What follows belongs to an exercise in optimizing a design on an open flow for small area; a production flow would make more cautious choices.
Only simulation tests tie the RTL to the original design; equivalence was not proved.
The series may have gaps, and a smaller design here may also do less where the tests do not look.

`config.mk`:
```
export PLATFORM = sky130hd
export DESIGN_NAME = Countdown
export DESIGN_NICKNAME = Countdown
export VERILOG_FILES = /design/flow/design.v
export SDC_FILE = /design/flow/constraint.sdc
export NUM_CORES = 4
export LEC_CHECK = 0
export CAP_MARGIN = 20
export CORE_MARGIN = 2
export CORE_UTILIZATION = 40
export SLEW_MARGIN = 20
```
`constraint.sdc`:
```
create_clock -name core_clock -period 12.0 [get_ports {clock}]
set_input_delay 2.4000 -clock core_clock [delete_from_list [all_inputs] [get_ports {clock}]]
set_output_delay 2.4000 -clock core_clock [all_outputs]
set_load 0.01 [all_outputs]
```
`design.v`:
```
module Countdown(
 clock,
 reset,
 beep,
 bs0,
 bs1,
 clock_5,
 clock_10,
 clock_f,
 TimeH,
 TimeL
);
 input clock;
 input reset;
 output [6:0] bs0;
 output [6:0] bs1;
 output beep;
 output clock_5;
 output clock_10;
 output clock_f;
 output [3:0] TimeL;
 output [3:0] TimeH;
 reg [3:0] a;  
 reg [4:0] b;  
 reg [3:0] c;  
 reg [4:0] s;  
 wire first = (s == 5'd0) & (c == 4'd0);  
 wire a9 = (a == 4'd9);
 wire b19 = (b == 5'd19);
 wire tick = (c == 4'd6) & (b == 5'd0) & (a == 4'd8);  
 always @(posedge clock or negedge reset)
  if (!reset) begin
   a <= 4'd0; b <= 5'd0; c <= 4'd0; s <= 5'd0;
  end else begin
   a <= a9 ? 4'd0 : a + 4'd1;
   if (a9) b <= b19 ? 5'd0 : b + 5'd1;
   if (a9 & b19) c <= (c == 4'd9) ? 4'd0 : c + 4'd1;
   if (tick & (s != 5'd17)) s <= s + 5'd1;
  end
 assign clock_5 = (a >= 4'd6);
 assign clock_10 = ((b == 5'd11) & (a >= 4'd1)) | (b >= 5'd12) |
                   ((b == 5'd0) & (a <= 4'd6) & ~first);
 assign clock_f = (c >= 4'd7) | ((c == 4'd6) & ((b != 5'd0) | (a >= 4'd8))) |
                  ((c == 4'd0) & ((b <= 5'd10) | ((b == 5'd11) & (a <= 4'd1))) & (s != 5'd0));
 wire [4:0] cnt = (s >= 5'd15) ? 5'd0 : 5'd15 - s;
 wire [4:0] shw = (s <= 5'd2) ? 5'd15 : 5'd17 - s;
 wire [3:0] cntL = (cnt >= 5'd10) ? cnt - 5'd10 : cnt;
 wire [3:0] shwL = (shw >= 5'd10) ? shw - 5'd10 : shw;
 assign TimeH = {3'b000, cnt >= 5'd10};
 assign TimeL = cntL;
 assign beep = (cnt == 5'd0);
 assign bs1 = (shw >= 5'd10) ? 7'h79 : 7'h40;
 reg [6:0] seg;
 always @(*)
  case (shwL)
   4'd0: seg = 7'h40;
   4'd1: seg = 7'h79;
   4'd2: seg = 7'h24;
   4'd3: seg = 7'h30;
   4'd4: seg = 7'h19;
   4'd5: seg = 7'h12;
   4'd6: seg = 7'h02;
   4'd7: seg = 7'h78;
   4'd8: seg = 7'h00;
   default: seg = 7'h10;
  endcase
 assign bs0 = seg;
endmodule
```
`run.sh`:
```
#!/bin/bash
# synth_recipe.tcl (not shown) runs the flow's synth.tcl, then flattens the netlist and writes it again
# the make line also repeats each setting of config.mk as NAME=value (left out here)
make -C /OpenROAD-flow-scripts/flow DESIGN_CONFIG=/design/flow/config.mk WORK_HOME=/design/flow/orfs CLKGATE_MAP_FILE= SYNTH_SCRIPT=/design/flow/synth_recipe.tcl finish
```
==> reports/qor.yml, run 1 <==
global_routing:
  met2_usage: 0.2608
  grtUsageMet3: 0.03409
  grt_max_degree: 19
  overflow: 0
  busiest_layer: "met2"
  met1_usage: 0.2125
  antenna_found_initial: 0
  grt_pass1_wl_microns: 5761
  grt_pass1_vias: 1266
floorplan:
  die_x_microns: 68.96
  die_area_sq_um: 4755
  num_rows: 23
  design.core.area_sq_um: 4029
  start_util: 0.4189
  well_tap_count: 50
  pin_count: 28
  fp.dieH_microns: 68.96
routing:
  dr_wl_met3_microns: 120
  post_drt_via_cell_ratio: 5.280
  drc: 0
  initialDrtViolationCount: 45
  met1_length_microns: 1575
  first_pass_iters: 4
  antenna_left: 0
  route.met2.wl_microns: 1560
yosys:
  yosysTopAreaCell: "dfrtp_1"
  dominantRegCellSynth: "dfrtp_1"
  ys_warn_count: 1
  synth_adder_area_share: 0.1186
  yosys.area.top_type_share: 0.2669
  synth-xor-area-share: 0.04151
  synth-edff-count: 0
  synth_top_family_by_area: "simple AND/OR/NAND/NOR gates"
  synth_compound_area_frac: 0.1950
  synth-seq-cells: 18
  synth-simple-area-share: 0.2128
  yosysUniqueCellTypes: 55
  postSynthAreaPerCell_sq_um: 8.700
  synth.most_common_cell: "inv_1"
  muxShareOfSynthArea: 0.05411
  netlist_area_sq_um: 1688
  synth_common_cells: "inv_1, dfrtp_1, ha_1"
  synthTopCellsByArea: "dfrtp_1, ha_1, inv_1"
  ys_seq_area_frac: 0.2669
  syn_inst: 194
sta:
  finalHoldViolCount: 0
  fin_hold_ws_ns: 0.5561
  tns_ns: 0
  final.min_clock_period_ns: 6.605
  skew_ns: 0.004104
  final.period_utilization: 0.5504
  fmax_mhz: 151.4
  tightest_slew_ns: 0.8122
  relSlewSlack: 0.4568
finish:
  antenna_cells: 0
  buffers: 21
  final-seq-area_sq_um: 450.4
  fillers: 399
  mostFrequentLayoutCells: "clkdlybuf4s50_1, inv_1, dfrtp_1"
  drive_above_1_share: 0.08696
  dominant_cells: "multi-input gates"
  syn_to_final_growth_pct: 13.05
  clock_buffers: 3
  multi_input_comb_area_sq_um: 1072
  num-nonclk-inverters: 19
  multi_input_area_share: 0.5620
  reg_top3: "b (5), s (5)"
  clock_area_frac: 0.02164
  fin_area_sq_um: 1908
  flops_and_latches: 18
  seq_area_frac: 0.2361
  comb.multi_input.count: 146
  layout.cells.most_common: "clkdlybuf4s50_1"
  stdcell_count: 257
  nNetsFinal: 227
  buf_share: 0.1102
worst_setup_path:
  arrival_ns: 4.21
  reg2reg_to: "s[4]$_DFFE_PN0P_"
  reg2regPathDepth: 6
  critPathLaunchType: "flip-flop"
  critPathKind: "reg -> out"
  setup.worst_path.end: "bs0[4]"
  setup.worst_path.start: "s[1]$_DFFE_PN0P_"
  rrSetupSlack_ns: 9.80
  cp-end-kind: "output port"
  worstPathRequired_ns: 9.60
  crit_path_max_fanout: 14
  r2r_start: "s[1]$_DFFE_PN0P_"
worst_hold_path:
  hp-start: "a[0]$_DFF_PN0_"
  hold_class: "reg -> reg"
  whs_endpoint: "a[1]$_DFF_PN0_"
  whs_path_depth: 1
flow_run:
  cap_violations: 0
place:
  gp_congestion: 0.8394
  dp.cells: 254
  hpwl_microns: 2496
  portBuffers: 21
clock_network:
  cts-buffers-inserted: 3
  cts_sinks: 18
  cts-root-buf: "clkbuf_8"
  cts.clk_slew.worst_paths_ns: 0.07
  post_cts_resized: 0
  cts_tree: "yes"
  hold_buffers: 0
  clk_latency_ns: 0.25
  h-tree-depth: 1
outcome:
  status: "finished clean"
-- run 1: worst max-delay path: stages, from the launching register on --
cell and delay [ns]:
dfrtp_1 0.60, inv_1 0.14, ha_1 0.30, o21a_2 0.28
nor2_1 0.16, ha_1 0.31, o21ai_1 0.10, a21o_2 0.24
a32oi_4 0.22, nor3_1 0.08, a21oi_1 0.12, and2_1 0.21
inv_1 0.08, ha_1 0.19, mux2_4 0.27, a21oi_2 0.12
clkdlybuf4s50_1 0.53
-- run 1: per-stage QoR --
stage / setup slack, ns / util
6_report: 5.395 / 0.4736
5_1_grt: 5.005 / 0.4736
4_1_cts: 5.397 / 0.4736
3_5_place_dp: 5.660 / 0.4634
3_3_place_gp: 5.809 / 0.4634
2_1_floorplan: 6.512 / -
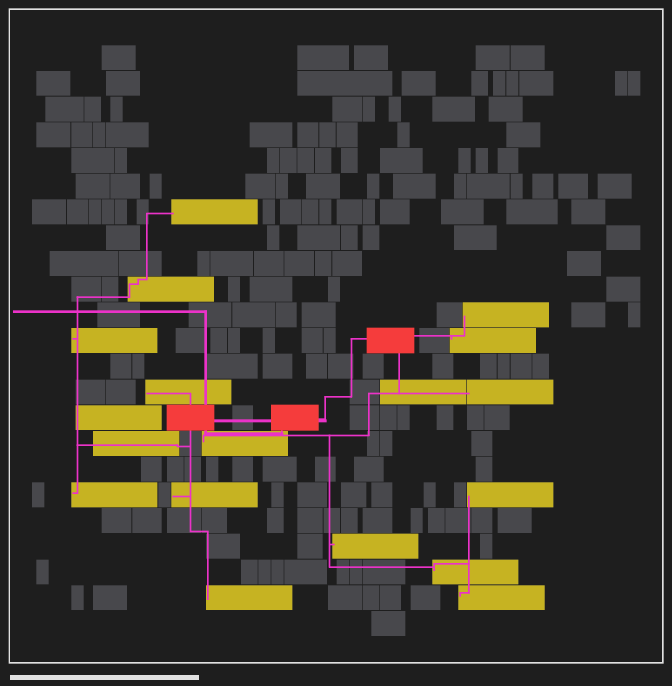
(run_1/clock_wires.png)
Bar = 20 microns.
Red stands for clock-net drivers, count 3. Yellow stands for flip-flops, count 18. Magenta stands for clock wires, length 248 microns.
There are 4 routed clock nets.

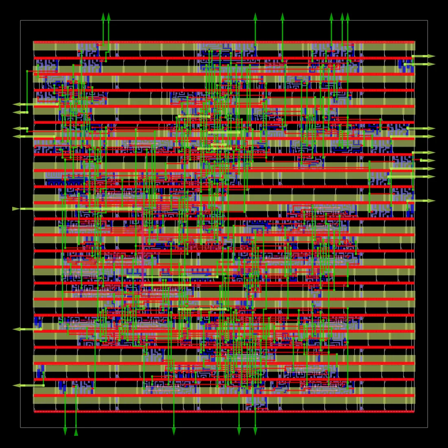
(run_1/routed.png)
total number of vias: 1357
WL/cell: 12.72 microns
GRT Overall Usage: 0.1570
final wirelength: 3268 microns
highest metal used: met4

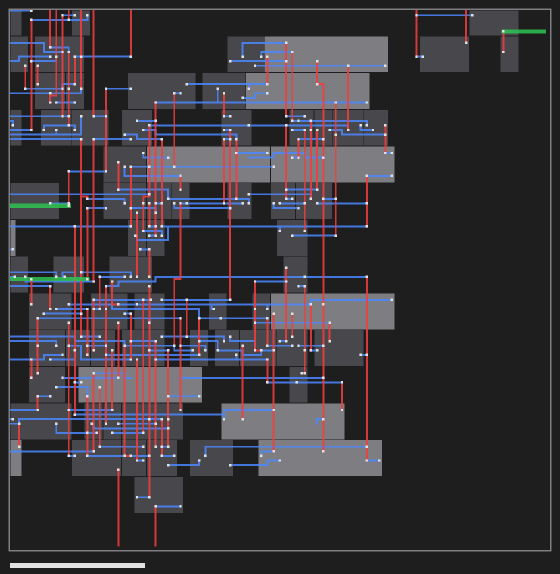
(run_1/closeup.png)
Bar = 10 microns. Window x 29 to 69, y 0 to 40 microns. Cells in gray, sequential cells in the stronger gray; small squares are vias.
Blue stands for M1. Green stands for M3. Red stands for M2.
Most frequent: dfrtp_1 (8), nand2_1 (6). Sequential cells in the window: 8. 66 logic cells have their middle in the window. Netlist names of flops here include b (4), c (4).

## Run 2: files that changed since run 1, shown whole
removed: run.sh
==> design.v <==
module Countdown(
 clock,
 reset,
 beep,
 bs0,
 bs1,
 clock_5,
 clock_10,
 clock_f,
 TimeH,
 TimeL
);
 input clock;
 input reset;
 output [6:0] bs0;
 output [6:0] bs1;
 output beep;
 output clock_5;
 output clock_10;
 output clock_f;
 output [3:0] TimeL;
 output [3:0] TimeH;
 reg [4:0] a;
 reg [4:0] b;
 reg [3:0] c;
 wire [1:0] h;
 wire ca = (~a[2] & a[3]);
 wire bw = (b[0] & b[1] & ~b[2] & b[4]);
 wire cb = ca & bw;
 assign h[0] = (~b[3] & ~b[4]) | (~b[1] & ~b[2] & ~b[4]) | (~a[1] & ~a[3] & ~b[0] & ~b[2] & ~b[4]);
 assign h[1] = (~a[2] & a[3] & b[0] & b[1] & b[4]);
 wire [4:0] na;
 assign na[0] = (~a[4]);
 assign na[1] = (a[0]);
 assign na[2] = (a[1]);
 assign na[3] = (a[2]);
 assign na[4] = (a[3]);
 wire [4:0] nb;
 assign nb[0] = (b[0] & ~ca) | (~b[0] & ca);
 assign nb[1] = (b[1] & ~ca) | (b[0] & ~b[1] & ca) | (~b[0] & b[1]);
 assign nb[2] = (b[2] & ~ca) | (b[0] & b[1] & ~b[2] & ~b[4] & ca) | (~b[1] & b[2]) | (~b[0] & b[2]);
 assign nb[3] = (b[3] & ~ca) | (b[0] & b[1] & b[2] & ~b[3] & ca) | (~b[2] & b[3]) | (~b[1] & b[3]) | (~b[0] & b[3]);
 assign nb[4] = (b[0] & b[1] & b[2] & b[3] & ~b[4] & ca) | (~b[1] & b[4]) | (~b[0] & b[4]) | (b[4] & ~ca);
 wire [3:0] nc;
 assign nc[0] = (c[0] & ~cb) | (~c[0] & cb) | (c[1] & c[3]);
 assign nc[1] = (c[1] & ~cb) | (c[0] & ~c[1] & ~c[3] & cb) | (~c[0] & c[1]);
 assign nc[2] = (c[2] & ~cb) | (c[0] & c[1] & ~c[2] & cb) | (~c[1] & c[2]) | (~c[0] & c[2]) | (c[1] & c[3]);
 assign nc[3] = (c[0] & c[1] & c[2] & ~c[3] & cb) | (c[3] & ~cb) | (~c[0] & c[3]);
 always @(posedge clock or negedge reset)
  if (!reset) begin
   a <= 5'd0; b <= 5'd31; c <= 4'd15;
  end else begin
   a <= na; b <= nb; c <= nc;
  end
 assign clock_5 = (~a[0] & a[4]);
 assign clock_10 = (~b[1] & b[4]) | (~b[0] & b[4]) | (b[2] & b[3] & ~b[4]) | (a[2] & b[1] & b[3] & ~b[4]) | (~a[3] & ~b[3] & b[4]) | (b[0] & b[1] & b[3] & ~b[4]) | (a[1] & ~b[3] & b[4]) | (a[0] & ~b[0] & b[1] & b[3]) | (a[3] & ~b[0] & b[1] & b[3]);
 assign clock_f = (~c[2] & ~c[3]) | (c[0] & ~c[2] & h[1]) | (~c[0] & ~c[1] & ~c[3] & h[0]);
 wire tick = (c[0] & ~c[1] & c[3] & h[1]);
 reg [4:0] e;
 always @(posedge clock or negedge reset)
  if (!reset) e <= 5'd23;
  else e <= {((e[1] & e[4]) | (e[4] & ~tick) | (e[2] & e[4]) | (e[0] & e[4])), ((~e[0] & ~e[1] & ~e[2] & e[4] & tick) | (e[3] & ~tick) | (e[0] & e[3])), ((e[2] & ~tick) | (~e[0] & e[3] & tick) | (e[1] & e[2]) | (e[0] & e[2])), ((e[1] & ~tick) | (~e[0] & ~e[1] & e[2] & tick) | (e[0] & e[1]) | (~e[0] & e[3] & tick)), ((e[0] & ~tick) | (~e[0] & e[1] & tick) | (~e[0] & e[2] & tick) | (~e[0] & e[3] & tick) | (~e[0] & e[4] & tick))};
 assign TimeH = {3'b000, (e[1] & e[4]) | (e[2] & e[4])};
 assign TimeL = {((~e[1] & ~e[2] & e[4])), ((e[1] & e[2]) | (e[3])), ((~e[1] & e[2]) | (e[3])), ((e[0] & e[1]) | (e[0] & e[2]) | (e[0] & e[3]) | (e[0] & e[4]))};
 assign beep = (~e[1] & ~e[2] & ~e[3] & ~e[4]) | (~e[0] & ~e[2] & ~e[3] & ~e[4]);
 wire d1 = (e[4]);
 assign bs1 = {1'b1, d1, d1, d1, 2'b00, d1};
 assign bs0 = {((~e[1] & ~e[2] & ~e[3]) | (e[0] & e[1] & e[2] & ~e[4])), ((e[0] & ~e[2] & ~e[3]) | (e[1] & ~e[2]) | (e[0] & e[1] & ~e[4])), ((e[0]) | (~e[1] & e[2]) | (e[2] & e[4])), ((e[0] & ~e[1] & ~e[2] & ~e[3]) | (~e[0] & ~e[1] & e[2]) | (e[0] & e[1] & e[2] & ~e[4])), ((~e[0] & e[1] & ~e[2])), ((e[0] & ~e[1] & e[2]) | (~e[0] & e[1] & e[2]) | (e[0] & e[2] & e[4])), ((~e[0] & ~e[1] & e[2]) | (e[0] & ~e[1] & ~e[2] & ~e[3]))};
endmodule
==> flow/run.sh <==
#!/bin/bash
# The standard layout (standard.sh), with the smallest buffer cell
# (buf_1) used for the buffer that ORFS puts on every input and output port.
export BUFFER_PORTS_ARGS="-buffer_cell sky130_fd_sc_hd__buf_1"
bash standard.sh > standard.log 2>&1
==> standard.sh <==
#!/bin/bash
# synth_recipe.tcl (not shown) runs the flow's synth.tcl, then flattens the netlist and writes it again
# the make line also repeats each setting of config.mk as NAME=value (left out here)
make -C /OpenROAD-flow-scripts/flow DESIGN_CONFIG=/design/flow/config.mk WORK_HOME=/design/flow/orfs CLKGATE_MAP_FILE= SYNTH_SCRIPT=/design/flow/synth_recipe.tcl "${@:-finish}"
==> config.mk <==
export PLATFORM = sky130hd
export DESIGN_NAME = Countdown
export DESIGN_NICKNAME = Countdown
export VERILOG_FILES = /design/flow/design.v
export SDC_FILE = /design/flow/constraint.sdc
export NUM_CORES = 4
export LEC_CHECK = 0
export ABC_AREA = 1
export CAP_MARGIN = 20
export CORE_AREA = 5 5 85 85
export CTS_BUF_LIST = sky130_fd_sc_hd__clkbuf_4
export DIE_AREA = 0 0 90 90
export SLEW_MARGIN = 20
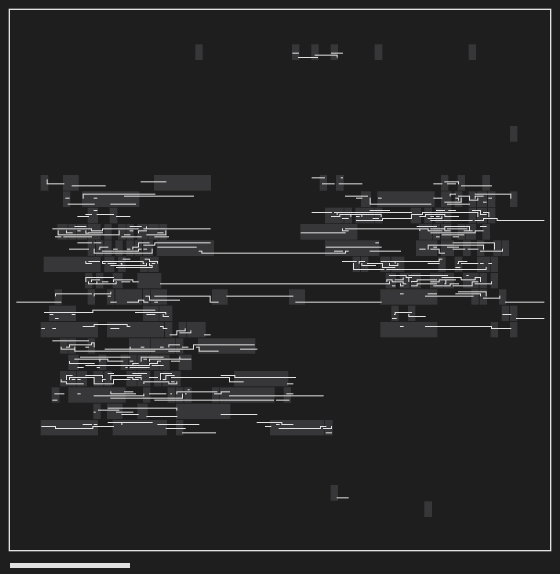
(run_2/m1.png)
Bar = 20 microns. Cells faint in the background.
The longest straight run is 38.2 microns. The layer holds 51% of the routed length.

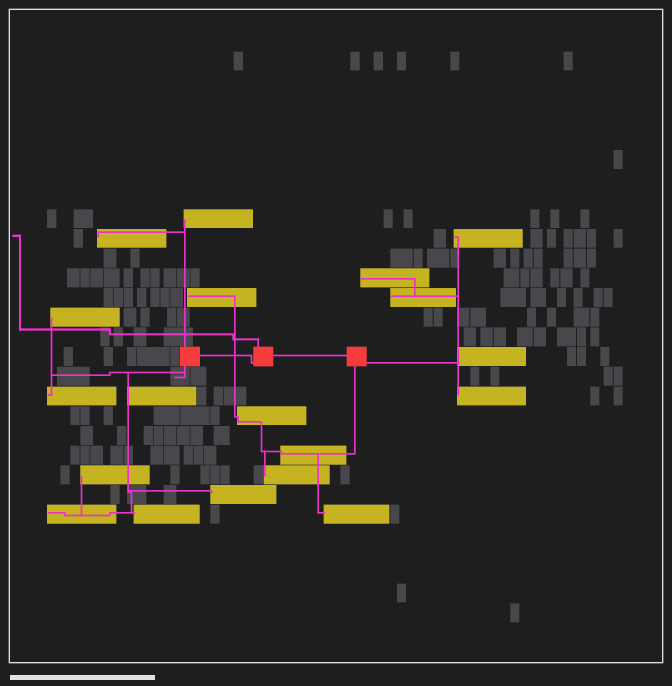
(run_2/clock_wires.png)
Bar = 20 microns.
Magenta stands for clock wires, length 314 microns. Yellow stands for flip-flops, count 19. Red stands for clock-net drivers, count 3.
There are 4 routed clock nets.

==> run 2 against run 1 <==
Compared with the run above:
- register-to-register slack improved by 0.79 ns
- worst hold slack got worse by 0.17 ns
- largest cell class unchanged
- still clean
- die area increased by 70%
==> reports/qor.yml, run 2 <==
finish:
  clock_area_frac: 0.02321  # +0.001572
  num-nonclk-inverters: 25  # +6
  syn_to_final_growth_pct: 12.88
  fin_area_sq_um: 1294  # -32%
  seq_area_frac: 0.3801  # +0.1440
  layout.cells.most_common: "nand2_1"
  multi_input_area_share: 0.3830  # -0.1790
  clock_buffers: 4  # +1
  antenna_cells: 0  # unchanged
  multi_input_comb_area_sq_um: 495.5  # -54%
  nNetsFinal: 172  # -24%
  buffers: 22  # +4.8%
  fin_util: 0.2061  # -0.2675
  reg_top3: "a (5), b (5), e (5)"
  drive_above_1_share: 0.2024  # +0.1154
  comb.multi_input.count: 98  # -33%
  fillers: 704  # +76%
  flops_and_latches: 19  # +1
  dominant_cells: "multi-input gates"
clock_network:
  cts.clk_slew.worst_paths_ns: 0.11  # +0.04 ns
  post_cts_buffers: 0
  clk_latency_ns: 0.29  # +0.04 ns
  cts-buffers-inserted: 3  # unchanged
  cts-root-buf: "clkbuf_4"
  cts_tree: "yes"
  cts_sinks: 19  # +1
  hold_buffers: 0  # unchanged
  post_cts_resized: 0  # unchanged
  h-tree-depth: 1  # unchanged
worst_setup_path:
  critPathLaunchType: "flip-flop"
  setup.worst_path.start: "a[2]$_DFF_PN0_"
  reg2reg_to: "e[3]$_DFF_PN0_"
  r2r_start: "a[2]$_DFF_PN0_"
  crit_path_max_fanout: 4  # -10
  arrival_ns: 1.60  # -2.61 ns
  critPathKind: "reg -> out"
  crit_path_top_delay_cell: "dfrtp_1"
  crit_chain: "inv_1, nand2_2, inv_1, ha_1, nand3_2, nor3_1, nor2_1, nand2_1, buf_1"
  path_delay_family: "simple AND/OR/NAND/NOR gates"
  crit_top_cell: "inv_1"
  reg2regPathDepth: 9  # +3
  worstPathRequired_ns: 9.60  # about the same
  cp-end-kind: "output port"
floorplan:
  well_tap_count: 77  # +54%
  die_x_microns: 90  # +31%
  num_rows: 29  # +26%
  pin_count: 28  # unchanged
  die_area_sq_um: 8100  # +70%
  fp.dieH_microns: 90  # +31%
outcome:
  status: "finished clean"
global_routing:
  grtUsageTotal: 0.05733  # -0.09965
  antenna_found_initial: 0  # unchanged
  grt_pass1_vias: 863  # -32%
  grt_pass1_wl_microns: 3946  # -32%
  grt_max_degree: 20  # +1
sta:
  final.min_clock_period_ns: 4.005  # -2.601 ns
  fin_hold_ws_ns: 0.3890  # -0.1670 ns
  final.period_utilization: 0.3337  # -0.2167
  fmax_mhz: 249.7  # +65%
  finalHoldViolCount: 0  # unchanged
  tns_ns: 0  # unchanged
  skew_ns: 0.001213  # -0.002891 ns
place:
  hpwl_microns: 1783  # -29%
  portBuffers: 21  # unchanged
  gp_congestion: 0.8243  # -1.8%
  dp.cells: 241  # -5.1%
routing:
  route.met2.wl_microns: 973  # -38%
  vias: 924  # -32%
  antenna_left: 0  # unchanged
  first_pass_iters: 4  # unchanged
  drc: 0  # unchanged
  routed_wl_microns: 2333  # -29%
  met1_length_microns: 1200  # -24%
  routed.top_layer: "met4"
  detail_route.wl_per_cell_microns: 9.522  # -25%
  dr_wl_met3_microns: 146  # +22%
flow_run:
  cap_violations: 0  # unchanged
worst_hold_path:
  hold_class: "reg -> reg"
  whs_path_depth: 0  # -1
  whs_endpoint: "a[3]$_DFF_PN0_"
  hp-start: "a[2]$_DFF_PN0_"
yosys:
  yosys.area.top_type_share: 0.2980  # +0.03117
  yosysUniqueCellTypes: 27  # -51%
  yosysTopAreaCell: "dfstp_2"
  synth-seq-cells: 19  # +1
  ys_seq_area_frac: 0.4290  # +0.1622
  synth-edff-count: 0  # unchanged
  synth.most_common_cell: "nand2_1"
  postSynthAreaPerCell_sq_um: 7.692  # -12%
  synth_common_cells: "nand2_1, inv_1, nand3_1"
  syn_inst: 149  # -23%
  ys_warn_count: 1  # unchanged
  synthTopCellsByArea: "dfstp_2, dfrtp_1, nand2_1"
[run 2: changes by cell type in the layout (fill, tap and decap cells not counted), sizes merged, moves of 6 or more]
cell,change
nand3,+11
ha,-15
buf,+22
inv,+6
dfstp,+13
clkdlybuf4s50,-21
dfrtp,-12
xnor2,-8
nand2,+17
[run 2: how the worst max path moves through the flow]
stage | cells after the start | to | slack, ns
2_1_floorplan | 8 | clock_f | 8.52
3_3_place_gp | 9 | clock_f | 8.34
3_5_place_dp | 9 | clock_f | 8.31
4_1_cts | 9 | clock_f | 7.94
5_1_grt | 9 | clock_f | 7.76
6_report | 9 | clock_f | 8.00
[run 2: cell families (layout without fill, tap and decap cells)]
logic type / after synthesis / in the layout / share of synthesized area
and+or+nand+nor: 73 / 73 / 0.3068
buffers and inverters: 36 / 51 / 0.1517
DFF: 19 / 19 / 0.4290
AOI/OAI and AO/OA: 17 / 17 / 0.08734
other: 2 / 6 / 0.006553
adders and majority gates: 1 / 1 / 0.01092
xor gates and xnor gates: 1 / 1 / 0.007643
[run 2: layer usage]
metal	track usage	vias up
li1	-	496
met1	0.07720	405
met2	0.08598	21
met3	0.02421	2
met4	0.01117	0
met5	0	-
==> run 3, diff against run 2 <==
==> flow/run.sh (replaced) <==
#!/bin/bash
# The standard layout (standard.sh) with two changes:
#  - the buffer that ORFS puts on every input and output port is buf_1;
#  - after the floorplan, OpenROAD's restructure re-maps the combinational
#    logic between the registers for area (registers are left as they are).
# Each tool's output goes to a log file of its own in this folder.
set -e
export BUFFER_PORTS_ARGS="-buffer_cell sky130_fd_sc_hd__buf_1"
bash standard.sh floorplan > standard_floorplan.log 2>&1
openroad -no_init -exit flow/restructure.tcl > restructure.log 2>&1
bash standard.sh > standard_finish.log 2>&1
==> flow/restructure.tcl (new file) <==
# Re-map the combinational logic of the floorplanned design for area.
set base orfs/results/sky130hd/Countdown/base
set plat $::env(FLOW_HOME)/platforms/sky130hd
set lib $plat/lib/sky130_fd_sc_hd__tt_025C_1v80.lib
read_lef $plat/lef/sky130_fd_sc_hd.tlef
read_lef $plat/lef/sky130_fd_sc_hd_merged.lef
read_liberty $lib
read_db $base/2_floorplan.odb
read_sdc $base/2_floorplan.sdc
source $plat/setRC.tcl
set_dont_use [list sky130_fd_sc_hd__probe_p_8 sky130_fd_sc_hd__probec_p_8 sky130_fd_sc_hd__lpflow_*]
report_design_area
file mkdir restructure_work
restructure -liberty_file $lib -target area \
  -tiehi_port {sky130_fd_sc_hd__conb_1 HI} -tielo_port {sky130_fd_sc_hd__conb_1 LO} \
  -work_dir restructure_work
report_design_area
write_db $base/2_floorplan.odb
--- a/config.mk
+++ b/config.mk
@@ -10,4 +10,6 @@
 export CORE_AREA = 5 5 85 85
 export CTS_BUF_LIST = sky130_fd_sc_hd__clkbuf_4
+export CTS_CLUSTER_DIAMETER = 200
+export CTS_CLUSTER_SIZE = 30
 export DIE_AREA = 0 0 90 90
 export SLEW_MARGIN = 20
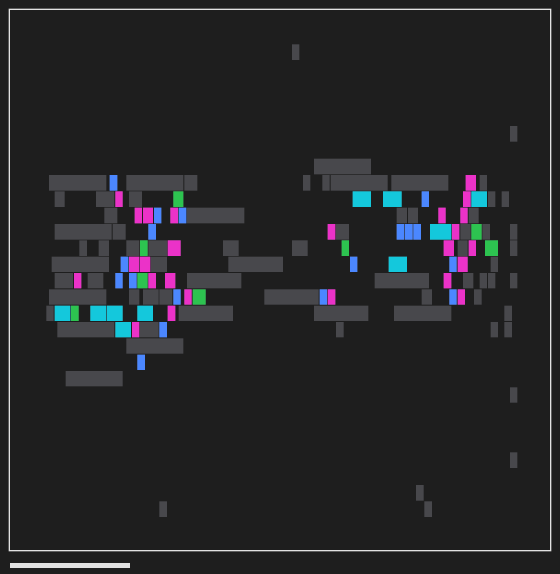
(run_3/gates.png)
Bar = 20 microns.
Cyan stands for non-inverting ao/oa cells, cells 10, most used o21a_1. Blue stands for inv cells, cells 18, most used clkinv_1. Green stands for nand cells, cells 8. Magenta stands for nor cells, cells 25, most used nor2_1.

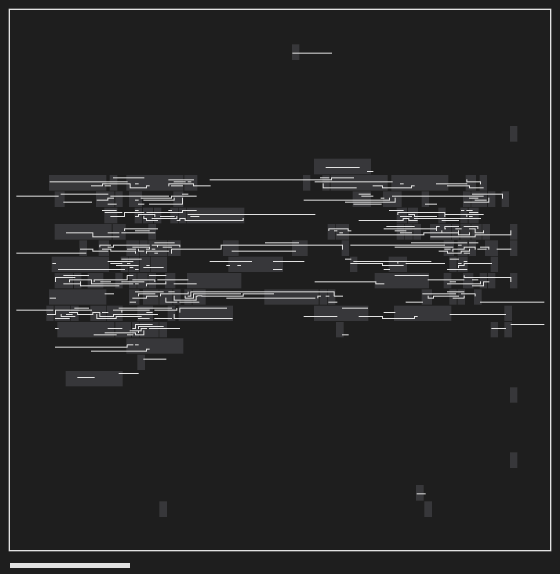
(run_3/m1.png)
Bar = 20 microns. Cells faint in the background.
The layer carries 1140 microns of wire. 110 nets have wire on it. The wires run mostly horizontal.

==> run 3 against run 2 <==
Compared with the run above:
- still clean
- routed wire length shrank 8.0%
- core utilization down 2.4 points
- final cell count decreased by 15%
- sequential share of layout area grew 4.9 points
- global-route usage decreased by 0.63 points
- sequential cell count did not move
- critical path depth shrank 4
- clock skew up 0.0077 ns
- setup slack lost 0.23 ns
- synthesized cell count stayed put
- critical path type unchanged
==> reports/qor.yml, run 3 <==
outcome:
  status: "finished clean"
yosys:
  synth_common_cells: "nand2_1, inv_1, nand3_1"
  synthTopCellsByArea: "dfstp_2, dfrtp_1, nand2_1"
  ys_warn_count: 1  # unchanged
  syn_inst: 149  # unchanged
  synth-seq-cells: 19  # unchanged
  ys_seq_area_frac: 0.4290  # unchanged
  synth.most_common_cell: "nand2_1"
  yosysTopAreaCell: "dfstp_2"
worst_setup_path:
  crit_chain: "clkinv_1, nor3_1, a31oi_1, o21ai_0, buf_1"
  arrival_ns: 1.84  # +0.24 ns
  cp-end-kind: "output port"
  r2r_start: "b[0]$_DFF_PN1_"
  crit_path_top_delay_cell: "dfstp_2"
  setup.worst_path.start: "b[0]$_DFF_PN1_"
  path_delay_family: "flip-flops"
  critPathKind: "reg -> out"
  critPathLaunchType: "flip-flop"
  worstPathRequired_ns: 9.60  # about the same
sta:
  tns_ns: 0  # unchanged
  fmax_mhz: 236.0  # -5.5%
  final.min_clock_period_ns: 4.238  # +0.2333 ns
  final.period_utilization: 0.3532  # +0.01944
  fin_hold_ws_ns: 0.4038  # +0.01477 ns
  finalHoldViolCount: 0  # unchanged
  skew_ns: 0.008878  # +0.007665 ns
finish:
  antenna_cells: 0  # unchanged
  fin_area_sq_um: 1145  # -12%
  syn_to_final_growth_pct: -0.1090
  nNetsFinal: 135  # -22%
  fin_util: 0.1824  # -0.02372
  drive_above_1_share: 0.1364  # -0.06602
  layout.cells.most_common: "buf_1"
floorplan:
  die_area_sq_um: 8100  # unchanged
  fp.dieH_microns: 90  # unchanged
  die_x_microns: 90  # unchanged
  num_rows: 29  # unchanged
  pin_count: 28  # unchanged
clock_network:
  cts.clk_slew.worst_paths_ns: 0.11  # about the same
  clk_latency_ns: 0.29  # about the same
  cts_tree: "yes"
  h-tree-depth: 1  # unchanged
  post_cts_resized: 0  # unchanged
  cts_buffer_depth: 2
  cts-buffers-inserted: 3  # unchanged
  hold_buffers: 0  # unchanged
  cts_sinks: 19  # unchanged
  cts-root-buf: "clkbuf_4"
global_routing:
  met1_usage: 0.07551  # -0.001688
  grtUsageTotal: 0.05104  # -0.006290
  busiest_layer: "met1"
  grt_pass1_vias: 739  # -14%
  antenna_found_initial: 0  # unchanged
  grtUsageMet3: 0.02588  # +0.001669
  grt_pass1_wl_microns: 3505  # -11%
  met2_usage: 0.06646  # -0.01951
  grt_max_degree: 20  # unchanged
worst_hold_path:
  hp-start: "a[2]$_DFF_PN0_"
  hold_class: "reg -> reg"
routing:
  route.met2.wl_microns: 832  # -14%
  drc: 0  # unchanged
  dr_wl_met3_microns: 174  # +19%
  first_pass_iters: 5  # +1
  routed.top_layer: "met3"
  detail_route.wl_per_cell_microns: 10.27  # +7.8%
  met1_length_microns: 1139  # -5.1%
  routed_wl_microns: 2146  # -8.0%
  antenna_left: 0  # unchanged
place:
  portBuffers: 21  # unchanged
  hpwl_microns: 1663  # -6.7%
  gp_congestion: 0.8029  # -2.6%
  dp.cells: 205  # -15%
## run 3: cell families (layout without fill, tap and decap cells)
logic type / count (synthesis) / in the layout / share of synthesized area
xor gates and xnor gates: 1 / 0 / 0.007643
AOI/OAI and AO/OA: 17 / 30 / 0.08734
and+or+nand+nor: 73 / 34 / 0.3068
adders and majority gates: 1 / 0 / 0.01092
buffers and inverters: 36 / 43 / 0.1517
other: 2 / 6 / 0.006553
DFF: 19 / 19 / 0.4290
## run 3: cell type report
| type | count | area (sq um) |
|---|---|---|
| sequential | 19 | 491.7 |
| fill | 705 | 5132 |
| tap | 77 | 96.34 |
| clock buffer | 4 | 30.03 |
| multi-input combinational | 70 | 379.1 |
| timing repair buffer | 21 | 80.08 |
| inverter | 18 | 67.56 |
## run 3: worst paths after layout
| check | end | cells past startpoint |
|---|---|---|
| min | a[3]$_DFF_PN0_ | 0 |
| min in group asynchronous | a[1]$_DFF_PN0_ | 1 |
| max | clock_f | 5 |
| max reg2reg | c[3]$_DFF_PN1_ | 8 |
| max in group asynchronous | b[0]$_DFF_PN1_ | 1 |
| min reg2reg | a[3]$_DFF_PN0_ | 0 |
==> run 4, diff against run 3 <==
--- a/config.mk
+++ b/config.mk
@@ -9,5 +9,5 @@
 export CAP_MARGIN = 20
 export CORE_AREA = 5 5 85 85
-export CTS_BUF_LIST = sky130_fd_sc_hd__clkbuf_4
+export CTS_BUF_LIST = sky130_fd_sc_hd__clkbuf_8
 export CTS_CLUSTER_DIAMETER = 200
 export CTS_CLUSTER_SIZE = 30
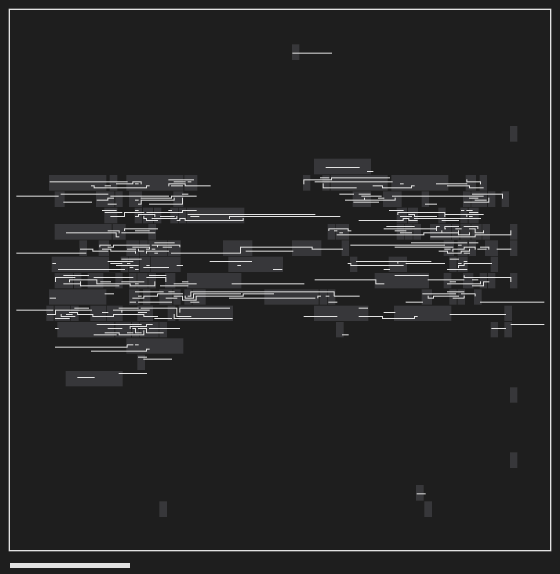
(run_4/m1.png)
Bar = 20 microns. Cells faint in the background.
The longest straight run is 23.9 microns. 110 nets have wire on it.

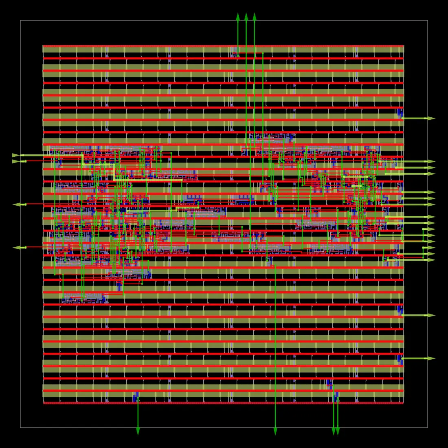
(run_4/routed.png)
total number of vias: 812
met1 wire length: 1137 microns
GRT Overall Usage: 0.05104

==> run 4 against run 3 <==
Compared with the run above:
- routed wire length about the same
- clock skew shrank 0.0047 ns
- sequential share of layout area fell by 0.56 points
- register-to-register slack gained 0.02 ns
- critical path type unchanged
- highest routed layer unchanged
==> reports/qor.yml, run 4 <==
global_routing:
  grtUsageMet3: 0.02588  # unchanged
  antenna_found_initial: 0  # unchanged
  overflow: 0
  grt_pass1_wl_microns: 3498  # -0.20%
  grt_pass1_vias: 736  # -0.41%
  met2_usage: 0.06646  # unchanged
  busiest_layer: "met1"
  grt_max_degree: 20  # unchanged
  met1_usage: 0.07551  # unchanged
place:
  pre_cts_ws_ns: 8.086
  hpwl_microns: 1663  # unchanged
  gp_congestion: 0.8029  # unchanged
  place_area_sq_um: 1114
  portBuffers: 21  # unchanged
  dp.cells: 205  # unchanged
finish:
  layout.cells.most_common: "buf_1"
  syn_to_final_growth_pct: 1.201
  antenna_cells: 0  # unchanged
  fin_area_sq_um: 1160  # +1.3%
  mostFrequentLayoutCells: "buf_1, clkinv_1, nor2_1"
  drive_above_1_share: 0.1288  # -0.007576
  stdcell_count: 209
  fin_util: 0.1848  # +0.002392
  nNetsFinal: 135  # unchanged
  reg_top3: "a (5), b (5), e (5)"
routing:
  post_drt_via_cell_ratio: 3.885
  detail_route.wl_per_cell_microns: 10.26  # about the same
  routed_wl_microns: 2145  # about the same
  first_pass_iters: 5  # unchanged
  antenna_left: 0  # unchanged
  routed.top_layer: "met3"
  dr_wl_met3_microns: 177  # +1.7%
  initialDrtViolationCount: 29
  route.met2.wl_microns: 831  # -0.12%
  drc: 0  # unchanged
yosys:
  syn_inst: 149  # unchanged
  synth_common_cells: "nand2_1, inv_1, nand3_1"
  yosysUniqueCellTypes: 27
  synthTopCellsByArea: "dfstp_2, dfrtp_1, nand2_1"
  synth.most_common_cell: "nand2_1"
  synth-edff-count: 0
  ys_seq_area_frac: 0.4290  # unchanged
  async_flop_share: 1.000
  dominantRegCellSynth: "dfstp_2"
  netlist_area_sq_um: 1146
  ys_warn_count: 1  # unchanged
  yosysTopAreaCell: "dfstp_2"
  yosys.area.top_type_share: 0.2980
  postSynthAreaPerCell_sq_um: 7.692
  synth-seq-cells: 19  # unchanged
sta:
  setup_violations: 0
  final.min_clock_period_ns: 4.180  # -0.05741 ns
  rsz0062_at_grt: "no"
  skew_ns: 0.004222  # -0.004656 ns
  fmax_mhz: 239.2  # +1.4%
  finalHoldViolCount: 0  # unchanged
  drv_slew: 0
  final.setup.worst_slack_ns: 7.820
  tns_ns: 0  # unchanged
  final.period_utilization: 0.3484  # -0.004784
  fin_hold_ws_ns: 0.4016  # -0.002178 ns
outcome:
  status: "finished clean"
clock_network:
  h-tree-depth: 1  # unchanged
  hold_buffers: 0  # unchanged
  cts.clk_slew.worst_paths_ns: 0.07  # -0.04 ns
  post_cts_buffers: 0
  cts-root-buf: "clkbuf_8"
  cts_sinks: 19  # unchanged
  clk_latency_ns: 0.25  # -0.04 ns
  cts_tree: "yes"
  cts_buffer_depth: 2  # unchanged
  cts-buffers-inserted: 3  # unchanged
  post_cts_resized: 0  # unchanged
worst_setup_path:
  worstPathRequired_ns: 9.60  # about the same
  cp-end-kind: "output port"
  reg2reg_to: "c[3]$_DFF_PN1_"
  slowest_delay_ns: 0.53
  arrival_ns: 1.78  # -0.06 ns
  critPathLaunchType: "flip-flop"
  rrSetupSlack_ns: 9.63
  crit_chain: "clkinv_1, nor3_1, a31oi_1, o21ai_0, buf_1"
  critPathKind: "reg -> out"
  r2r_start: "b[0]$_DFF_PN1_"
  path_delay_family: "flip-flops"
  setup.worst_path.start: "b[0]$_DFF_PN1_"
  reg2regPathDepth: 8  # unchanged
  crit_path_top_delay_cell: "dfstp_2"
  critPathBufInv: 2
  crit_path_max_fanout: 5
worst_hold_path:
  hold_class: "reg -> reg"
  whs_path_depth: 0  # unchanged
  hp-start: "a[2]$_DFF_PN0_"
  whs_endpoint: "a[3]$_DFF_PN0_"
floorplan:
  design.core.area_sq_um: 6277
  die_x_microns: 90  # unchanged
  pin_count: 28  # unchanged
  fp.dieH_microns: 90  # unchanged
  start_util: 0.1826
  die_area_sq_um: 8100  # unchanged
  num_rows: 29  # unchanged
flow_run:
  cap_violations: 0
[run 4: worst max-delay path by stage]
stage,to,slack [ns],depth (start not counted)
after global placement,clock_f,8.09,5
after CTS,clock_f,7.79,5
after detailed placement,clock_f,8.09,5
after global routing,clock_f,7.58,5
final,clock_f,7.82,5
after floorplan,clock_f,8.52,8
[run 4: cell families after synthesis]
family                     after synthesis  synth area share
buffers and inverters                   36            0.1517
AOI/OAI and AO/OA                       17           0.08734
xor gates and xnor gates                 1          0.007643
other                                    2          0.006553
DFF                                     19            0.4290
and+or+nand+nor                         73            0.3068
adders and majority gates                1           0.01092
[run 4: worst reg2reg max path: cells and delay by family (launching register included)]
family,cells,cell delay (ns)
buffers and inverters,3,0.52
flip-flops,1,0.53
AND/OR/NAND/NOR,4,1.07
AO/OA/AOI/OAI,1,0.18
[run 4: final cells by class]
cell class,count,area [sq um]
inverters,18,67.56
clock buffers,3,41.29
repair buffers,21,80.08
multi-input cells,70,379.1
flip-flops and latches,19,491.7
clock inverters,1,3.754
fillers,707,5117
well taps,77,96.34
==> run 5, diff against run 4 <==
--- a/config.mk
+++ b/config.mk
@@ -9,7 +9,5 @@
 export CAP_MARGIN = 20
 export CORE_AREA = 5 5 85 85
-export CTS_BUF_LIST = sky130_fd_sc_hd__clkbuf_8
-export CTS_CLUSTER_DIAMETER = 200
-export CTS_CLUSTER_SIZE = 30
+export CTS_BUF_LIST = sky130_fd_sc_hd__clkbuf_4
 export DIE_AREA = 0 0 90 90
 export SLEW_MARGIN = 20
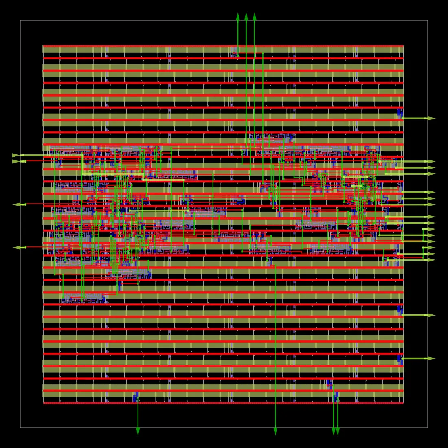
(run_5/routed.png)
Routed met3 length: 174 microns
highest metal used: met3
WL/cell: 10.27 microns

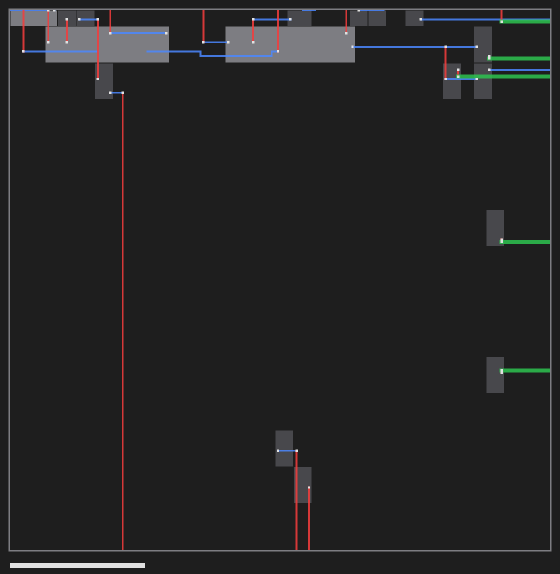
(run_5/closeup.png)
Bar = 10 microns. Window x 48 to 88, y 2 to 42 microns. Cells in gray, sequential cells in the stronger gray; small squares are vias.
Blue stands for M1. Red stands for M2. Green stands for M3.
Most frequent: conb_1 (4), buf_1 (4). Netlist names of flops here include a (1), e (1). Sequential cells in the window: 2. 10 logic cells have their middle in the window.

==> run 5 against run 4 <==
Compared with the run above:
- via count decreased by 0.12%
- setup slack got worse by 0.057 ns
- critical endpoint unchanged
==> reports/qor.yml, run 5 <==
outcome:
  status: "finished clean"
worst_hold_path:
  whs_endpoint: "a[3]$_DFF_PN0_"
  hp-start: "a[2]$_DFF_PN0_"
  whs_path_depth: 0  # unchanged
  hold_class: "reg -> reg"
sta:
  skew_ns: 0.008878  # +0.004656 ns
  rsz0062_at_grt: "no"
  setup_violations: 0  # unchanged
  tns_ns: 0  # unchanged
  finalHoldViolCount: 0  # unchanged
  final.period_utilization: 0.3532  # +0.004784
  final.min_clock_period_ns: 4.238  # +0.05741 ns
  fmax_mhz: 236.0  # -1.4%
  drv_slew: 0  # unchanged
yosys:
  ys_seq_area_frac: 0.4290  # unchanged
  yosysUniqueCellTypes: 27  # unchanged
  yosysTopAreaCell: "dfstp_2"
  synth_top_family_by_area: "simple AND/OR/NAND/NOR gates"
  synth_adder_area_share: 0.01092  # unchanged
  muxShareOfSynthArea: 0  # unchanged
  yosys.area.top_type_share: 0.2980  # unchanged
  syn_inst: 149  # unchanged
  dominantRegCellSynth: "dfstp_2"
  postSynthAreaPerCell_sq_um: 7.692  # unchanged
  synth_compound_area_frac: 0.08734  # unchanged
  synth-xor-area-share: 0.007642  # unchanged
  synth.most_common_cell: "nand2_1"
  synth-simple-area-share: 0.3068  # unchanged
  synth-edff-count: 0  # unchanged
  netlist_area_sq_um: 1146  # unchanged
  synth_common_cells: "nand2_1, inv_1, nand3_1"
  synthTopCellsByArea: "dfstp_2, dfrtp_1, nand2_1"
  async_flop_share: 1.000  # unchanged
  ys_warn_count: 1  # unchanged
floorplan:
  design.core.area_sq_um: 6277  # unchanged
  die_area_sq_um: 8100  # unchanged
  num_rows: 29  # unchanged
  start_util: 0.1826  # unchanged
  pin_count: 28  # unchanged
  fp.dieH_microns: 90  # unchanged
  die_x_microns: 90  # unchanged
finish:
  fin_util: 0.1824  # -0.002392
  drive_above_1_share: 0.1364  # +0.007576
  antenna_cells: 0  # unchanged
  reg_top3: "a (5), b (5), e (5)"
  stdcell_count: 209  # unchanged
  mostFrequentLayoutCells: "buf_1, clkinv_1, nor2_1"
  layout.cells.most_common: "buf_1"
  syn_to_final_growth_pct: -0.1090
  nNetsFinal: 135  # unchanged
  fillers: 705  # -0.28%
worst_setup_path:
  critPathKind: "reg -> out"
  worstPathRequired_ns: 9.60  # about the same
  r2r_start: "b[0]$_DFF_PN1_"
  reg2regPathDepth: 8  # unchanged
  setup.worst_path.end: "clock_f"
  rrSetupSlack_ns: 9.61  # -0.02 ns
  setup.worst_path.start: "b[0]$_DFF_PN1_"
  crit_path_max_fanout: 5  # unchanged
  cp-end-kind: "output port"
  reg2reg_to: "c[3]$_DFF_PN1_"
  arrival_ns: 1.84  # +0.06 ns
routing:
  met1_length_microns: 1139  # +0.18%
  drc: 0  # unchanged
  post_drt_via_cell_ratio: 3.880  # -0.12%
  routed_wl_microns: 2146  # about the same
  first_pass_iters: 5  # unchanged
  route.met2.wl_microns: 832  # +0.12%
  antenna_left: 0  # unchanged
  initialDrtViolationCount: 30  # +3.4%
  vias: 811  # -0.12%
flow_run:
  cap_violations: 0  # unchanged
clock_network:
  cts_buffer_depth: 2  # unchanged
  cts-root-buf: "clkbuf_4"
  post_cts_buffers: 0  # unchanged
  clk_latency_ns: 0.29  # +0.04 ns
  hold_buffers: 0  # unchanged
  cts-buffers-inserted: 3  # unchanged
  h-tree-depth: 1  # unchanged
  cts_sinks: 19  # unchanged
  cts_tree: "yes"
  cts.clk_slew.worst_paths_ns: 0.11  # +0.04 ns
  post_cts_resized: 0  # unchanged
place:
  portBuffers: 21  # unchanged
  gp_congestion: 0.8029  # unchanged
  dp.cells: 205  # unchanged
  hpwl_microns: 1663  # unchanged
global_routing:
  grt_pass1_wl_microns: 3505  # +0.20%
  grtUsageMet3: 0.02588  # unchanged
  overflow: 0  # unchanged
  grtUsageTotal: 0.05104  # unchanged
  met1_usage: 0.07551  # unchanged
  grt_pass1_vias: 739  # +0.41%
  busiest_layer: "met1"
  met2_usage: 0.06646  # unchanged
-- run 5: cell counts after synthesis --
No cell type changed its count.
-- run 5: stage by stage --
step	hold slack (ns)	worst slack [ns]	instance area (sq um)
2_1_floorplan	0.3537	8.516	1161
3_3_place_gp	0.3744	8.091	1114
3_5_place_dp	0.3870	8.086	1114
4_1_cts	0.4092	7.728	1144
5_1_grt	0.4111	7.517	1145
6_report	0.4038	7.762	1145
-- run 5: layout make-up --
cell class	instances	area (sq um)	area share
inverter	18	67.56	0.05902
tap	77	96.34	0.08415
sequential	19	491.7	0.4295
multi-input combinational	70	379.1	0.3311
timing repair buffer	21	80.08	0.06995
clock buffer	4	30.03	0.02623
-- run 5: worst max-delay path, stage by stage, from the launching register on --
cell and delay, ns:
dfstp_2 0.54, clkinv_1 0.12, nor3_1 0.41, a31oi_1 0.14
o21ai_0 0.16, buf_1 0.18
## Run 6: files that changed since run 5, shown whole
==> design.v <==
module Countdown(
 clock,
 reset,
 beep,
 bs0,
 bs1,
 clock_5,
 clock_10,
 clock_f,
 TimeH,
 TimeL
);
 input clock;
 input reset;
 output [6:0] bs0;
 output [6:0] bs1;
 output beep;
 output clock_5;
 output clock_10;
 output clock_f;
 output [3:0] TimeL;
 output [3:0] TimeH;
 reg [4:0] a;
 reg [4:0] b;
 reg [3:0] c;
 wire [1:0] h;
 wire ca = (~a[0] & ~a[4]);
 wire bw = (b[0] & b[1] & ~b[2] & b[4]);
 wire cb = ca & bw;
 assign h[0] = (~b[3] & ~b[4]) | (~b[1] & ~b[2] & ~b[4]) | (a[0] & ~a[3] & ~b[0] & ~b[2] & ~b[4]);
 assign h[1] = (~a[0] & ~a[4] & b[0] & b[1] & b[4]);
 wire [4:0] na;
 assign na[0] = (~a[4]);
 assign na[1] = (a[0]);
 assign na[2] = (a[1]);
 assign na[3] = (a[2]);
 assign na[4] = (a[3]);
 wire [4:0] nb;
 assign nb[0] = (b[0] & ~ca) | (~b[0] & ca);
 assign nb[1] = (b[1] & ~ca) | (b[0] & ~b[1] & ca) | (~b[0] & b[1]);
 assign nb[2] = (b[2] & ~ca) | (b[0] & b[1] & ~b[2] & ~b[4] & ca) | (~b[1] & b[2]) | (~b[0] & b[2]);
 assign nb[3] = (b[3] & ~ca) | (b[0] & b[1] & b[2] & ~b[3] & ca) | (~b[2] & b[3]) | (~b[1] & b[3]) | (~b[0] & b[3]);
 assign nb[4] = (b[0] & b[1] & b[2] & b[3] & ~b[4] & ca) | (~b[1] & b[4]) | (~b[0] & b[4]) | (b[4] & ~ca);
 wire [3:0] nc;
 assign nc[0] = (c[0] & ~cb) | (~c[0] & cb);
 assign nc[1] = (c[1] & ~cb) | (~c[0] & ~c[1] & cb) | (c[0] & c[1]) | (c[1] & c[3]);
 assign nc[2] = (c[2] & ~cb) | (~c[0] & ~c[1] & ~c[2] & cb) | (c[0] & c[2]) | (c[1] & c[2]);
 assign nc[3] = (~c[0] & ~c[1] & ~c[2] & cb) | (c[3] & ~cb) | (c[0] & c[3]);
 always @(posedge clock or negedge reset)
  if (!reset) begin
   a <= 5'd3; b <= 5'd31; c <= 4'd12;
  end else begin
   a <= na; b <= nb; c <= nc;
  end
 assign clock_5 = (~a[1] & ~a[2]);
 assign clock_10 = (~b[1] & b[4]) | (~b[0] & b[4]) | (b[2] & b[3] & ~b[4]) | (~a[0] & b[1] & b[3] & ~b[4]) | (a[2] & b[1] & b[3] & ~b[4]) | (a[2] & ~b[3] & b[4]) | (a[0] & ~b[3] & b[4]) | (b[0] & b[1] & b[3] & ~b[4]) | (a[3] & ~b[3] & b[4]);
 assign clock_f = (c[2] & ~c[3] & h[0]) | (~c[0] & c[1] & c[2]) | (c[0] & c[2] & h[1]) | (c[0] & c[2] & ~c[3]);
 wire tick = (c[0] & c[3] & h[1]);
 reg [4:0] e;
 always @(posedge clock or negedge reset)
  if (!reset) e <= 5'd15;
  else e <= {((e[4]) | (~e[0] & ~e[1] & ~e[2] & tick)), ((e[1]) | (e[2]) | (e[3] & ~tick) | (e[0] & e[3]) | (~e[0] & e[4] & tick)), ((e[2] & ~tick) | (e[1] & e[2]) | (e[0] & e[2]) | (~e[0] & ~e[3] & tick)), ((e[0] & e[1]) | (e[1] & ~tick) | (~e[0] & ~e[1] & e[2] & tick) | (~e[0] & ~e[3] & tick)), ((e[0] & ~tick) | (~e[0] & ~e[4] & tick) | (~e[0] & ~e[3] & tick) | (~e[0] & e[1] & tick) | (~e[0] & e[2] & tick))};
 assign TimeH = {3'b000, (e[1] & ~e[4]) | (e[2] & ~e[4])};
 assign TimeL = {((~e[1] & ~e[2] & ~e[4])), ((~e[3]) | (e[1] & e[2])), ((~e[3]) | (~e[1] & e[2])), ((e[0] & ~e[4]) | (e[0] & ~e[3]) | (e[0] & e[1]) | (e[0] & e[2]))};
 assign beep = (~e[1] & ~e[2] & e[3] & e[4]) | (~e[0] & ~e[2] & e[3] & e[4]);
 wire d1 = (~e[4]);
 assign bs1 = {1'b1, d1, d1, d1, 2'b00, d1};
 assign bs0 = {((~e[1] & ~e[2] & e[3]) | (e[0] & e[1] & e[2] & e[4])), ((e[1] & ~e[2]) | (e[0] & ~e[2] & e[3]) | (e[0] & e[1] & e[4])), ((e[0]) | (e[2] & ~e[4]) | (~e[1] & e[2])), ((~e[0] & ~e[1] & e[2]) | (e[0] & ~e[1] & ~e[2] & e[3]) | (e[0] & e[1] & e[2] & e[4])), ((~e[0] & e[1] & ~e[2])), ((e[0] & ~e[1] & e[2]) | (~e[0] & e[1] & e[2]) | (e[0] & e[2] & ~e[4])), ((~e[0] & ~e[1] & e[2]) | (e[0] & ~e[1] & ~e[2] & e[3]))};
endmodule
==> flow/run.sh <==
#!/bin/bash
# The standard layout (standard.sh) with three changes:
#  - the buffer that ORFS puts on every input and output port is buf_1;
#  - after the floorplan, OpenROAD's restructure re-maps the combinational
#    logic between the registers for area (registers are left as they are).
#  - clock tree synthesis inserts no dummy load buffers.
# Each tool's output goes to a log file of its own in this folder.
set -e
export BUFFER_PORTS_ARGS="-buffer_cell sky130_fd_sc_hd__buf_1"
export CTS_ARGS="-sink_clustering_enable -repair_clock_nets -buf_list sky130_fd_sc_hd__clkbuf_4 -dont_use_dummy_load"
bash standard.sh floorplan > standard_floorplan.log 2>&1
openroad -no_init -exit flow/restructure.tcl > restructure.log 2>&1
bash standard.sh > standard_finish.log 2>&1
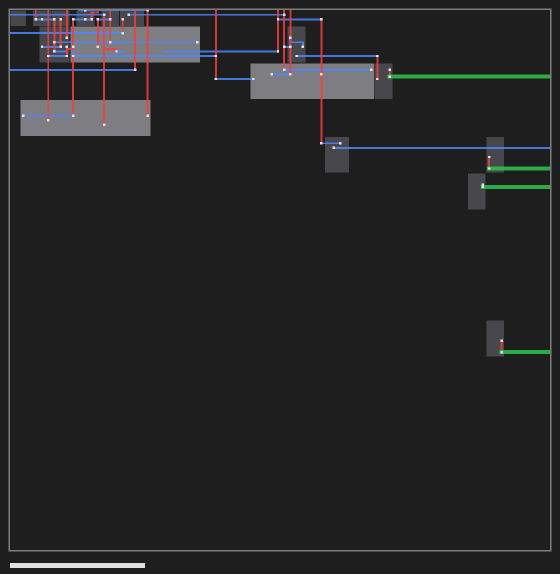
(run_6/closeup.png)
Bar = 10 microns. Window x 48 to 88, y 2 to 42 microns. Cells in gray, sequential cells in the stronger gray; small squares are vias.
Blue stands for M1. Green stands for M3. Red stands for M2.
Netlist names of flops here include a (2), b (1). 10 logic cells have their middle in the window. Sequential cells in the window: 3. Most frequent: conb_1 (3), dfstp_2 (2).

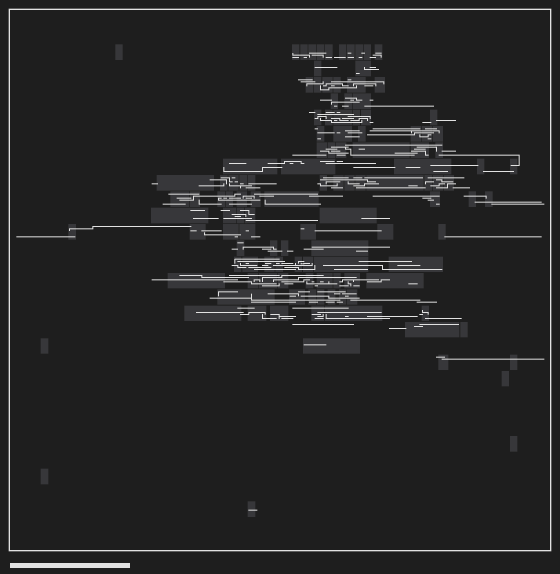
(run_6/m1.png)
Bar = 20 microns. Cells faint in the background.
The longest straight run is 17.0 microns. The layer holds 52% of the routed length.

==> run 6 against run 5 <==
Compared with the run above:
- first-iteration DRC count grew 23%
- clock-buffer cell count shrank 1
- critical path depth up 1
- setup slack got worse by 0.011 ns
- routed wire length down 6.0%
- still clean on timing, DRC and antenna
- fmax is 0.25% lower
- largest cell class unchanged
==> reports/qor.yml, run 6 <==
outcome:
  status: "finished clean"
flow_run:
  cap_violations: 0  # unchanged
yosys:
  synth.most_common_cell: "nand2_1"
  yosys.area.top_type_share: 0.3023  # +0.004291
  async_flop_share: 1.000  # unchanged
  dominantRegCellSynth: "dfstp_2"
  postSynthAreaPerCell_sq_um: 7.792  # +1.3%
  synth_common_cells: "nand2_1, inv_1, nand3_1"
  yosysTopAreaCell: "dfstp_2"
  synth-edff-count: 0  # unchanged
  synth-seq-cells: 19
  ys_seq_area_frac: 0.4352  # +0.006177
  yosysUniqueCellTypes: 26  # -3.7%
  synthTopCellsByArea: "dfstp_2, dfrtp_1, nand2_1"
  syn_inst: 145  # -2.7%
  netlist_area_sq_um: 1130  # -1.4%
  ys_warn_count: 1  # unchanged
finish:
  num-nonclk-inverters: 16  # -2
  final-seq-area_sq_um: 491.7  # unchanged
  seq_area_frac: 0.4466  # +0.01708
  multi_input_comb_area_sq_um: 350.3  # -7.6%
  fin_area_sq_um: 1101  # -3.8%
  antenna_cells: 0  # unchanged
  fin_util: 0.1754  # -0.006976
  comb.multi_input.count: 65  # -7.1%
  fillers: 702  # -0.43%
  reg_top3: "a (5), b (5), e (5)"
  buffers: 21  # unchanged
  layout.cells.most_common: "buf_1"
  dominant_cells: "registers"
  drive_above_1_share: 0.1371  # +0.0007331
  buf_share: 0.07273  # +0.002782
  mostFrequentLayoutCells: "buf_1, clkinv_1, o21ai_0"
  stdcell_count: 201  # -3.8%
  flops_and_latches: 19  # unchanged
  nNetsFinal: 128  # -5.2%
  clock_area_frac: 0.02045  # -0.005775
  syn_to_final_growth_pct: -2.547
  clock_buffers: 3  # -1
  multi_input_area_share: 0.3182  # -0.01297
worst_setup_path:
  slowest_delay_ns: 0.57  # +0.03 ns
  crit_top_cell: "nand2_1"
  critPathKind: "reg -> out"
  crit_path_top_delay_cell: "dfstp_2"
  setup.worst_path.start: "b[0]$_DFF_PN1_"
  rrSetupSlack_ns: 10.15  # +0.54 ns
  r2r_start: "b[0]$_DFF_PN1_"
  setup.worst_path.end: "clock_f"
  cp-end-kind: "output port"
  arrival_ns: 1.85  # about the same
  critPathLaunchType: "flip-flop"
  reg2regPathDepth: 8  # unchanged
  worstPathRequired_ns: 9.60  # about the same
  crit_path_max_fanout: 5  # unchanged
  crit_chain: "nand2_1, nor2_1, nand2_1, o22ai_1, o21a_1, buf_1"
  reg2reg_to: "e[0]$_DFF_PN1_"
sta:
  rsz0062_at_grt: "no"
  fin_hold_ws_ns: 0.4007  # -0.003075 ns
  finalHoldViolCount: 0  # unchanged
  tns_ns: 0  # unchanged
  fmax_mhz: 235.4  # -0.25%
  skew_ns: 0.01470  # +0.005821 ns
  drv_slew: 0  # unchanged
  setup_violations: 0  # unchanged
  final.min_clock_period_ns: 4.249  # +0.01060 ns
  final.period_utilization: 0.3540  # +0.0008833
  final.setup.worst_slack_ns: 7.752  # -0.01060 ns
global_routing:
  overflow: 0  # unchanged
  antenna_found_initial: 0
  grt_pass1_vias: 715  # -3.2%
  grt_pass1_wl_microns: 3325  # -5.1%
  grt_max_degree: 20
  grtUsageTotal: 0.04898  # -0.002058
clock_network:
  h-tree-depth: 1  # unchanged
  cts_sinks: 19  # unchanged
  cts.clk_slew.worst_paths_ns: 0.11  # about the same
  cts_buffer_depth: 2  # unchanged
  cts-buffers-inserted: 3  # unchanged
  hold_buffers: 0  # unchanged
  post_cts_resized: 0  # unchanged
  cts_tree: "yes"
  clk_latency_ns: 0.30  # about the same
  cts-root-buf: "clkbuf_4"
  post_cts_buffers: 0  # unchanged
routing:
  antenna_left: 0  # unchanged
  vias: 767  # -5.4%
  post_drt_via_cell_ratio: 3.816  # -1.7%
  first_pass_iters: 4  # -1
  routed_wl_microns: 2018  # -6.0%
  initialDrtViolationCount: 37  # +23%
  drc: 0  # unchanged
  detail_route.wl_per_cell_microns: 10.04  # -2.2%
place:
  hpwl_microns: 1560  # -6.2%
  dp.cells: 198  # -3.4%
  place_area_sq_um: 1077  # -3.3%
  pre_cts_ws_ns: 8.103  # +0.01696 ns
  portBuffers: 21  # unchanged
  gp_congestion: 0.7842  # -2.3%
floorplan:
  die_x_microns: 90  # unchanged
  design.core.area_sq_um: 6277  # unchanged
  pin_count: 28  # unchanged
  start_util: 0.1800  # -0.002591
  num_rows: 29  # unchanged
  die_area_sq_um: 8100  # unchanged
  fp.dieH_microns: 90  # unchanged
  well_tap_count: 77  # unchanged
worst_hold_path:
  whs_endpoint: "a[1]$_DFF_PN1_"
  hp-start: "a[0]$_DFF_PN1_"
  hold_class: "reg -> reg"
  whs_path_depth: 0  # unchanged
-- run 6: cell types whose count changed after synthesis, sizes merged, moves of 2 or more --
cell	previous run	this run
nand3b	0	3
nor3	5	2
inv	25	22
a31oi	2	0
nand3	16	18
nand2	31	28
-- run 6: logic make-up (layout without fill, tap and decap cells) --
| family | after synthesis | after routing | synth area share |
|---|---|---|---|
| fa+ha+maj | 1 | 0 | 0.01107 |
| other cells | 2 | 6 | 0.006647 |
| buf+inv | 34 | 40 | 0.1506 |
| compound gates | 16 | 35 | 0.07752 |
| flops | 19 | 19 | 0.4352 |
| simple gates | 72 | 23 | 0.3112 |
| xor+xnor | 1 | 1 | 0.007753 |
-- run 6: worst max-delay path, delay by kind of cell, from the launching register on --
kind                   cells  cell delay [ns]
AO/OA/AOI/OAI              2             0.32
buffers and inverters      1             0.16
flip-flops                 1             0.57
AND/OR/NAND/NOR            3             0.50
-- run 6: per-layer routing --
metal,global-route usage,share of wire
met3,0.02588,0.062
met1,0.06592,0.52
met4,0.003722,0
met2,0.07256,0.42
met5,0,0
==> run 7, diff against run 6 <==
==> flow/run.sh (replaced) <==
#!/bin/bash
# The standard layout (standard.sh) with these changes:
#  - the buffer that ORFS puts on every input and output port is buf_1;
#  - after the floorplan, OpenROAD's restructure re-maps the combinational
#    logic between the registers for area (registers are left as they are);
#  - after placement, the constant outputs share one tie cell;
#  - clock tree synthesis inserts no dummy load buffers.
# Each tool's output goes to a log file of its own in this folder.
set -e
export BUFFER_PORTS_ARGS="-buffer_cell sky130_fd_sc_hd__buf_1"
export CTS_ARGS="-sink_clustering_enable -repair_clock_nets -buf_list sky130_fd_sc_hd__clkbuf_4 -dont_use_dummy_load"
bash standard.sh floorplan > standard_floorplan.log 2>&1
openroad -no_init -exit flow/restructure.tcl > restructure.log 2>&1
bash standard.sh place > standard_place.log 2>&1
openroad -no_init -exit flow/merge_ties.tcl > merge_ties.log 2>&1
bash standard.sh > standard_finish.log 2>&1
==> flow/merge_ties.tcl (new file) <==
# After placement: drive all constant outputs from one tie cell (conb_1 has
# both a HI and a LO output) instead of one tie cell per output.
set base orfs/results/sky130hd/Countdown/base
set plat $::env(FLOW_HOME)/platforms/sky130hd
read_lef $plat/lef/sky130_fd_sc_hd.tlef
read_lef $plat/lef/sky130_fd_sc_hd_merged.lef
read_liberty $plat/lib/sky130_fd_sc_hd__tt_025C_1v80.lib
read_db $base/3_place.odb
set block [ord::get_db_block]
set ties {}
foreach inst [$block getInsts] {
  if {[[$inst getMaster] getName] eq "sky130_fd_sc_hd__conb_1"} { lappend ties $inst }
}
puts "tie cells before merge: [llength $ties]"
if {[llength $ties] > 1} {
  set main [lindex $ties 0]
  foreach pin {HI LO} {
    set mterm [$main findITerm $pin]
    set mnet [$mterm getNet]
    foreach t [lrange $ties 1 end] {
      set it [$t findITerm $pin]
      set net [$it getNet]
      if {$net eq "NULL"} { continue }
      $it disconnect
      if {$mnet eq "NULL"} { $mterm connect $net; set mnet $net; continue }
      foreach iterm [$net getITerms] { $iterm disconnect; $iterm connect $mnet }
      foreach bterm [$net getBTerms] { $bterm disconnect; $bterm connect $mnet }
      odb::dbNet_destroy $net
    }
  }
  foreach t [lrange $ties 1 end] { odb::dbInst_destroy $t }
}
set n 0
foreach inst [$block getInsts] {
  if {[[$inst getMaster] getName] eq "sky130_fd_sc_hd__conb_1"} { incr n }
}
puts "tie cells after merge: $n"
write_db $base/3_place.odb
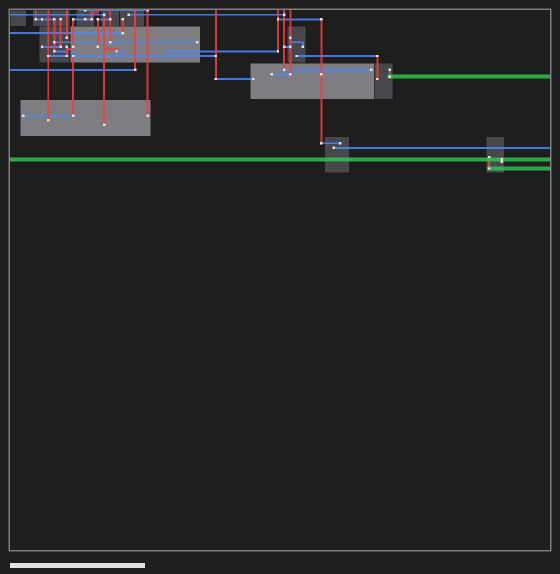
(run_7/closeup.png)
Bar = 10 microns. Window x 48 to 88, y 2 to 42 microns. Cells in gray, sequential cells in the stronger gray; small squares are vias.
Blue stands for M1. Green stands for M3. Red stands for M2.
Netlist names of flops here include a (2), b (1). Most frequent: dfstp_2 (2). Sequential cells in the window: 3. 8 logic cells have their middle in the window.

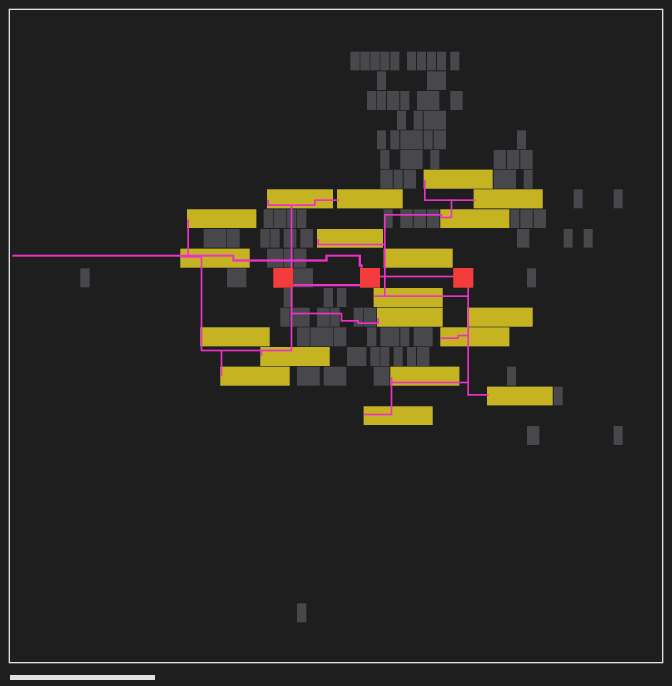
(run_7/clock_wires.png)
Bar = 20 microns.
Yellow stands for flip-flops, count 19. Magenta stands for clock wires, length 259 microns. Red stands for clock-net drivers, count 3.
There are 4 routed clock nets.

==> run 7 against run 6 <==
Compared with the run above:
- clock-buffer cell count unchanged
- global-route usage up 0.43 points
- non-clock buffer count unchanged
- clock skew up 0.00060 ns
- sequential cell count unchanged
- register-to-register slack about the same
- core utilization down 0.30 points
- area after synthesis unchanged
- routed wire length up 7.4%
- highest routed layer unchanged
==> reports/qor.yml, run 7 <==
outcome:
  status: "finished clean"
sta:
  fin_hold_ws_ns: 0.4007  # unchanged
  fmax_mhz: 235.4  # about the same
  final.min_clock_period_ns: 4.248  # -0.0008300 ns
  drv_slew: 0  # unchanged
  setup_violations: 0  # unchanged
  finalHoldViolCount: 0  # unchanged
  final.setup.worst_slack_ns: 7.752  # +0.0008300 ns
  final.period_utilization: 0.3540  # about the same
  tns_ns: 0  # unchanged
  rsz0062_at_grt: "no"
  skew_ns: 0.01530  # +0.0006028 ns
yosys:
  synthTopCellsByArea: "dfstp_2, dfrtp_1, nand2_1"
  ys_seq_area_frac: 0.4352  # unchanged
  dominantRegCellSynth: "dfstp_2"
  async_flop_share: 1.000  # unchanged
  synth-seq-cells: 19  # unchanged
  synth.most_common_cell: "nand2_1"
  muxShareOfSynthArea: 0  # unchanged
  yosysTopAreaCell: "dfstp_2"
  synth-xor-area-share: 0.007752  # unchanged
  yosysUniqueCellTypes: 26  # unchanged
  netlist_area_sq_um: 1130  # unchanged
  synth_common_cells: "nand2_1, inv_1, nand3_1"
  postSynthAreaPerCell_sq_um: 7.792  # unchanged
  synth-simple-area-share: 0.3112  # unchanged
  ys_warn_count: 1  # unchanged
  syn_inst: 145  # unchanged
  synth-edff-count: 0  # unchanged
  synth_adder_area_share: 0.01107  # unchanged
  synth_compound_area_frac: 0.07752  # unchanged
  synth_top_family_by_area: "simple AND/OR/NAND/NOR gates"
  yosys.area.top_type_share: 0.3023  # unchanged
worst_hold_path:
  hp-start: "a[0]$_DFF_PN1_"
  whs_path_depth: 0  # unchanged
  whs_endpoint: "a[1]$_DFF_PN1_"
  hold_class: "reg -> reg"
global_routing:
  overflow: 0  # unchanged
  antenna_found_initial: 0  # unchanged
  grt_pass1_wl_microns: 3532  # +6.2%
  grtUsageTotal: 0.05333  # +0.004343
  grt_max_degree: 20  # unchanged
  grt_pass1_vias: 724  # +1.3%
worst_setup_path:
  critPathLaunchType: "flip-flop"
  setup.worst_path.start: "b[0]$_DFF_PN1_"
  reg2reg_to: "e[0]$_DFF_PN1_"
  worstPathRequired_ns: 9.60  # about the same
  crit_chain: "nand2_1, nor2_1, nand2_1, o22ai_1, o21a_1, buf_1"
  r2r_start: "b[0]$_DFF_PN1_"
  reg2regPathDepth: 8  # unchanged
  cp_num_cells: 6  # unchanged
  crit_path_max_fanout: 5  # unchanged
  slowest_delay_ns: 0.57  # about the same
  critPathBufInv: 1  # unchanged
  arrival_ns: 1.85  # about the same
  setup.worst_path.end: "clock_f"
  crit_top_cell: "nand2_1"
  rrSetupSlack_ns: 10.15  # about the same
  cp-end-kind: "output port"
  critPathKind: "reg -> out"
  path_delay_family: "flip-flops"
  crit_path_top_delay_cell: "dfstp_2"
finish:
  final-seq-area_sq_um: 491.7  # unchanged
  reg_top3: "a (5), b (5), e (5)"
  fillers: 704  # +0.28%
  nNetsFinal: 124  # -3.1%
  multi_input_comb_area_sq_um: 331.6  # -5.4%
  drive_above_1_share: 0.1429  # +0.005760
  fin_area_sq_um: 1082  # -1.7%
  syn_to_final_growth_pct: -4.208
  mostFrequentLayoutCells: "buf_1, clkinv_1, o21ai_0"
  antenna_cells: 0  # unchanged
  layout.cells.most_common: "buf_1"
place:
  gp_congestion: 0.7842  # unchanged
  pre_cts_ws_ns: 8.103  # unchanged
  place_area_sq_um: 1077  # unchanged
  portBuffers: 21  # unchanged
  hpwl_microns: 1560  # unchanged
floorplan:
  pin_count: 28  # unchanged
  start_util: 0.1800  # unchanged
  design.core.area_sq_um: 6277  # unchanged
  die_x_microns: 90  # unchanged
  fp.dieH_microns: 90  # unchanged
  die_area_sq_um: 8100  # unchanged
  num_rows: 29  # unchanged
routing:
  post_drt_via_cell_ratio: 3.913  # +2.6%
  detail_route.wl_per_cell_microns: 11.06  # +10%
  antenna_left: 0  # unchanged
  drc: 0  # unchanged
  initialDrtViolationCount: 25  # -32%
  routed_wl_microns: 2167  # +7.4%
  first_pass_iters: 4  # unchanged
  vias: 767  # unchanged
clock_network:
  cts_tree: "yes"
  clk_latency_ns: 0.30  # about the same
  h-tree-depth: 1  # unchanged
  cts_sinks: 19  # unchanged
  post_cts_resized: 0  # unchanged
  cts_buffer_depth: 2  # unchanged
  hold_buffers: 0  # unchanged
  cts.clk_slew.worst_paths_ns: 0.11  # about the same
  cts-buffers-inserted: 3  # unchanged
  cts-root-buf: "clkbuf_4"
  post_cts_buffers: 0  # unchanged
flow_run:
  cap_violations: 0  # unchanged
-- run 7: cell count changes in the layout (fill, tap and decap cells not counted), sizes merged --
| cell | previous run | this run |
|---|---|---|
| conb | 6 | 1 |
-- run 7: layout make-up --
class / count / share of cell area
sequential: 19 / 0.4543
multi-input combinational: 60 / 0.3064
tap: 77 / 0.08902
timing repair buffer: 21 / 0.07399
inverter: 16 / 0.05549
clock buffer: 3 / 0.02081
-- run 7: metrics by stage --
stage | cells | util
after floorplan | 149 | -
after global placement | 198 | 0.1716
after detailed placement | 198 | 0.1716
after CTS | 196 | 0.1722
after global routing | 196 | 0.1724
final | 196 | 0.1724
-- run 7: routing by layer --
layer | track usage | vias up | wire length, microns
met2 | 0.07988 | 23 | 934
met5 | 0 | - | 0
li1 | - | 386 | -
met1 | 0.06643 | 358 | 1039
met3 | 0.03589 | 0 | 193
met4 | 0.003722 | 0 | 0
==> run 8, diff against run 7 <==
--- a/design.v
+++ b/design.v
@@ -26,8 +26,8 @@
  wire [1:0] h;
  wire ca = (~a[0] & ~a[4]);
- wire bw = (b[0] & b[1] & ~b[2] & b[4]);
+ wire bw = (~b[0] & ~b[1] & b[2] & b[4]);
  wire cb = ca & bw;
- assign h[0] = (~b[3] & ~b[4]) | (~b[1] & ~b[2] & ~b[4]) | (a[0] & ~a[3] & ~b[0] & ~b[2] & ~b[4]);
- assign h[1] = (~a[0] & ~a[4] & b[0] & b[1] & b[4]);
+ assign h[0] = (b[3] & ~b[4]) | (b[1] & b[2] & ~b[4]) | (a[0] & ~a[3] & b[0] & b[2] & ~b[4]);
+ assign h[1] = (~a[0] & ~a[4] & ~b[0] & ~b[1] & b[4]);
  wire [4:0] na;
  assign na[0] = (~a[4]);
@@ -38,8 +38,8 @@
  wire [4:0] nb;
  assign nb[0] = (b[0] & ~ca) | (~b[0] & ca);
- assign nb[1] = (b[1] & ~ca) | (b[0] & ~b[1] & ca) | (~b[0] & b[1]);
- assign nb[2] = (b[2] & ~ca) | (b[0] & b[1] & ~b[2] & ~b[4] & ca) | (~b[1] & b[2]) | (~b[0] & b[2]);
- assign nb[3] = (b[3] & ~ca) | (b[0] & b[1] & b[2] & ~b[3] & ca) | (~b[2] & b[3]) | (~b[1] & b[3]) | (~b[0] & b[3]);
- assign nb[4] = (b[0] & b[1] & b[2] & b[3] & ~b[4] & ca) | (~b[1] & b[4]) | (~b[0] & b[4]) | (b[4] & ~ca);
+ assign nb[1] = (b[1] & ~ca) | (~b[0] & ~b[1] & ca) | (b[0] & b[1]);
+ assign nb[2] = (b[2] & ~ca) | (~b[0] & ~b[1] & ~b[2] & ca) | (b[0] & b[2]) | (b[1] & b[2]) | (b[4] & ca);
+ assign nb[3] = (b[3] & ~ca) | (~b[0] & ~b[1] & ~b[2] & ~b[3] & ca) | (b[0] & b[3]) | (b[1] & b[3]) | (b[2] & b[3]) | (b[4]);
+ assign nb[4] = (~b[0] & ~b[1] & ~b[2] & ~b[3] & ca) | (b[4] & ~ca) | (b[0] & b[4]) | (b[1] & b[4]);
  wire [3:0] nc;
  assign nc[0] = (c[0] & ~cb) | (~c[0] & cb);
@@ -49,10 +49,10 @@
  always @(posedge clock or negedge reset)
   if (!reset) begin
-   a <= 5'd3; b <= 5'd31; c <= 4'd12;
+   a <= 5'd3; b <= 5'd24; c <= 4'd12;
   end else begin
    a <= na; b <= nb; c <= nc;
   end
  assign clock_5 = (~a[1] & ~a[2]);
- assign clock_10 = (~b[1] & b[4]) | (~b[0] & b[4]) | (b[2] & b[3] & ~b[4]) | (~a[0] & b[1] & b[3] & ~b[4]) | (a[2] & b[1] & b[3] & ~b[4]) | (a[2] & ~b[3] & b[4]) | (a[0] & ~b[3] & b[4]) | (b[0] & b[1] & b[3] & ~b[4]) | (a[3] & ~b[3] & b[4]);
+ assign clock_10 = (~b[2] & ~b[3]) | (~b[0] & ~b[1] & ~b[3]) | (a[3] & b[2] & b[4]) | (~a[0] & ~b[1] & ~b[3]) | (b[0] & b[4]) | (a[2] & ~b[1] & ~b[3]) | (b[1] & b[4]) | (a[0] & b[2] & b[4]);
  assign clock_f = (c[2] & ~c[3] & h[0]) | (~c[0] & c[1] & c[2]) | (c[0] & c[2] & h[1]) | (c[0] & c[2] & ~c[3]);
  wire tick = (c[0] & c[3] & h[1]);
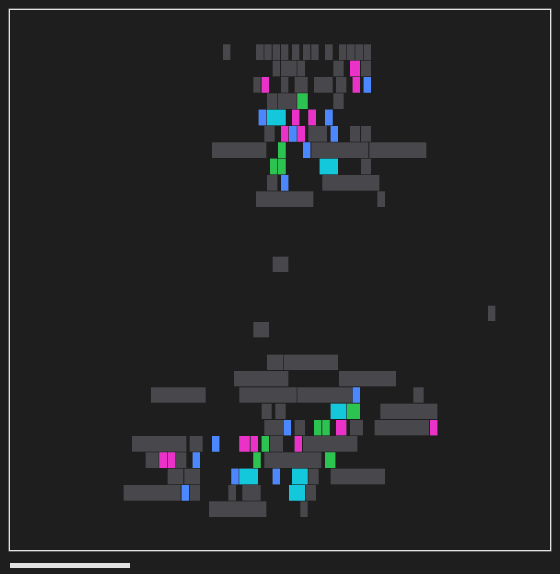
(run_8/gates.png)
Bar = 20 microns.
Cyan stands for non-inverting ao/oa cells, cells 6, most used o21a_1. Magenta stands for nor cells, cells 14, most used nor2_1. Green stands for nand cells, cells 10, most used nand2_1. Blue stands for inv cells, cells 14, most used clkinv_1.

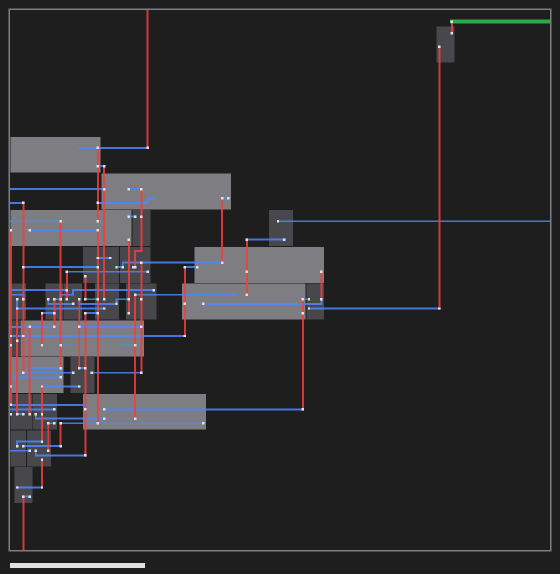
(run_8/closeup.png)
Bar = 10 microns. Window x 48 to 88, y 2 to 42 microns. Cells in gray, sequential cells in the stronger gray; small squares are vias.
Green stands for M3. Blue stands for M1. Red stands for M2.
24 logic cells have their middle in the window. Most frequent: dfrtp_1 (5). Sequential cells in the window: 7. Netlist names of flops here include a (5), b (2).

==> run 8 against run 7 <==
Compared with the run above:
- area after synthesis up 0.33%
- first-iteration DRC count rose to 2.8 times the previous value
- fmax fell by 3.1%
- core utilization fell by 0.14 points
- clock-buffer cell count stayed put
- clock skew up 0.018 ns
- die area is the same
- sequential cell count is the same
- critical endpoint unchanged
==> reports/qor.yml, run 8 <==
sta:
  tns_ns: 0  # unchanged
  fin_hold_ws_ns: 0.3956  # -0.005146 ns
  final.period_utilization: 0.3652  # +0.01121
  fmax_mhz: 228.2  # -3.1%
  setup_violations: 0  # unchanged
  finalHoldViolCount: 0  # unchanged
  final.min_clock_period_ns: 4.382  # +0.1345 ns
  final.setup.worst_slack_ns: 7.618  # -0.1345 ns
  skew_ns: 0.03354  # +0.01824 ns
  rsz0062_at_grt: "no"
  drv_slew: 0  # unchanged
yosys:
  synth-seq-cells: 19  # unchanged
  yosys.area.top_type_share: 0.2318  # -0.07054
  syn_inst: 142  # -2.1%
  ys_warn_count: 1  # unchanged
  dominantRegCellSynth: "dfstp_2"
  async_flop_share: 1.000  # unchanged
  synth-edff-count: 0  # unchanged
  synth.most_common_cell: "nand2_1"
  ys_seq_area_frac: 0.4305  # -0.004752
  synth_common_cells: "nand2_1, inv_1, nor2_1"
  postSynthAreaPerCell_sq_um: 7.983  # +2.5%
  synthTopCellsByArea: "dfstp_2, dfrtp_1, nand2_1"
  yosysTopAreaCell: "dfstp_2"
  yosysUniqueCellTypes: 25  # -3.8%
  netlist_area_sq_um: 1134  # +0.33%
finish:
  fillers: 699  # -0.71%
  nNetsFinal: 123  # -0.81%
  stdcell_count: 195  # -0.51%
  antenna_cells: 0  # unchanged
  layout.cells.most_common: "buf_1"
  reg_top3: "a (5), b (5), e (5)"
  fin_util: 0.1710  # -0.001395
  syn_to_final_growth_pct: -5.298
  drive_above_1_share: 0.1186  # -0.02421
  mostFrequentLayoutCells: "buf_1, clkinv_1, o21ai_0"
  fin_area_sq_um: 1074  # -0.81%
routing:
  detail_route.wl_per_cell_microns: 11.53  # +4.3%
  drc: 0  # unchanged
  routed_wl_microns: 2248  # +3.7%
  first_pass_iters: 4  # unchanged
  post_drt_via_cell_ratio: 3.887  # -0.67%
  vias: 758  # -1.2%
  initialDrtViolationCount: 69  # +180%
  antenna_left: 0  # unchanged
clock_network:
  cts_buffer_depth: 2  # unchanged
  cts-buffers-inserted: 3  # unchanged
  hold_buffers: 0  # unchanged
  cts_sinks: 19  # unchanged
  clk_latency_ns: 0.30  # about the same
  post_cts_resized: 0  # unchanged
  cts.clk_slew.worst_paths_ns: 0.12  # about the same
  cts_tree: "yes"
  cts-root-buf: "clkbuf_4"
  post_cts_buffers: 0  # unchanged
  h-tree-depth: 1  # unchanged
worst_setup_path:
  reg2reg_to: "c[2]$_DFF_PN1_"
  cp_num_cells: 6  # unchanged
  critPathLaunchType: "flip-flop"
  cp-end-kind: "output port"
  worstPathRequired_ns: 9.60  # about the same
  arrival_ns: 1.98  # +0.13 ns
  reg2regPathDepth: 7  # -1
  setup.worst_path.end: "clock_f"
  rrSetupSlack_ns: 9.83  # -0.32 ns
  crit_path_max_fanout: 5  # unchanged
  slowest_delay_ns: 0.42  # -0.15 ns
  setup.worst_path.start: "a[0]$_DFF_PN1_"
  crit_path_top_delay_cell: "or3_1"
  r2r_start: "a[0]$_DFF_PN1_"
  crit_chain: "or3_1, nor2_1, nand2_1, a31o_1, o41ai_1, buf_1"
  critPathBufInv: 1  # unchanged
  path_delay_family: "simple AND/OR/NAND/NOR gates"
  critPathKind: "reg -> out"
place:
  hpwl_microns: 1566  # +0.40%
  pre_cts_ws_ns: 7.967  # -0.1365 ns
  portBuffers: 21  # unchanged
  place_area_sq_um: 1069  # -0.81%
  gp_congestion: 0.7696  # -1.9%
  dp.cells: 197  # -0.51%
global_routing:
  grt_pass1_wl_microns: 3525  # -0.20%
  grtUsageTotal: 0.05330  # about the same
  grt_pass1_vias: 695  # -4.0%
  antenna_found_initial: 0  # unchanged
  overflow: 0  # unchanged
  grt_max_degree: 20  # unchanged
floorplan:
  die_area_sq_um: 8100  # unchanged
  design.core.area_sq_um: 6277  # unchanged
  fp.dieH_microns: 90  # unchanged
  num_rows: 29  # unchanged
  start_util: 0.1806  # +0.0005979
  die_x_microns: 90  # unchanged
  pin_count: 28  # unchanged
worst_hold_path:
  whs_endpoint: "a[1]$_DFF_PN1_"
  hp-start: "a[0]$_DFF_PN1_"
  hold_class: "reg -> reg"
  whs_path_depth: 0  # unchanged
flow_run:
  cap_violations: 0  # unchanged
outcome:
  status: "finished clean"
[run 8: changes by cell type after synthesis, moves of 2 or more]
cell,delta
dfrtp_1,+3
dfstp_2,-3
inv_1,-3
inv_2,+2
nand2_1,+3
nand2_2,+2
nand3_1,-7
nand3_2,+2
nand3b_1,-3
o21ai_2,+3
[run 8: logic make-up (layout without fill, tap and decap cells)]
group	Yosys count	after routing	synth area share
simple gates	70	26	0.3102
buf+inv	33	38	0.1501
flops	19	19	0.4305
compound gates	17	34	0.09160
other cells	2	1	0.006625
fa+ha+maj	1	0	0.01104
[run 8: routing by layer]
metal | global-route usage | part of all wire | vias to the layer above | wire length [microns]
met5 | 0 | 0 | - | 0
met4 | 0.01489 | 0.0071 | 0 | 16
met3 | 0.01836 | 0.046 | 2 | 103
met2 | 0.09329 | 0.50 | 10 | 1127
met1 | 0.06122 | 0.45 | 365 | 1001
li1 | - | - | 381 | -
[run 8: cell type report]
cell class | instances | area (sq um) | area share
multi-input cells | 61 | 334.1 | 0.3112
repair buffers | 21 | 80.08 | 0.07459
flip-flops and latches | 19 | 488.0 | 0.4545
well taps | 77 | 96.34 | 0.08974
clock buffers | 3 | 22.52 | 0.02098
inverters | 14 | 52.55 | 0.04895
==> run 9, diff against run 8 <==
--- a/config.mk
+++ b/config.mk
@@ -8,6 +8,7 @@
 export ABC_AREA = 1
 export CAP_MARGIN = 20
-export CORE_AREA = 5 5 85 85
+export CORE_AREA = 5 5 75 75
 export CTS_BUF_LIST = sky130_fd_sc_hd__clkbuf_4
-export DIE_AREA = 0 0 90 90
+export DIE_AREA = 0 0 80 80
+export PLACE_DENSITY = 0.85
 export SLEW_MARGIN = 20
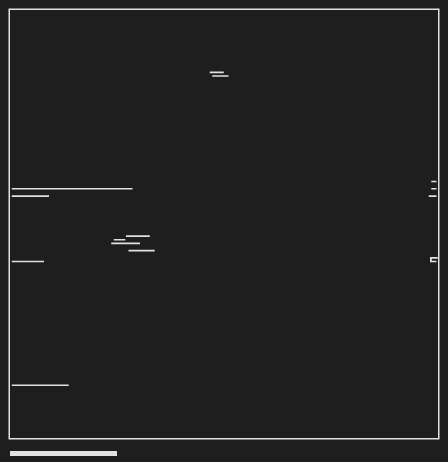
(run_9/m3.png)
Bar = 20 microns.
The longest straight run is 22.3 microns. The layer holds 3.3% of the routed length. The layer carries 71.1 microns of wire.

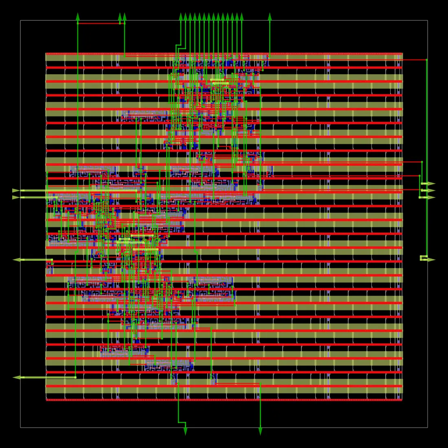
(run_9/routed.png)
total number of vias: 774
met1 wire length: 973 microns
WL/cell: 11.72 microns

==> run 9 against run 8 <==
Compared with the run above:
- sequential share of layout area up 0.54 points
- via count up 2.1%
- worst hold slack about the same
- still clean on timing, DRC and antenna
- core utilization up 5.2 points
- synthesized cell count unchanged
==> reports/qor.yml, run 9 <==
yosys:
  ys_warn_count: 1  # unchanged
  synth_adder_area_share: 0.01104  # unchanged
  synth_top_family_by_area: "simple AND/OR/NAND/NOR gates"
  synth-edff-count: 0  # unchanged
  synth-xor-area-share: 0  # unchanged
  synth_compound_area_frac: 0.09161  # unchanged
  synth-simple-area-share: 0.3102  # unchanged
  yosys.area.top_type_share: 0.2318  # unchanged
  netlist_area_sq_um: 1134  # unchanged
  synthTopCellsByArea: "dfstp_2, dfrtp_1, nand2_1"
  async_flop_share: 1.000  # unchanged
  dominantRegCellSynth: "dfstp_2"
  postSynthAreaPerCell_sq_um: 7.983  # unchanged
  muxShareOfSynthArea: 0  # unchanged
  ys_seq_area_frac: 0.4305  # unchanged
  synth_common_cells: "nand2_1, inv_1, nor2_1"
  synth.most_common_cell: "nand2_1"
  yosysUniqueCellTypes: 25  # unchanged
  yosysTopAreaCell: "dfstp_2"
  synth-seq-cells: 19  # unchanged
  syn_inst: 142  # unchanged
clock_network:
  post_cts_buffers: 0  # unchanged
  hold_buffers: 0  # unchanged
  post_cts_resized: 0  # unchanged
  cts-buffers-inserted: 3  # unchanged
  cts-root-buf: "clkbuf_4"
  clk_latency_ns: 0.29  # about the same
  cts_tree: "yes"
  cts_buffer_depth: 2  # unchanged
  cts.clk_slew.worst_paths_ns: 0.08  # -0.04 ns
  cts_sinks: 19  # unchanged
  h-tree-depth: 1  # unchanged
worst_setup_path:
  rrSetupSlack_ns: 9.82  # about the same
  critPathLaunchType: "flip-flop"
  critPathBufInv: 1  # unchanged
  cp-end-kind: "output port"
  worstPathRequired_ns: 9.60  # about the same
  reg2reg_to: "c[2]$_DFF_PN1_"
  critPathKind: "reg -> out"
  cp_num_cells: 6  # unchanged
  r2r_start: "a[0]$_DFF_PN1_"
  reg2regPathDepth: 7  # unchanged
  setup.worst_path.end: "clock_f"
  crit_path_top_delay_cell: "or3_1"
  crit_path_max_fanout: 5  # unchanged
  arrival_ns: 1.97  # about the same
  crit_chain: "or3_1, nor2_1, nand2_1, a31o_1, o41ai_1, buf_1"
  slowest_delay_ns: 0.41  # about the same
  path_delay_family: "simple AND/OR/NAND/NOR gates"
  setup.worst_path.start: "a[0]$_DFF_PN1_"
finish:
  layout.cells.most_common: "buf_1"
  antenna_cells: 0  # unchanged
  mostFrequentLayoutCells: "buf_1, clkinv_1, o21ai_0"
  nNetsFinal: 123  # unchanged
  syn_to_final_growth_pct: -6.402
  stdcell_count: 185  # -5.1%
  drive_above_1_share: 0.1186  # unchanged
  reg_top3: "a (5), b (5), e (5)"
routing:
  post_drt_via_cell_ratio: 4.184  # +7.6%
  routed_wl_microns: 2169  # -3.5%
  first_pass_iters: 4  # unchanged
  dr_wl_met3_microns: 71  # -31%
  route.met2.wl_microns: 1124  # -0.27%
  antenna_left: 0  # unchanged
  initialDrtViolationCount: 17  # -75%
  drc: 0  # unchanged
  routed.top_layer: "met3"
sta:
  final.period_utilization: 0.3639  # -0.001312
  final.min_clock_period_ns: 4.366  # -0.01575 ns
  finalHoldViolCount: 0  # unchanged
  final.setup.worst_slack_ns: 7.634  # +0.01575 ns
  fin_hold_ws_ns: 0.3959  # +0.0002860 ns
  drv_slew: 0  # unchanged
  tns_ns: 0  # unchanged
  rsz0062_at_grt: "no"
  skew_ns: 0.01755  # -0.01598 ns
  setup_violations: 0  # unchanged
  fmax_mhz: 229.0  # +0.36%
global_routing:
  grt_pass1_wl_microns: 3394  # -3.7%
  overflow: 0  # unchanged
  antenna_found_initial: 0  # unchanged
  busiest_layer: "met2"
  grt_pass1_vias: 744  # +7.1%
  grtUsageMet3: 0.01129  # -0.007077
  met2_usage: 0.1200  # +0.02674
  grt_max_degree: 20  # unchanged
  grtUsageTotal: 0.06681  # +0.01351
  met1_usage: 0.08247  # +0.02125
flow_run:
  cap_violations: 0  # unchanged
place:
  gp_congestion: 0.7564  # -1.7%
  pre_cts_ws_ns: 7.976  # +0.008960 ns
  portBuffers: 21  # unchanged
  hpwl_microns: 1567  # about the same
  dp.cells: 187  # -5.1%
floorplan:
  pin_count: 28  # unchanged
  die_area_sq_um: 6400  # -21%
  fp.dieH_microns: 80  # -11%
  design.core.area_sq_um: 4755  # -24%
  die_x_microns: 80  # -11%
  num_rows: 25  # -14%
  start_util: 0.2384  # +0.05784
outcome:
  status: "finished clean"
worst_hold_path:
  hold_class: "reg -> reg"
  whs_path_depth: 0  # unchanged
  whs_endpoint: "a[1]$_DFF_PN1_"
  hp-start: "a[0]$_DFF_PN1_"
run 9: cell counts in the layout (fill, tap and decap cells not counted):
Identical to the previous run, type by type.
run 9: metrics by stage:
stage | instance area (sq um) | utilization
after floorplan | 1149 | -
after global placement | 1056 | 0.2221
after detailed placement | 1056 | 0.2221
after CTS | 1060 | 0.2229
after global routing | 1061 | 0.2232
final | 1061 | 0.2232
run 9: cell families (layout without fill, tap and decap cells):
group                      Yosys count  after routing
and+or+nand+nor                     70             26
buffers and inverters               33             38
DFF                                 19             19
AOI/OAI and AO/OA                   17             34
other                                2              1
adders and majority gates            1              0
run 9: area by class of cell:
type / count / area, sq um
Fill cell: 562 / 3694
Sequential cell: 19 / 488.0
Timing Repair Buffer: 21 / 80.08
Multi-Input combinational cell: 61 / 334.1
Clock buffer: 3 / 22.52
Inverter: 14 / 52.55
Tap cell: 67 / 83.83
==> run 10, diff against run 9 <==
--- a/design.v
+++ b/design.v
@@ -21,19 +21,18 @@
  output [3:0] TimeL;
  output [3:0] TimeH;
- reg [4:0] a;
+ reg [3:0] a;
  reg [4:0] b;
  reg [3:0] c;
  wire [1:0] h;
- wire ca = (~a[0] & ~a[4]);
+ wire ca = (~a[0] & ~a[1] & a[2]);
  wire bw = (~b[0] & ~b[1] & b[2] & b[4]);
  wire cb = ca & bw;
- assign h[0] = (b[3] & ~b[4]) | (b[1] & b[2] & ~b[4]) | (a[0] & ~a[3] & b[0] & b[2] & ~b[4]);
- assign h[1] = (~a[0] & ~a[4] & ~b[0] & ~b[1] & b[4]);
- wire [4:0] na;
- assign na[0] = (~a[4]);
+ assign h[0] = (b[3] & ~b[4]) | (b[1] & b[2] & ~b[4]) | (~a[1] & ~a[2] & b[0] & b[2] & ~b[3]);
+ assign h[1] = (~a[0] & ~a[1] & a[2] & ~b[0] & ~b[1] & b[4]);
+ wire [3:0] na;
+ assign na[0] = (~a[0] & ~a[3]) | (a[0] & ~a[1]) | (a[0] & a[3]);
  assign na[1] = (a[0]);
  assign na[2] = (a[1]);
  assign na[3] = (a[2]);
- assign na[4] = (a[3]);
  wire [4:0] nb;
  assign nb[0] = (b[0] & ~ca) | (~b[0] & ca);
@@ -49,10 +48,10 @@
  always @(posedge clock or negedge reset)
   if (!reset) begin
-   a <= 5'd3; b <= 5'd24; c <= 4'd12;
+   a <= 4'd0; b <= 5'd24; c <= 4'd12;
   end else begin
    a <= na; b <= nb; c <= nc;
   end
- assign clock_5 = (~a[1] & ~a[2]);
- assign clock_10 = (~b[2] & ~b[3]) | (~b[0] & ~b[1] & ~b[3]) | (a[3] & b[2] & b[4]) | (~a[0] & ~b[1] & ~b[3]) | (b[0] & b[4]) | (a[2] & ~b[1] & ~b[3]) | (b[1] & b[4]) | (a[0] & b[2] & b[4]);
+ assign clock_5 = (~a[0] & a[3]) | (a[0] & a[1] & a[2]);
+ assign clock_10 = (~b[2] & ~b[3]) | (~b[0] & ~b[1] & ~b[3]) | (a[0] & ~b[1] & ~b[3]) | (a[2] & ~b[1] & ~b[3]) | (~a[3] & b[2] & b[4]) | (a[0] & b[2] & b[4]) | (b[0] & b[4]) | (b[1] & b[4]) | (~a[2] & b[2] & b[4]);
  assign clock_f = (c[2] & ~c[3] & h[0]) | (~c[0] & c[1] & c[2]) | (c[0] & c[2] & h[1]) | (c[0] & c[2] & ~c[3]);
  wire tick = (c[0] & c[3] & h[1]);
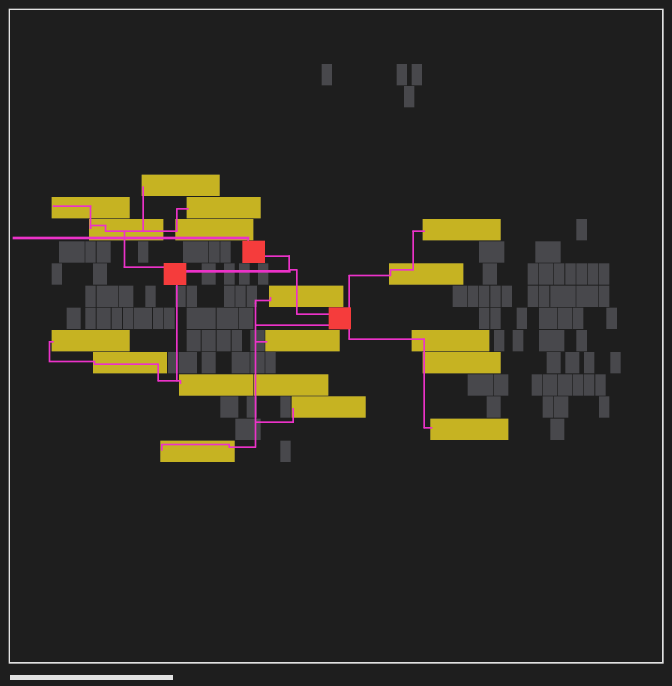
(run_10/clock_wires.png)
Bar = 20 microns.
Magenta stands for clock wires, length 229 microns. Red stands for clock-net drivers, count 3. Yellow stands for flip-flops, count 18.
There are 4 routed clock nets.

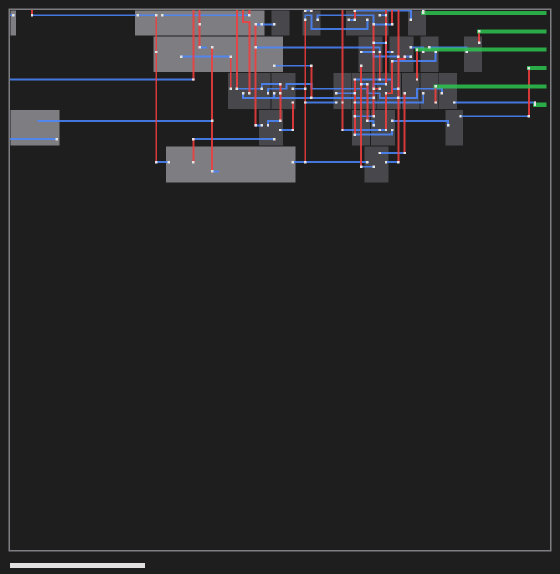
(run_10/closeup.png)
Bar = 10 microns. Window x 40 to 80, y 0 to 40 microns. Cells in gray, sequential cells in the stronger gray; small squares are vias.
Blue stands for M1. Green stands for M3. Red stands for M2.
24 logic cells have their middle in the window. Sequential cells in the window: 3. Netlist names of flops here include e (3). Most frequent: buf_1 (6), o21ai_0 (6).

==> run 10 against run 9 <==
Compared with the run above:
- clock-buffer cell count unchanged
- worst hold slack gained 0.054 ns
- synthesized cell count increased by 2.8%
- critical path type unchanged
- critical endpoint unchanged
==> reports/qor.yml, run 10 <==
outcome:
  status: "finished clean"
worst_hold_path:
  hold_class: "reg -> reg"
  whs_path_depth: 0  # unchanged
  whs_endpoint: "a[2]$_DFF_PN0_"
  hp-start: "a[1]$_DFF_PN0_"
yosys:
  synth_adder_area_share: 0.01140  # +0.0003650
  synth_common_cells: "nand2_1, inv_1, nor2_1"
  dominantRegCellSynth: "dfrtp_1"
  synth.most_common_cell: "nand2_1"
  synth-edff-count: 0  # unchanged
  muxShareOfSynthArea: 0  # unchanged
  synth-simple-area-share: 0.3375  # +0.02736
  synthTopCellsByArea: "dfrtp_1, dfstp_2, nand2_1"
  ys_warn_count: 1  # unchanged
  synth-xor-area-share: 0  # unchanged
  postSynthAreaPerCell_sq_um: 7.516  # -5.9%
  syn_inst: 146  # +2.8%
  async_flop_share: 1.000  # unchanged
  synth-seq-cells: 18  # -1
  yosysTopAreaCell: "dfrtp_1"
  synth_compound_area_frac: 0.08666  # -0.004952
  yosysUniqueCellTypes: 26  # +4.0%
  netlist_area_sq_um: 1097  # -3.2%
  ys_seq_area_frac: 0.4196  # -0.01085
  yosys.area.top_type_share: 0.2281  # -0.003738
  synth_top_family_by_area: "simple AND/OR/NAND/NOR gates"
place:
  place_area_sq_um: 1047  # -0.83%
  gp_congestion: 0.7792  # +3.0%
  hpwl_microns: 1471  # -6.2%
  pre_cts_ws_ns: 7.974  # -0.001940 ns
  portBuffers: 21  # unchanged
  dp.cells: 192  # +2.7%
sta:
  fin_hold_ws_ns: 0.4501  # +0.05423 ns
  final.period_utilization: 0.3654  # +0.001568
  rsz0062_at_grt: "no"
  skew_ns: 0.01434  # -0.003218 ns
  drv_slew: 0  # unchanged
  final.setup.worst_slack_ns: 7.615  # -0.01881 ns
  final.min_clock_period_ns: 4.385  # +0.01881 ns
  setup_violations: 0  # unchanged
  tns_ns: 0  # unchanged
  finalHoldViolCount: 0  # unchanged
  fmax_mhz: 228.0  # -0.43%
floorplan:
  fp.dieH_microns: 80  # unchanged
  die_area_sq_um: 6400  # unchanged
  num_rows: 25  # unchanged
  pin_count: 28  # unchanged
  die_x_microns: 80  # unchanged
  start_util: 0.2308  # -0.007632
  design.core.area_sq_um: 4755  # unchanged
worst_setup_path:
  path_delay_family: "simple AND/OR/NAND/NOR gates"
  crit_path_top_delay_cell: "dfrtp_1"
  reg2regPathDepth: 8  # +1
  crit_path_max_fanout: 6  # +1
  cp-end-kind: "output port"
  critPathBufInv: 1  # unchanged
  rrSetupSlack_ns: 9.97  # +0.15 ns
  arrival_ns: 1.99  # +0.02 ns
  slowest_delay_ns: 0.44  # +0.03 ns
  critPathLaunchType: "flip-flop"
  reg2reg_to: "e[2]$_DFF_PN1_"
  critPathKind: "reg -> out"
  crit_chain: "nor3b_1, nand2_1, nor2_1, nand2_1, a21oi_1, o21a_1, buf_1"
  setup.worst_path.start: "a[0]$_DFF_PN0_"
  worstPathRequired_ns: 9.60  # about the same
  r2r_start: "a[0]$_DFF_PN0_"
clock_network:
  post_cts_buffers: 0  # unchanged
  cts-buffers-inserted: 3  # unchanged
  hold_buffers: 0  # unchanged
  cts_buffer_depth: 2  # unchanged
  clk_latency_ns: 0.29  # about the same
  h-tree-depth: 1  # unchanged
  cts.clk_slew.worst_paths_ns: 0.10  # +0.02 ns
  cts_sinks: 18  # -1
  cts-root-buf: "clkbuf_4"
  post_cts_resized: 0  # unchanged
  cts_tree: "yes"
global_routing:
  grtUsageMet3: 0.02709  # +0.01580
  overflow: 0  # unchanged
  grt_max_degree: 19  # -5.0%
  grtUsageTotal: 0.06436  # -0.002443
  busiest_layer: "met2"
  met2_usage: 0.09851  # -0.02152
  grt_pass1_vias: 708  # -4.8%
  antenna_found_initial: 0  # unchanged
  grt_pass1_wl_microns: 3305  # -2.6%
  met1_usage: 0.08556  # +0.003084
routing:
  drc: 0  # unchanged
  post_drt_via_cell_ratio: 4.121  # -1.5%
  routed_wl_microns: 2029  # -6.5%
  initialDrtViolationCount: 20  # +3
  route.met2.wl_microns: 894  # -20%
  dr_wl_met3_microns: 173  # +140%
  vias: 783  # +1.2%
  routed.top_layer: "met4"
  detail_route.wl_per_cell_microns: 10.68  # -8.9%
  antenna_left: 0  # unchanged
  first_pass_iters: 4  # unchanged
  met1_length_microns: 943  # -3.1%
finish:
  nNetsFinal: 128  # +4.1%
  mostFrequentLayoutCells: "buf_1, clkinv_1, o21ai_0"
  stdcell_count: 190  # +2.7%
  drive_above_1_share: 0.08943  # -0.02921
  syn_to_final_growth_pct: -4.219
  antenna_cells: 0  # unchanged
  layout.cells.most_common: "buf_1"
  reg_top3: "b (5), e (5)"
  fin_area_sq_um: 1051  # -0.94%
  fin_util: 0.2211  # -0.002105
flow_run:
  cap_violations: 0  # unchanged
run 10: how the worst max path moves through the flow:
stage / slack (ns) / end / cells after the start
after floorplan: 8.37 / clock_f / 8
after global placement: 8.02 / clock_f / 7
after detailed placement: 7.97 / clock_f / 7
after CTS: 7.61 / clock_f / 7
after global routing: 7.40 / clock_f / 7
final: 7.61 / clock_f / 7
run 10: area by class of cell:
cell class | instances | area (sq um)
Clock buffer | 3 | 22.52
Timing Repair Buffer | 21 | 78.83
Multi-Input combinational cell | 65 | 345.3
Sequential cell | 18 | 460.4
Fill cell | 548 | 3704
Tap cell | 67 | 83.83
Inverter | 16 | 60.06
run 10: cell families after synthesis:
| family | after synthesis |
|---|---|
| other | 2 |
| DFF | 18 |
| AOI/OAI and AO/OA | 16 |
| buffers and inverters | 30 |
| and+or+nand+nor | 79 |
| adders and majority gates | 1 |
==> run 11, diff against run 10 <==
==> design.v (replaced) <==
module Countdown(
 clock,
 reset,
 beep,
 bs0,
 bs1,
 clock_5,
 clock_10,
 clock_f,
 TimeH,
 TimeL
);
 input clock;
 input reset;
 output [6:0] bs0;
 output [6:0] bs1;
 output beep;
 output clock_5;
 output clock_10;
 output clock_f;
 output [3:0] TimeL;
 output [3:0] TimeH;
 reg [3:0] a;
 reg [4:0] b;
 reg [3:0] c;
 wire [1:0] h;
 wire ca = (~a[0] & ~a[1] & a[2]);
 wire bw = (~b[0] & ~b[1] & b[2] & b[4]);
 wire cb = ca & bw;
 assign h[0] = (b[3] & ~b[4]) | (b[1] & b[2] & ~b[4]) | (~a[1] & ~a[2] & b[0] & b[2] & ~b[3]);
 assign h[1] = (~a[0] & ~a[1] & a[2] & ~b[0] & ~b[1] & b[4]);
 wire [3:0] na;
 assign na[0] = (~a[0] & ~a[3]) | (a[0] & ~a[1]) | (a[0] & a[3]);
 assign na[1] = (a[0]);
 assign na[2] = (a[1]);
 assign na[3] = (a[2]);
 wire [4:0] nb;
 assign nb[0] = (b[0] & ~ca) | (~b[0] & ca);
 assign nb[1] = (b[1] & ~ca) | (~b[0] & ~b[1] & ca) | (b[0] & b[1]);
 assign nb[2] = (b[2] & ~ca) | (~b[0] & ~b[1] & ~b[2] & ca) | (b[0] & b[2]) | (b[1] & b[2]) | (b[4] & ca);
 assign nb[3] = (b[3] & ~ca) | (~b[0] & ~b[1] & ~b[2] & ~b[3] & ca) | (b[0] & b[3]) | (b[1] & b[3]) | (b[2] & b[3]) | (b[4]);
 assign nb[4] = (~b[0] & ~b[1] & ~b[2] & ~b[3] & ca) | (b[4] & ~ca) | (b[0] & b[4]) | (b[1] & b[4]);
 wire [3:0] nc;
 assign nc[0] = (c[0] & ~cb) | (~c[0] & cb);
 assign nc[1] = (c[1] & ~cb) | (~c[0] & ~c[1] & cb) | (c[0] & c[1]) | (c[3]);
 assign nc[2] = (c[2] & ~cb) | (~c[0] & ~c[1] & ~c[2] & cb) | (c[0] & c[2]) | (c[1] & c[2]);
 assign nc[3] = (~c[0] & ~c[1] & c[2] & cb) | (c[0] & c[3]) | (c[3] & ~cb);
 always @(posedge clock or negedge reset)
  if (!reset) begin
   a <= 4'd0; b <= 5'd24; c <= 4'd14;
  end else begin
   a <= na; b <= nb; c <= nc;
  end
 assign clock_5 = (~a[0] & a[3]) | (a[0] & a[1] & a[2]);
 assign clock_10 = (~b[2] & ~b[3]) | (~b[0] & ~b[1] & ~b[3]) | (a[0] & ~b[1] & ~b[3]) | (a[2] & ~b[1] & ~b[3]) | (~a[3] & b[2] & b[4]) | (a[0] & b[2] & b[4]) | (b[0] & b[4]) | (b[1] & b[4]) | (~a[2] & b[2] & b[4]);
 assign clock_f = (c[1] & ~c[2] & ~c[3]) | (~c[2] & h[0] & h[1]) | (c[0] & ~c[2] & ~c[3]) | (~c[0] & c[1] & ~c[2]) | (~c[0] & ~c[2] & h[0]) | (c[0] & ~c[2] & h[1]);
 wire tick = (c[0] & c[3] & h[1]);
 reg [4:0] e;
 always @(posedge clock or negedge reset)
  if (!reset) e <= 5'd6;
  else e <= {((e[4]) | (e[0] & ~e[1] & ~e[2] & tick)), ((e[0] & ~e[1] & ~e[2] & ~e[4] & tick) | (~e[0] & e[3]) | (e[3] & ~tick)), ((~e[0] & e[2]) | (e[1] & e[2]) | (e[2] & ~tick) | (e[0] & e[3] & tick)), ((~e[0] & e[1]) | (e[1] & ~tick) | (e[0] & ~e[1] & e[2] & tick) | (e[0] & e[3] & tick)), ((e[0] & ~tick) | (~e[0] & tick) | (~e[1] & ~e[2] & ~e[3] & e[4] & tick))};
 assign TimeH = {3'b000, (e[1] & ~e[4]) | (e[2] & ~e[4])};
 assign TimeL = {((~e[1] & ~e[2] & ~e[4])), ((e[1] & e[2]) | (e[3])), ((~e[1] & e[2]) | (e[3])), ((~e[0] & ~e[4]) | (~e[0] & e[1]) | (~e[0] & e[2]) | (~e[0] & e[3]))};
 assign beep = (~e[1] & ~e[2] & ~e[3] & e[4]) | (e[0] & e[1] & ~e[2] & e[4]);
 wire d1 = (~e[4]);
 assign bs1 = {1'b1, d1, d1, d1, 2'b00, d1};
 assign bs0 = {((~e[1] & ~e[2] & ~e[3]) | (~e[0] & e[1] & e[2] & e[4])), ((~e[0] & ~e[2] & ~e[3]) | (e[1] & ~e[2]) | (~e[0] & e[1] & e[4])), ((~e[0]) | (e[2] & ~e[4]) | (~e[1] & e[2])), ((~e[0] & ~e[1] & ~e[2] & ~e[3]) | (e[0] & ~e[1] & e[2]) | (~e[0] & e[1] & e[2] & e[4])), ((e[0] & e[1] & ~e[2])), ((~e[0] & ~e[1] & e[2]) | (e[0] & e[1] & e[2]) | (~e[0] & e[2] & ~e[4])), ((~e[0] & ~e[1] & ~e[2] & ~e[3]) | (e[0] & ~e[1] & e[2]))};
endmodule
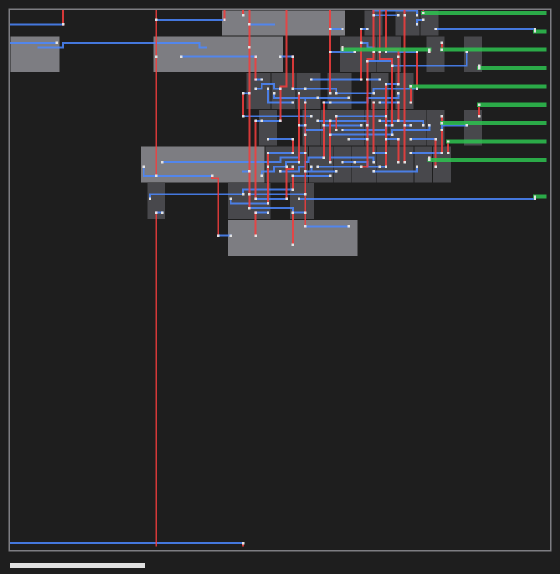
(run_11/closeup.png)
Bar = 10 microns. Window x 40 to 80, y 0 to 40 microns. Cells in gray, sequential cells in the stronger gray; small squares are vias.
Green stands for M3. Blue stands for M1. Red stands for M2.
34 logic cells have their middle in the window. Most frequent: buf_1 (9), clkinv_1 (5), o21ai_0 (5). Netlist names of flops here include e (4). Sequential cells in the window: 4.

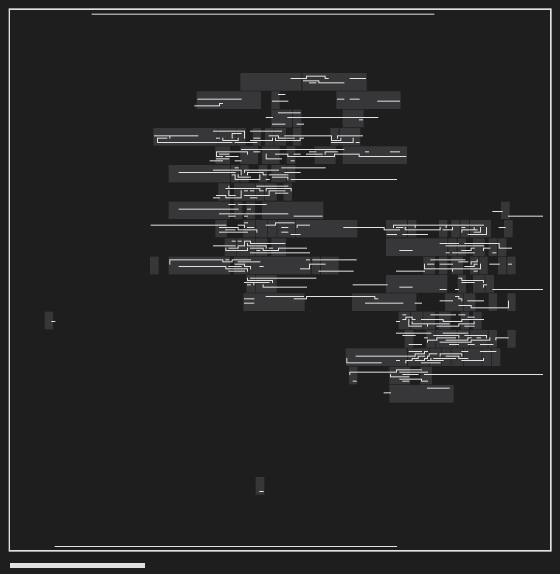
(run_11/m1.png)
Bar = 20 microns. Cells faint in the background.
The layer holds 47% of the routed length. The layer carries 916 microns of wire. 98 nets have wire on it. The wires run mostly horizontal. The longest straight run is 50.6 microns.

==> run 11 against run 10 <==
Compared with the run above:
- global-route usage shrank 0.44 points
- highest routed layer is now met3
- area after synthesis grew 0.68%
- synthesized cell count decreased by 0.68%
- still clean on timing, DRC and antenna
- worst hold slack improved by 0.0034 ns
==> reports/qor.yml, run 11 <==
outcome:
  status: "finished clean"
clock_network:
  cts_buffer_depth: 2  # unchanged
  cts-buffers-inserted: 3  # unchanged
  post_cts_buffers: 0  # unchanged
  h-tree-depth: 1  # unchanged
  clk_latency_ns: 0.29  # about the same
  cts_tree: "yes"
  cts-root-buf: "clkbuf_4"
worst_setup_path:
  crit_path_top_delay_cell: "dfrtp_1"
  critPathLaunchType: "flip-flop"
  r2r_start: "a[0]$_DFF_PN0_"
  crit_path_max_fanout: 6  # unchanged
  cp-end-kind: "output port"
  worstPathRequired_ns: 9.60  # about the same
  crit_chain: "nor3b_1, nand2_1, nor2_1, nand2_1, a311oi_1, buf_1"
  path_delay_family: "simple AND/OR/NAND/NOR gates"
  setup.worst_path.start: "a[0]$_DFF_PN0_"
routing:
  vias: 736  # -6.0%
  detail_route.wl_per_cell_microns: 10.85  # +1.6%
  post_drt_via_cell_ratio: 4.066  # -1.3%
  drc: 0  # unchanged
flow_run:
  cap_violations: 0  # unchanged
finish:
  flops_and_latches: 18  # unchanged
  fillers: 541  # -1.3%
  reg_top3: "b (5), e (5)"
  seq_area_frac: 0.4465  # +0.008375
  antenna_cells: 0  # unchanged
  mostFrequentLayoutCells: "buf_1, clkinv_1, dfrtp_1"
  comb.multi_input.count: 59  # -9.2%
  multi_input_area_share: 0.3248  # -0.003755
  final-seq-area_sq_um: 459.2  # -0.27%
  multi_input_comb_area_sq_um: 334.1  # -3.3%
yosys:
  synth_top_family_by_area: "simple AND/OR/NAND/NOR gates"
  syn_inst: 145  # -0.68%
  synth-edff-count: 0  # unchanged
  synthTopCellsByArea: "dfrtp_1, dfstp_2, nand2_1"
  netlist_area_sq_um: 1105  # +0.68%
  synth-simple-area-share: 0.2990  # -0.03853
  ys_seq_area_frac: 0.4156  # -0.003984
  synth_common_cells: "nand2_1, inv_1, nor2_1"
  synth-xor-area-share: 0  # unchanged
  synth_adder_area_share: 0.01133  # -0.00007748
  synth-seq-cells: 18  # unchanged
global_routing:
  grt_pass1_wl_microns: 2932  # -11%
  busiest_layer: "met2"
  grt_max_degree: 19  # unchanged
floorplan:
  die_area_sq_um: 6400  # unchanged
  start_util: 0.2324  # +0.001579
  well_tap_count: 67  # unchanged
  num_rows: 25  # unchanged
sta:
  fmax_mhz: 221.8  # -2.8%
  skew_ns: 0.01556  # +0.001228 ns
place:
  gp_congestion: 0.7232  # -7.2%
-- run 11: cell count changes after synthesis, moves of 2 or more --
cell	delta
o21ai_1	-2
nand2_2	+2
nor2_2	-2
nand2_1	-4
nand3_1	-5
inv_1	+6
a21oi_1	+3
inv_2	-2
-- run 11: path summary, 6_finish.rpt --
check                                  to  cells after the start
min                        a[3]$_DFF_PN0_                      0
min in group asynchronous  e[3]$_DFF_PN0_                      1
max in group asynchronous  b[4]$_DFF_PN1_                      1
max                               clock_f                      6
max reg2reg                e[3]$_DFF_PN0_                      7
min reg2reg                a[3]$_DFF_PN0_                      0
-- run 11: stage by stage --
step | setup slack (ns) | cell area [sq um] | utilization | hold slack, ns | cells
floorplan | 8.414 | 1120 | - | 0.4258 | 149
global placement | 7.916 | 1023 | 0.2153 | 0.4174 | 183
detailed placement | 7.837 | 1023 | 0.2153 | 0.4284 | 183
CTS | 7.496 | 1027 | 0.2161 | 0.4511 | 181
global route | 7.305 | 1028 | 0.2163 | 0.4767 | 181
finish | 7.490 | 1028 | 0.2163 | 0.4535 | 181
==> run 12, diff against run 11 <==
--- a/design.v
+++ b/design.v
@@ -31,8 +31,8 @@
  assign h[1] = (~a[0] & ~a[1] & a[2] & ~b[0] & ~b[1] & b[4]);
  wire [3:0] na;
- assign na[0] = (~a[0] & ~a[3]) | (a[0] & ~a[1]) | (a[0] & a[3]);
+ assign na[0] = (~a[0] & a[3]) | (a[0] & ~a[1]) | (a[0] & ~a[3]);
  assign na[1] = (a[0]);
  assign na[2] = (a[1]);
- assign na[3] = (a[2]);
+ assign na[3] = (~a[2]);
  wire [4:0] nb;
  assign nb[0] = (b[0] & ~ca) | (~b[0] & ca);
@@ -48,10 +48,10 @@
  always @(posedge clock or negedge reset)
   if (!reset) begin
-   a <= 4'd0; b <= 5'd24; c <= 4'd14;
+   a <= 4'd8; b <= 5'd24; c <= 4'd14;
   end else begin
    a <= na; b <= nb; c <= nc;
   end
- assign clock_5 = (~a[0] & a[3]) | (a[0] & a[1] & a[2]);
- assign clock_10 = (~b[2] & ~b[3]) | (~b[0] & ~b[1] & ~b[3]) | (a[0] & ~b[1] & ~b[3]) | (a[2] & ~b[1] & ~b[3]) | (~a[3] & b[2] & b[4]) | (a[0] & b[2] & b[4]) | (b[0] & b[4]) | (b[1] & b[4]) | (~a[2] & b[2] & b[4]);
+ assign clock_5 = (~a[0] & ~a[3]) | (a[0] & a[2] & a[3]);
+ assign clock_10 = (~b[2] & ~b[3]) | (~b[0] & ~b[1] & ~b[3]) | (a[2] & ~b[1] & ~b[3]) | (a[0] & ~b[1] & ~b[3]) | (a[0] & b[2] & b[4]) | (a[3] & b[2] & b[4]) | (b[0] & b[4]) | (b[1] & b[4]) | (~a[2] & b[2] & b[4]);
  assign clock_f = (c[1] & ~c[2] & ~c[3]) | (~c[2] & h[0] & h[1]) | (c[0] & ~c[2] & ~c[3]) | (~c[0] & c[1] & ~c[2]) | (~c[0] & ~c[2] & h[0]) | (c[0] & ~c[2] & h[1]);
  wire tick = (c[0] & c[3] & h[1]);
==> flow/restructure.tcl (replaced) <==
# Re-map the combinational logic of the floorplanned design for area.
set base orfs/results/sky130hd/Countdown/base
set plat $::env(FLOW_HOME)/platforms/sky130hd
set lib $plat/lib/sky130_fd_sc_hd__tt_025C_1v80.lib

# restructure hands its liberty file to ABC as is, so give it a copy
# without the cells the platform marks don't-use.
proc filter_lib {src dst pats} {
  set in [open $src r]; set out [open $dst w]
  set skip 0; set depth 0; set dropped 0
  while {[gets $in line] >= 0} {
    if {!$skip && [regexp {^\s*cell\s*\(\s*"?([A-Za-z0-9_]+)"?\s*\)} $line -> name]} {
      foreach p $pats {
        if {[string match $p $name]} { set skip 1; set depth 0; incr dropped; break }
      }
    }
    if {$skip} {
      incr depth [expr {[regexp -all {\{} $line] - [regexp -all {\}} $line]}]
      if {$depth <= 0} { set skip 0 }
      continue
    }
    puts $out $line
  }
  close $in; close $out
  return $dropped
}
set dont_use {sky130_fd_sc_hd__probe_p_8 sky130_fd_sc_hd__probec_p_8 sky130_fd_sc_hd__lpflow_*}
file mkdir restructure_work
set abc_lib [file normalize restructure_work/abc_cells.lib]
puts "cells left out of the liberty file for restructure: [filter_lib $lib $abc_lib $dont_use]"

read_lef $plat/lef/sky130_fd_sc_hd.tlef
read_lef $plat/lef/sky130_fd_sc_hd_merged.lef
read_liberty $lib
read_db $base/2_floorplan.odb
read_sdc $base/2_floorplan.sdc
source $plat/setRC.tcl
set_dont_use $dont_use
report_design_area
restructure -liberty_file $abc_lib -target area \
  -tiehi_port {sky130_fd_sc_hd__conb_1 HI} -tielo_port {sky130_fd_sc_hd__conb_1 LO} \
  -work_dir restructure_work
report_design_area
set bad 0
foreach inst [[ord::get_db_block] getInsts] {
  set m [[$inst getMaster] getName]
  foreach p $dont_use { if {[string match $p $m]} { incr bad } }
}
puts "don't-use cells after restructure: $bad"
if {$bad > 0} { error "restructure used don't-use cells" }
write_db $base/2_floorplan.odb
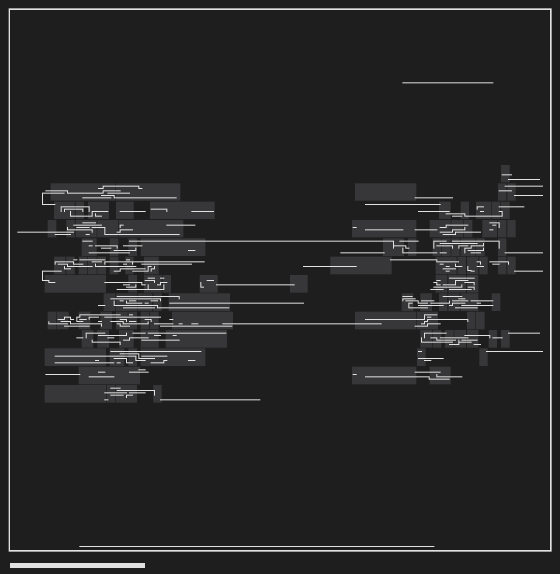
(run_12/m1.png)
Bar = 20 microns. Cells faint in the background.
The wires run mostly horizontal. The longest straight run is 52.4 microns. The layer carries 954 microns of wire. The layer holds 49% of the routed length. 103 nets have wire on it.

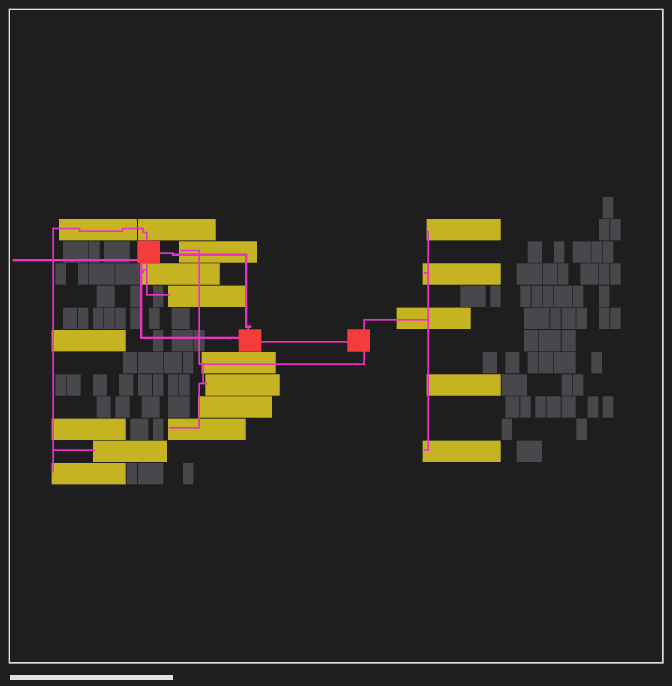
(run_12/clock_wires.png)
Bar = 20 microns.
Magenta stands for clock wires, length 223 microns. Yellow stands for flip-flops, count 18. Red stands for clock-net drivers, count 3.
There are 4 routed clock nets.

==> run 12 against run 11 <==
Compared with the run above:
- die area stayed put
- largest cell class unchanged
- critical endpoint unchanged
- non-clock buffer count stayed put
- sequential share of layout area up 0.23 points
- core utilization shrank 0.053 points
- first-iteration DRC count shrank 19%
- sequential cell count unchanged
- global-route usage grew 0.57 points
- still clean on timing, DRC and antenna
- synthesized cell count is 2.1% lower
==> reports/qor.yml, run 12 <==
sta:
  final.setup.worst_slack_ns: 7.332  # -0.1587 ns
  fin_hold_ws_ns: 0.4339  # -0.01961 ns
  finalHoldViolCount: 0
  skew_ns: 0.01520  # -0.0003653 ns
  tns_ns: 0
yosys:
  synth-simple-area-share: 0.2867  # -0.01228
  syn_inst: 142  # -2.1%
  ys_seq_area_frac: 0.4220  # +0.006390
  synth_adder_area_share: 0.01147  # +0.0001429
  synthTopCellsByArea: "dfrtp_1, dfstp_2, nand2_1"
  synth_top_family_by_area: "simple AND/OR/NAND/NOR gates"
  synth-seq-cells: 18  # unchanged
  synth-xor-area-share: 0  # unchanged
  synth_common_cells: "nand2_1, inv_1, nor2_1"
worst_setup_path:
  reg2reg_to: "e[3]$_DFF_PN0_"
  critPathLaunchType: "flip-flop"
  reg2regPathDepth: 7  # unchanged
  cp-end-kind: "output port"
  setup.worst_path.end: "clock_f"
  r2r_start: "a[0]$_DFF_PN0_"
  setup.worst_path.start: "a[0]$_DFF_PN0_"
  crit_path_max_fanout: 6  # unchanged
routing:
  post_drt_via_cell_ratio: 4.078  # +0.28%
  drc: 0  # unchanged
  vias: 734  # -0.27%
  detail_route.wl_per_cell_microns: 10.88  # +0.35%
clock_network:
  cts_buffer_depth: 2  # unchanged
  cts-buffers-inserted: 3  # unchanged
  cts_tree: "yes"
  cts-root-buf: "clkbuf_4"
  post_cts_buffers: 0  # unchanged
  clk_latency_ns: 0.29  # about the same
global_routing:
  busiest_layer: "met2"
  grt_pass1_wl_microns: 3208  # +9.4%
  grt_max_degree: 19  # unchanged
place:
  gp_congestion: 0.8554  # +18%
  dp.cells: 182  # -0.55%
  place_area_sq_um: 1022  # -0.12%
  pre_cts_ws_ns: 7.669  # -0.1681 ns
finish:
  stdcell_count: 180  # -0.55%
  fin_util: 0.2158  # -0.0005270
  mostFrequentLayoutCells: "buf_1, clkinv_1, dfrtp_1"
  reg_top3: "b (5), e (5)"
  fin_area_sq_um: 1026  # -0.24%
  antenna_cells: 0  # unchanged
outcome:
  status: "finished clean"
worst_hold_path:
  whs_path_depth: 0  # unchanged
  hp-start: "a[1]$_DFF_PN0_"
  whs_endpoint: "a[2]$_DFF_PN0_"
flow_run:
  cap_violations: 0  # unchanged
floorplan:
  start_util: 0.2295  # -0.002895
  num_rows: 25  # unchanged
run 12: final cells by class:
cell class	instances	area, sq um
Tap cell	67	83.83
Clock buffer	3	22.52
Fill cell	542	3729
Sequential cell	18	460.4
Inverter	11	41.29
Timing Repair Buffer	21	78.83
Multi-Input combinational cell	60	339.1
run 12: cell families after synthesis:
kind of cell,after synthesis
and+or+nand+nor,65
buffers and inverters,35
AOI/OAI and AO/OA,21
DFF,18
other,2
adders and majority gates,1
run 12: layer usage:
| metal | vias to the layer above | part of all wire | wire length (microns) |
|---|---|---|---|
| met4 | 0 | 0.0092 | 18 |
| met3 | 4 | 0.094 | 184 |
| met1 | 322 | 0.49 | 953 |
| li1 | 372 | - | - |
| met5 | - | 0 | 0 |
| met2 | 36 | 0.41 | 803 |
run 12: worst max-delay path: stages, from the launching register on:
cell and delay [ns]:
dfrtp_1 0.43, or3_1 0.42, or2_0 0.25, nor2_1 0.28, nand2_1 0.15, a311oi_1 0.28
buf_1 0.18

==> separate check: timing with driven ports <==
The results above use ideal ports. As a check the final layouts listed here were re-extracted and re-timed, cells and wires unchanged. Step 1, drivers: a clkbuf_16 drives clock and a buf_2 each remaining input, both assumed. Step 2 times the ports against the registers' clock, not the clock port: input delays grow and output delays shrink by t, the midpoint of the rising clock arrivals with the driver on. Slacks: ideal / step 1 / step 2; pairs: ideal / step 1.
run | shift t [ns] | slack for setup (ns) | hold slack, ns | worst register clock-pin slew, ns
run 1 | 0.272 | 5.395 / 5.370 / 5.642 | 0.556 / 0.556 / 0.556 | 0.07 / 0.07
run 2 | 0.314 | 7.995 / 7.974 / 8.287 | 0.389 / 0.389 / 0.389 | 0.11 / 0.11
run 3 | 0.309 | 7.762 / 7.740 / 8.050 | 0.404 / 0.404 / 0.404 | 0.11 / 0.11
run 4 | 0.273 | 7.820 / 7.795 / 8.068 | 0.402 / 0.402 / 0.402 | 0.07 / 0.07
run 5 | 0.309 | 7.762 / 7.740 / 8.050 | 0.404 / 0.404 / 0.404 | 0.11 / 0.11
run 6 | 0.310 | 7.752 / 7.730 / 8.040 | 0.401 / 0.401 / 0.401 | 0.11 / 0.11
run 7 | 0.309 | 7.752 / 7.730 / 8.040 | 0.401 / 0.401 / 0.401 | 0.11 / 0.11
run 8 | 0.304 | 7.618 / 7.596 / 7.900 | 0.396 / 0.396 / 0.396 | 0.12 / 0.12
run 9 | 0.298 | 7.634 / 7.616 / 7.914 | 0.396 / 0.396 / 0.396 | 0.11 / 0.11
run 10 | 0.302 | 7.615 / 7.596 / 7.898 | 0.450 / 0.450 / 0.450 | 0.10 / 0.10
run 11 | 0.303 | 7.490 / 7.470 / 7.773 | 0.454 / 0.454 / 0.454 | 0.11 / 0.11
run 12 | 0.301 | 7.332 / 7.311 / 7.612 | 0.434 / 0.434 / 0.434 | 0.10 / 0.10
After both steps every run listed still meets setup and hold.
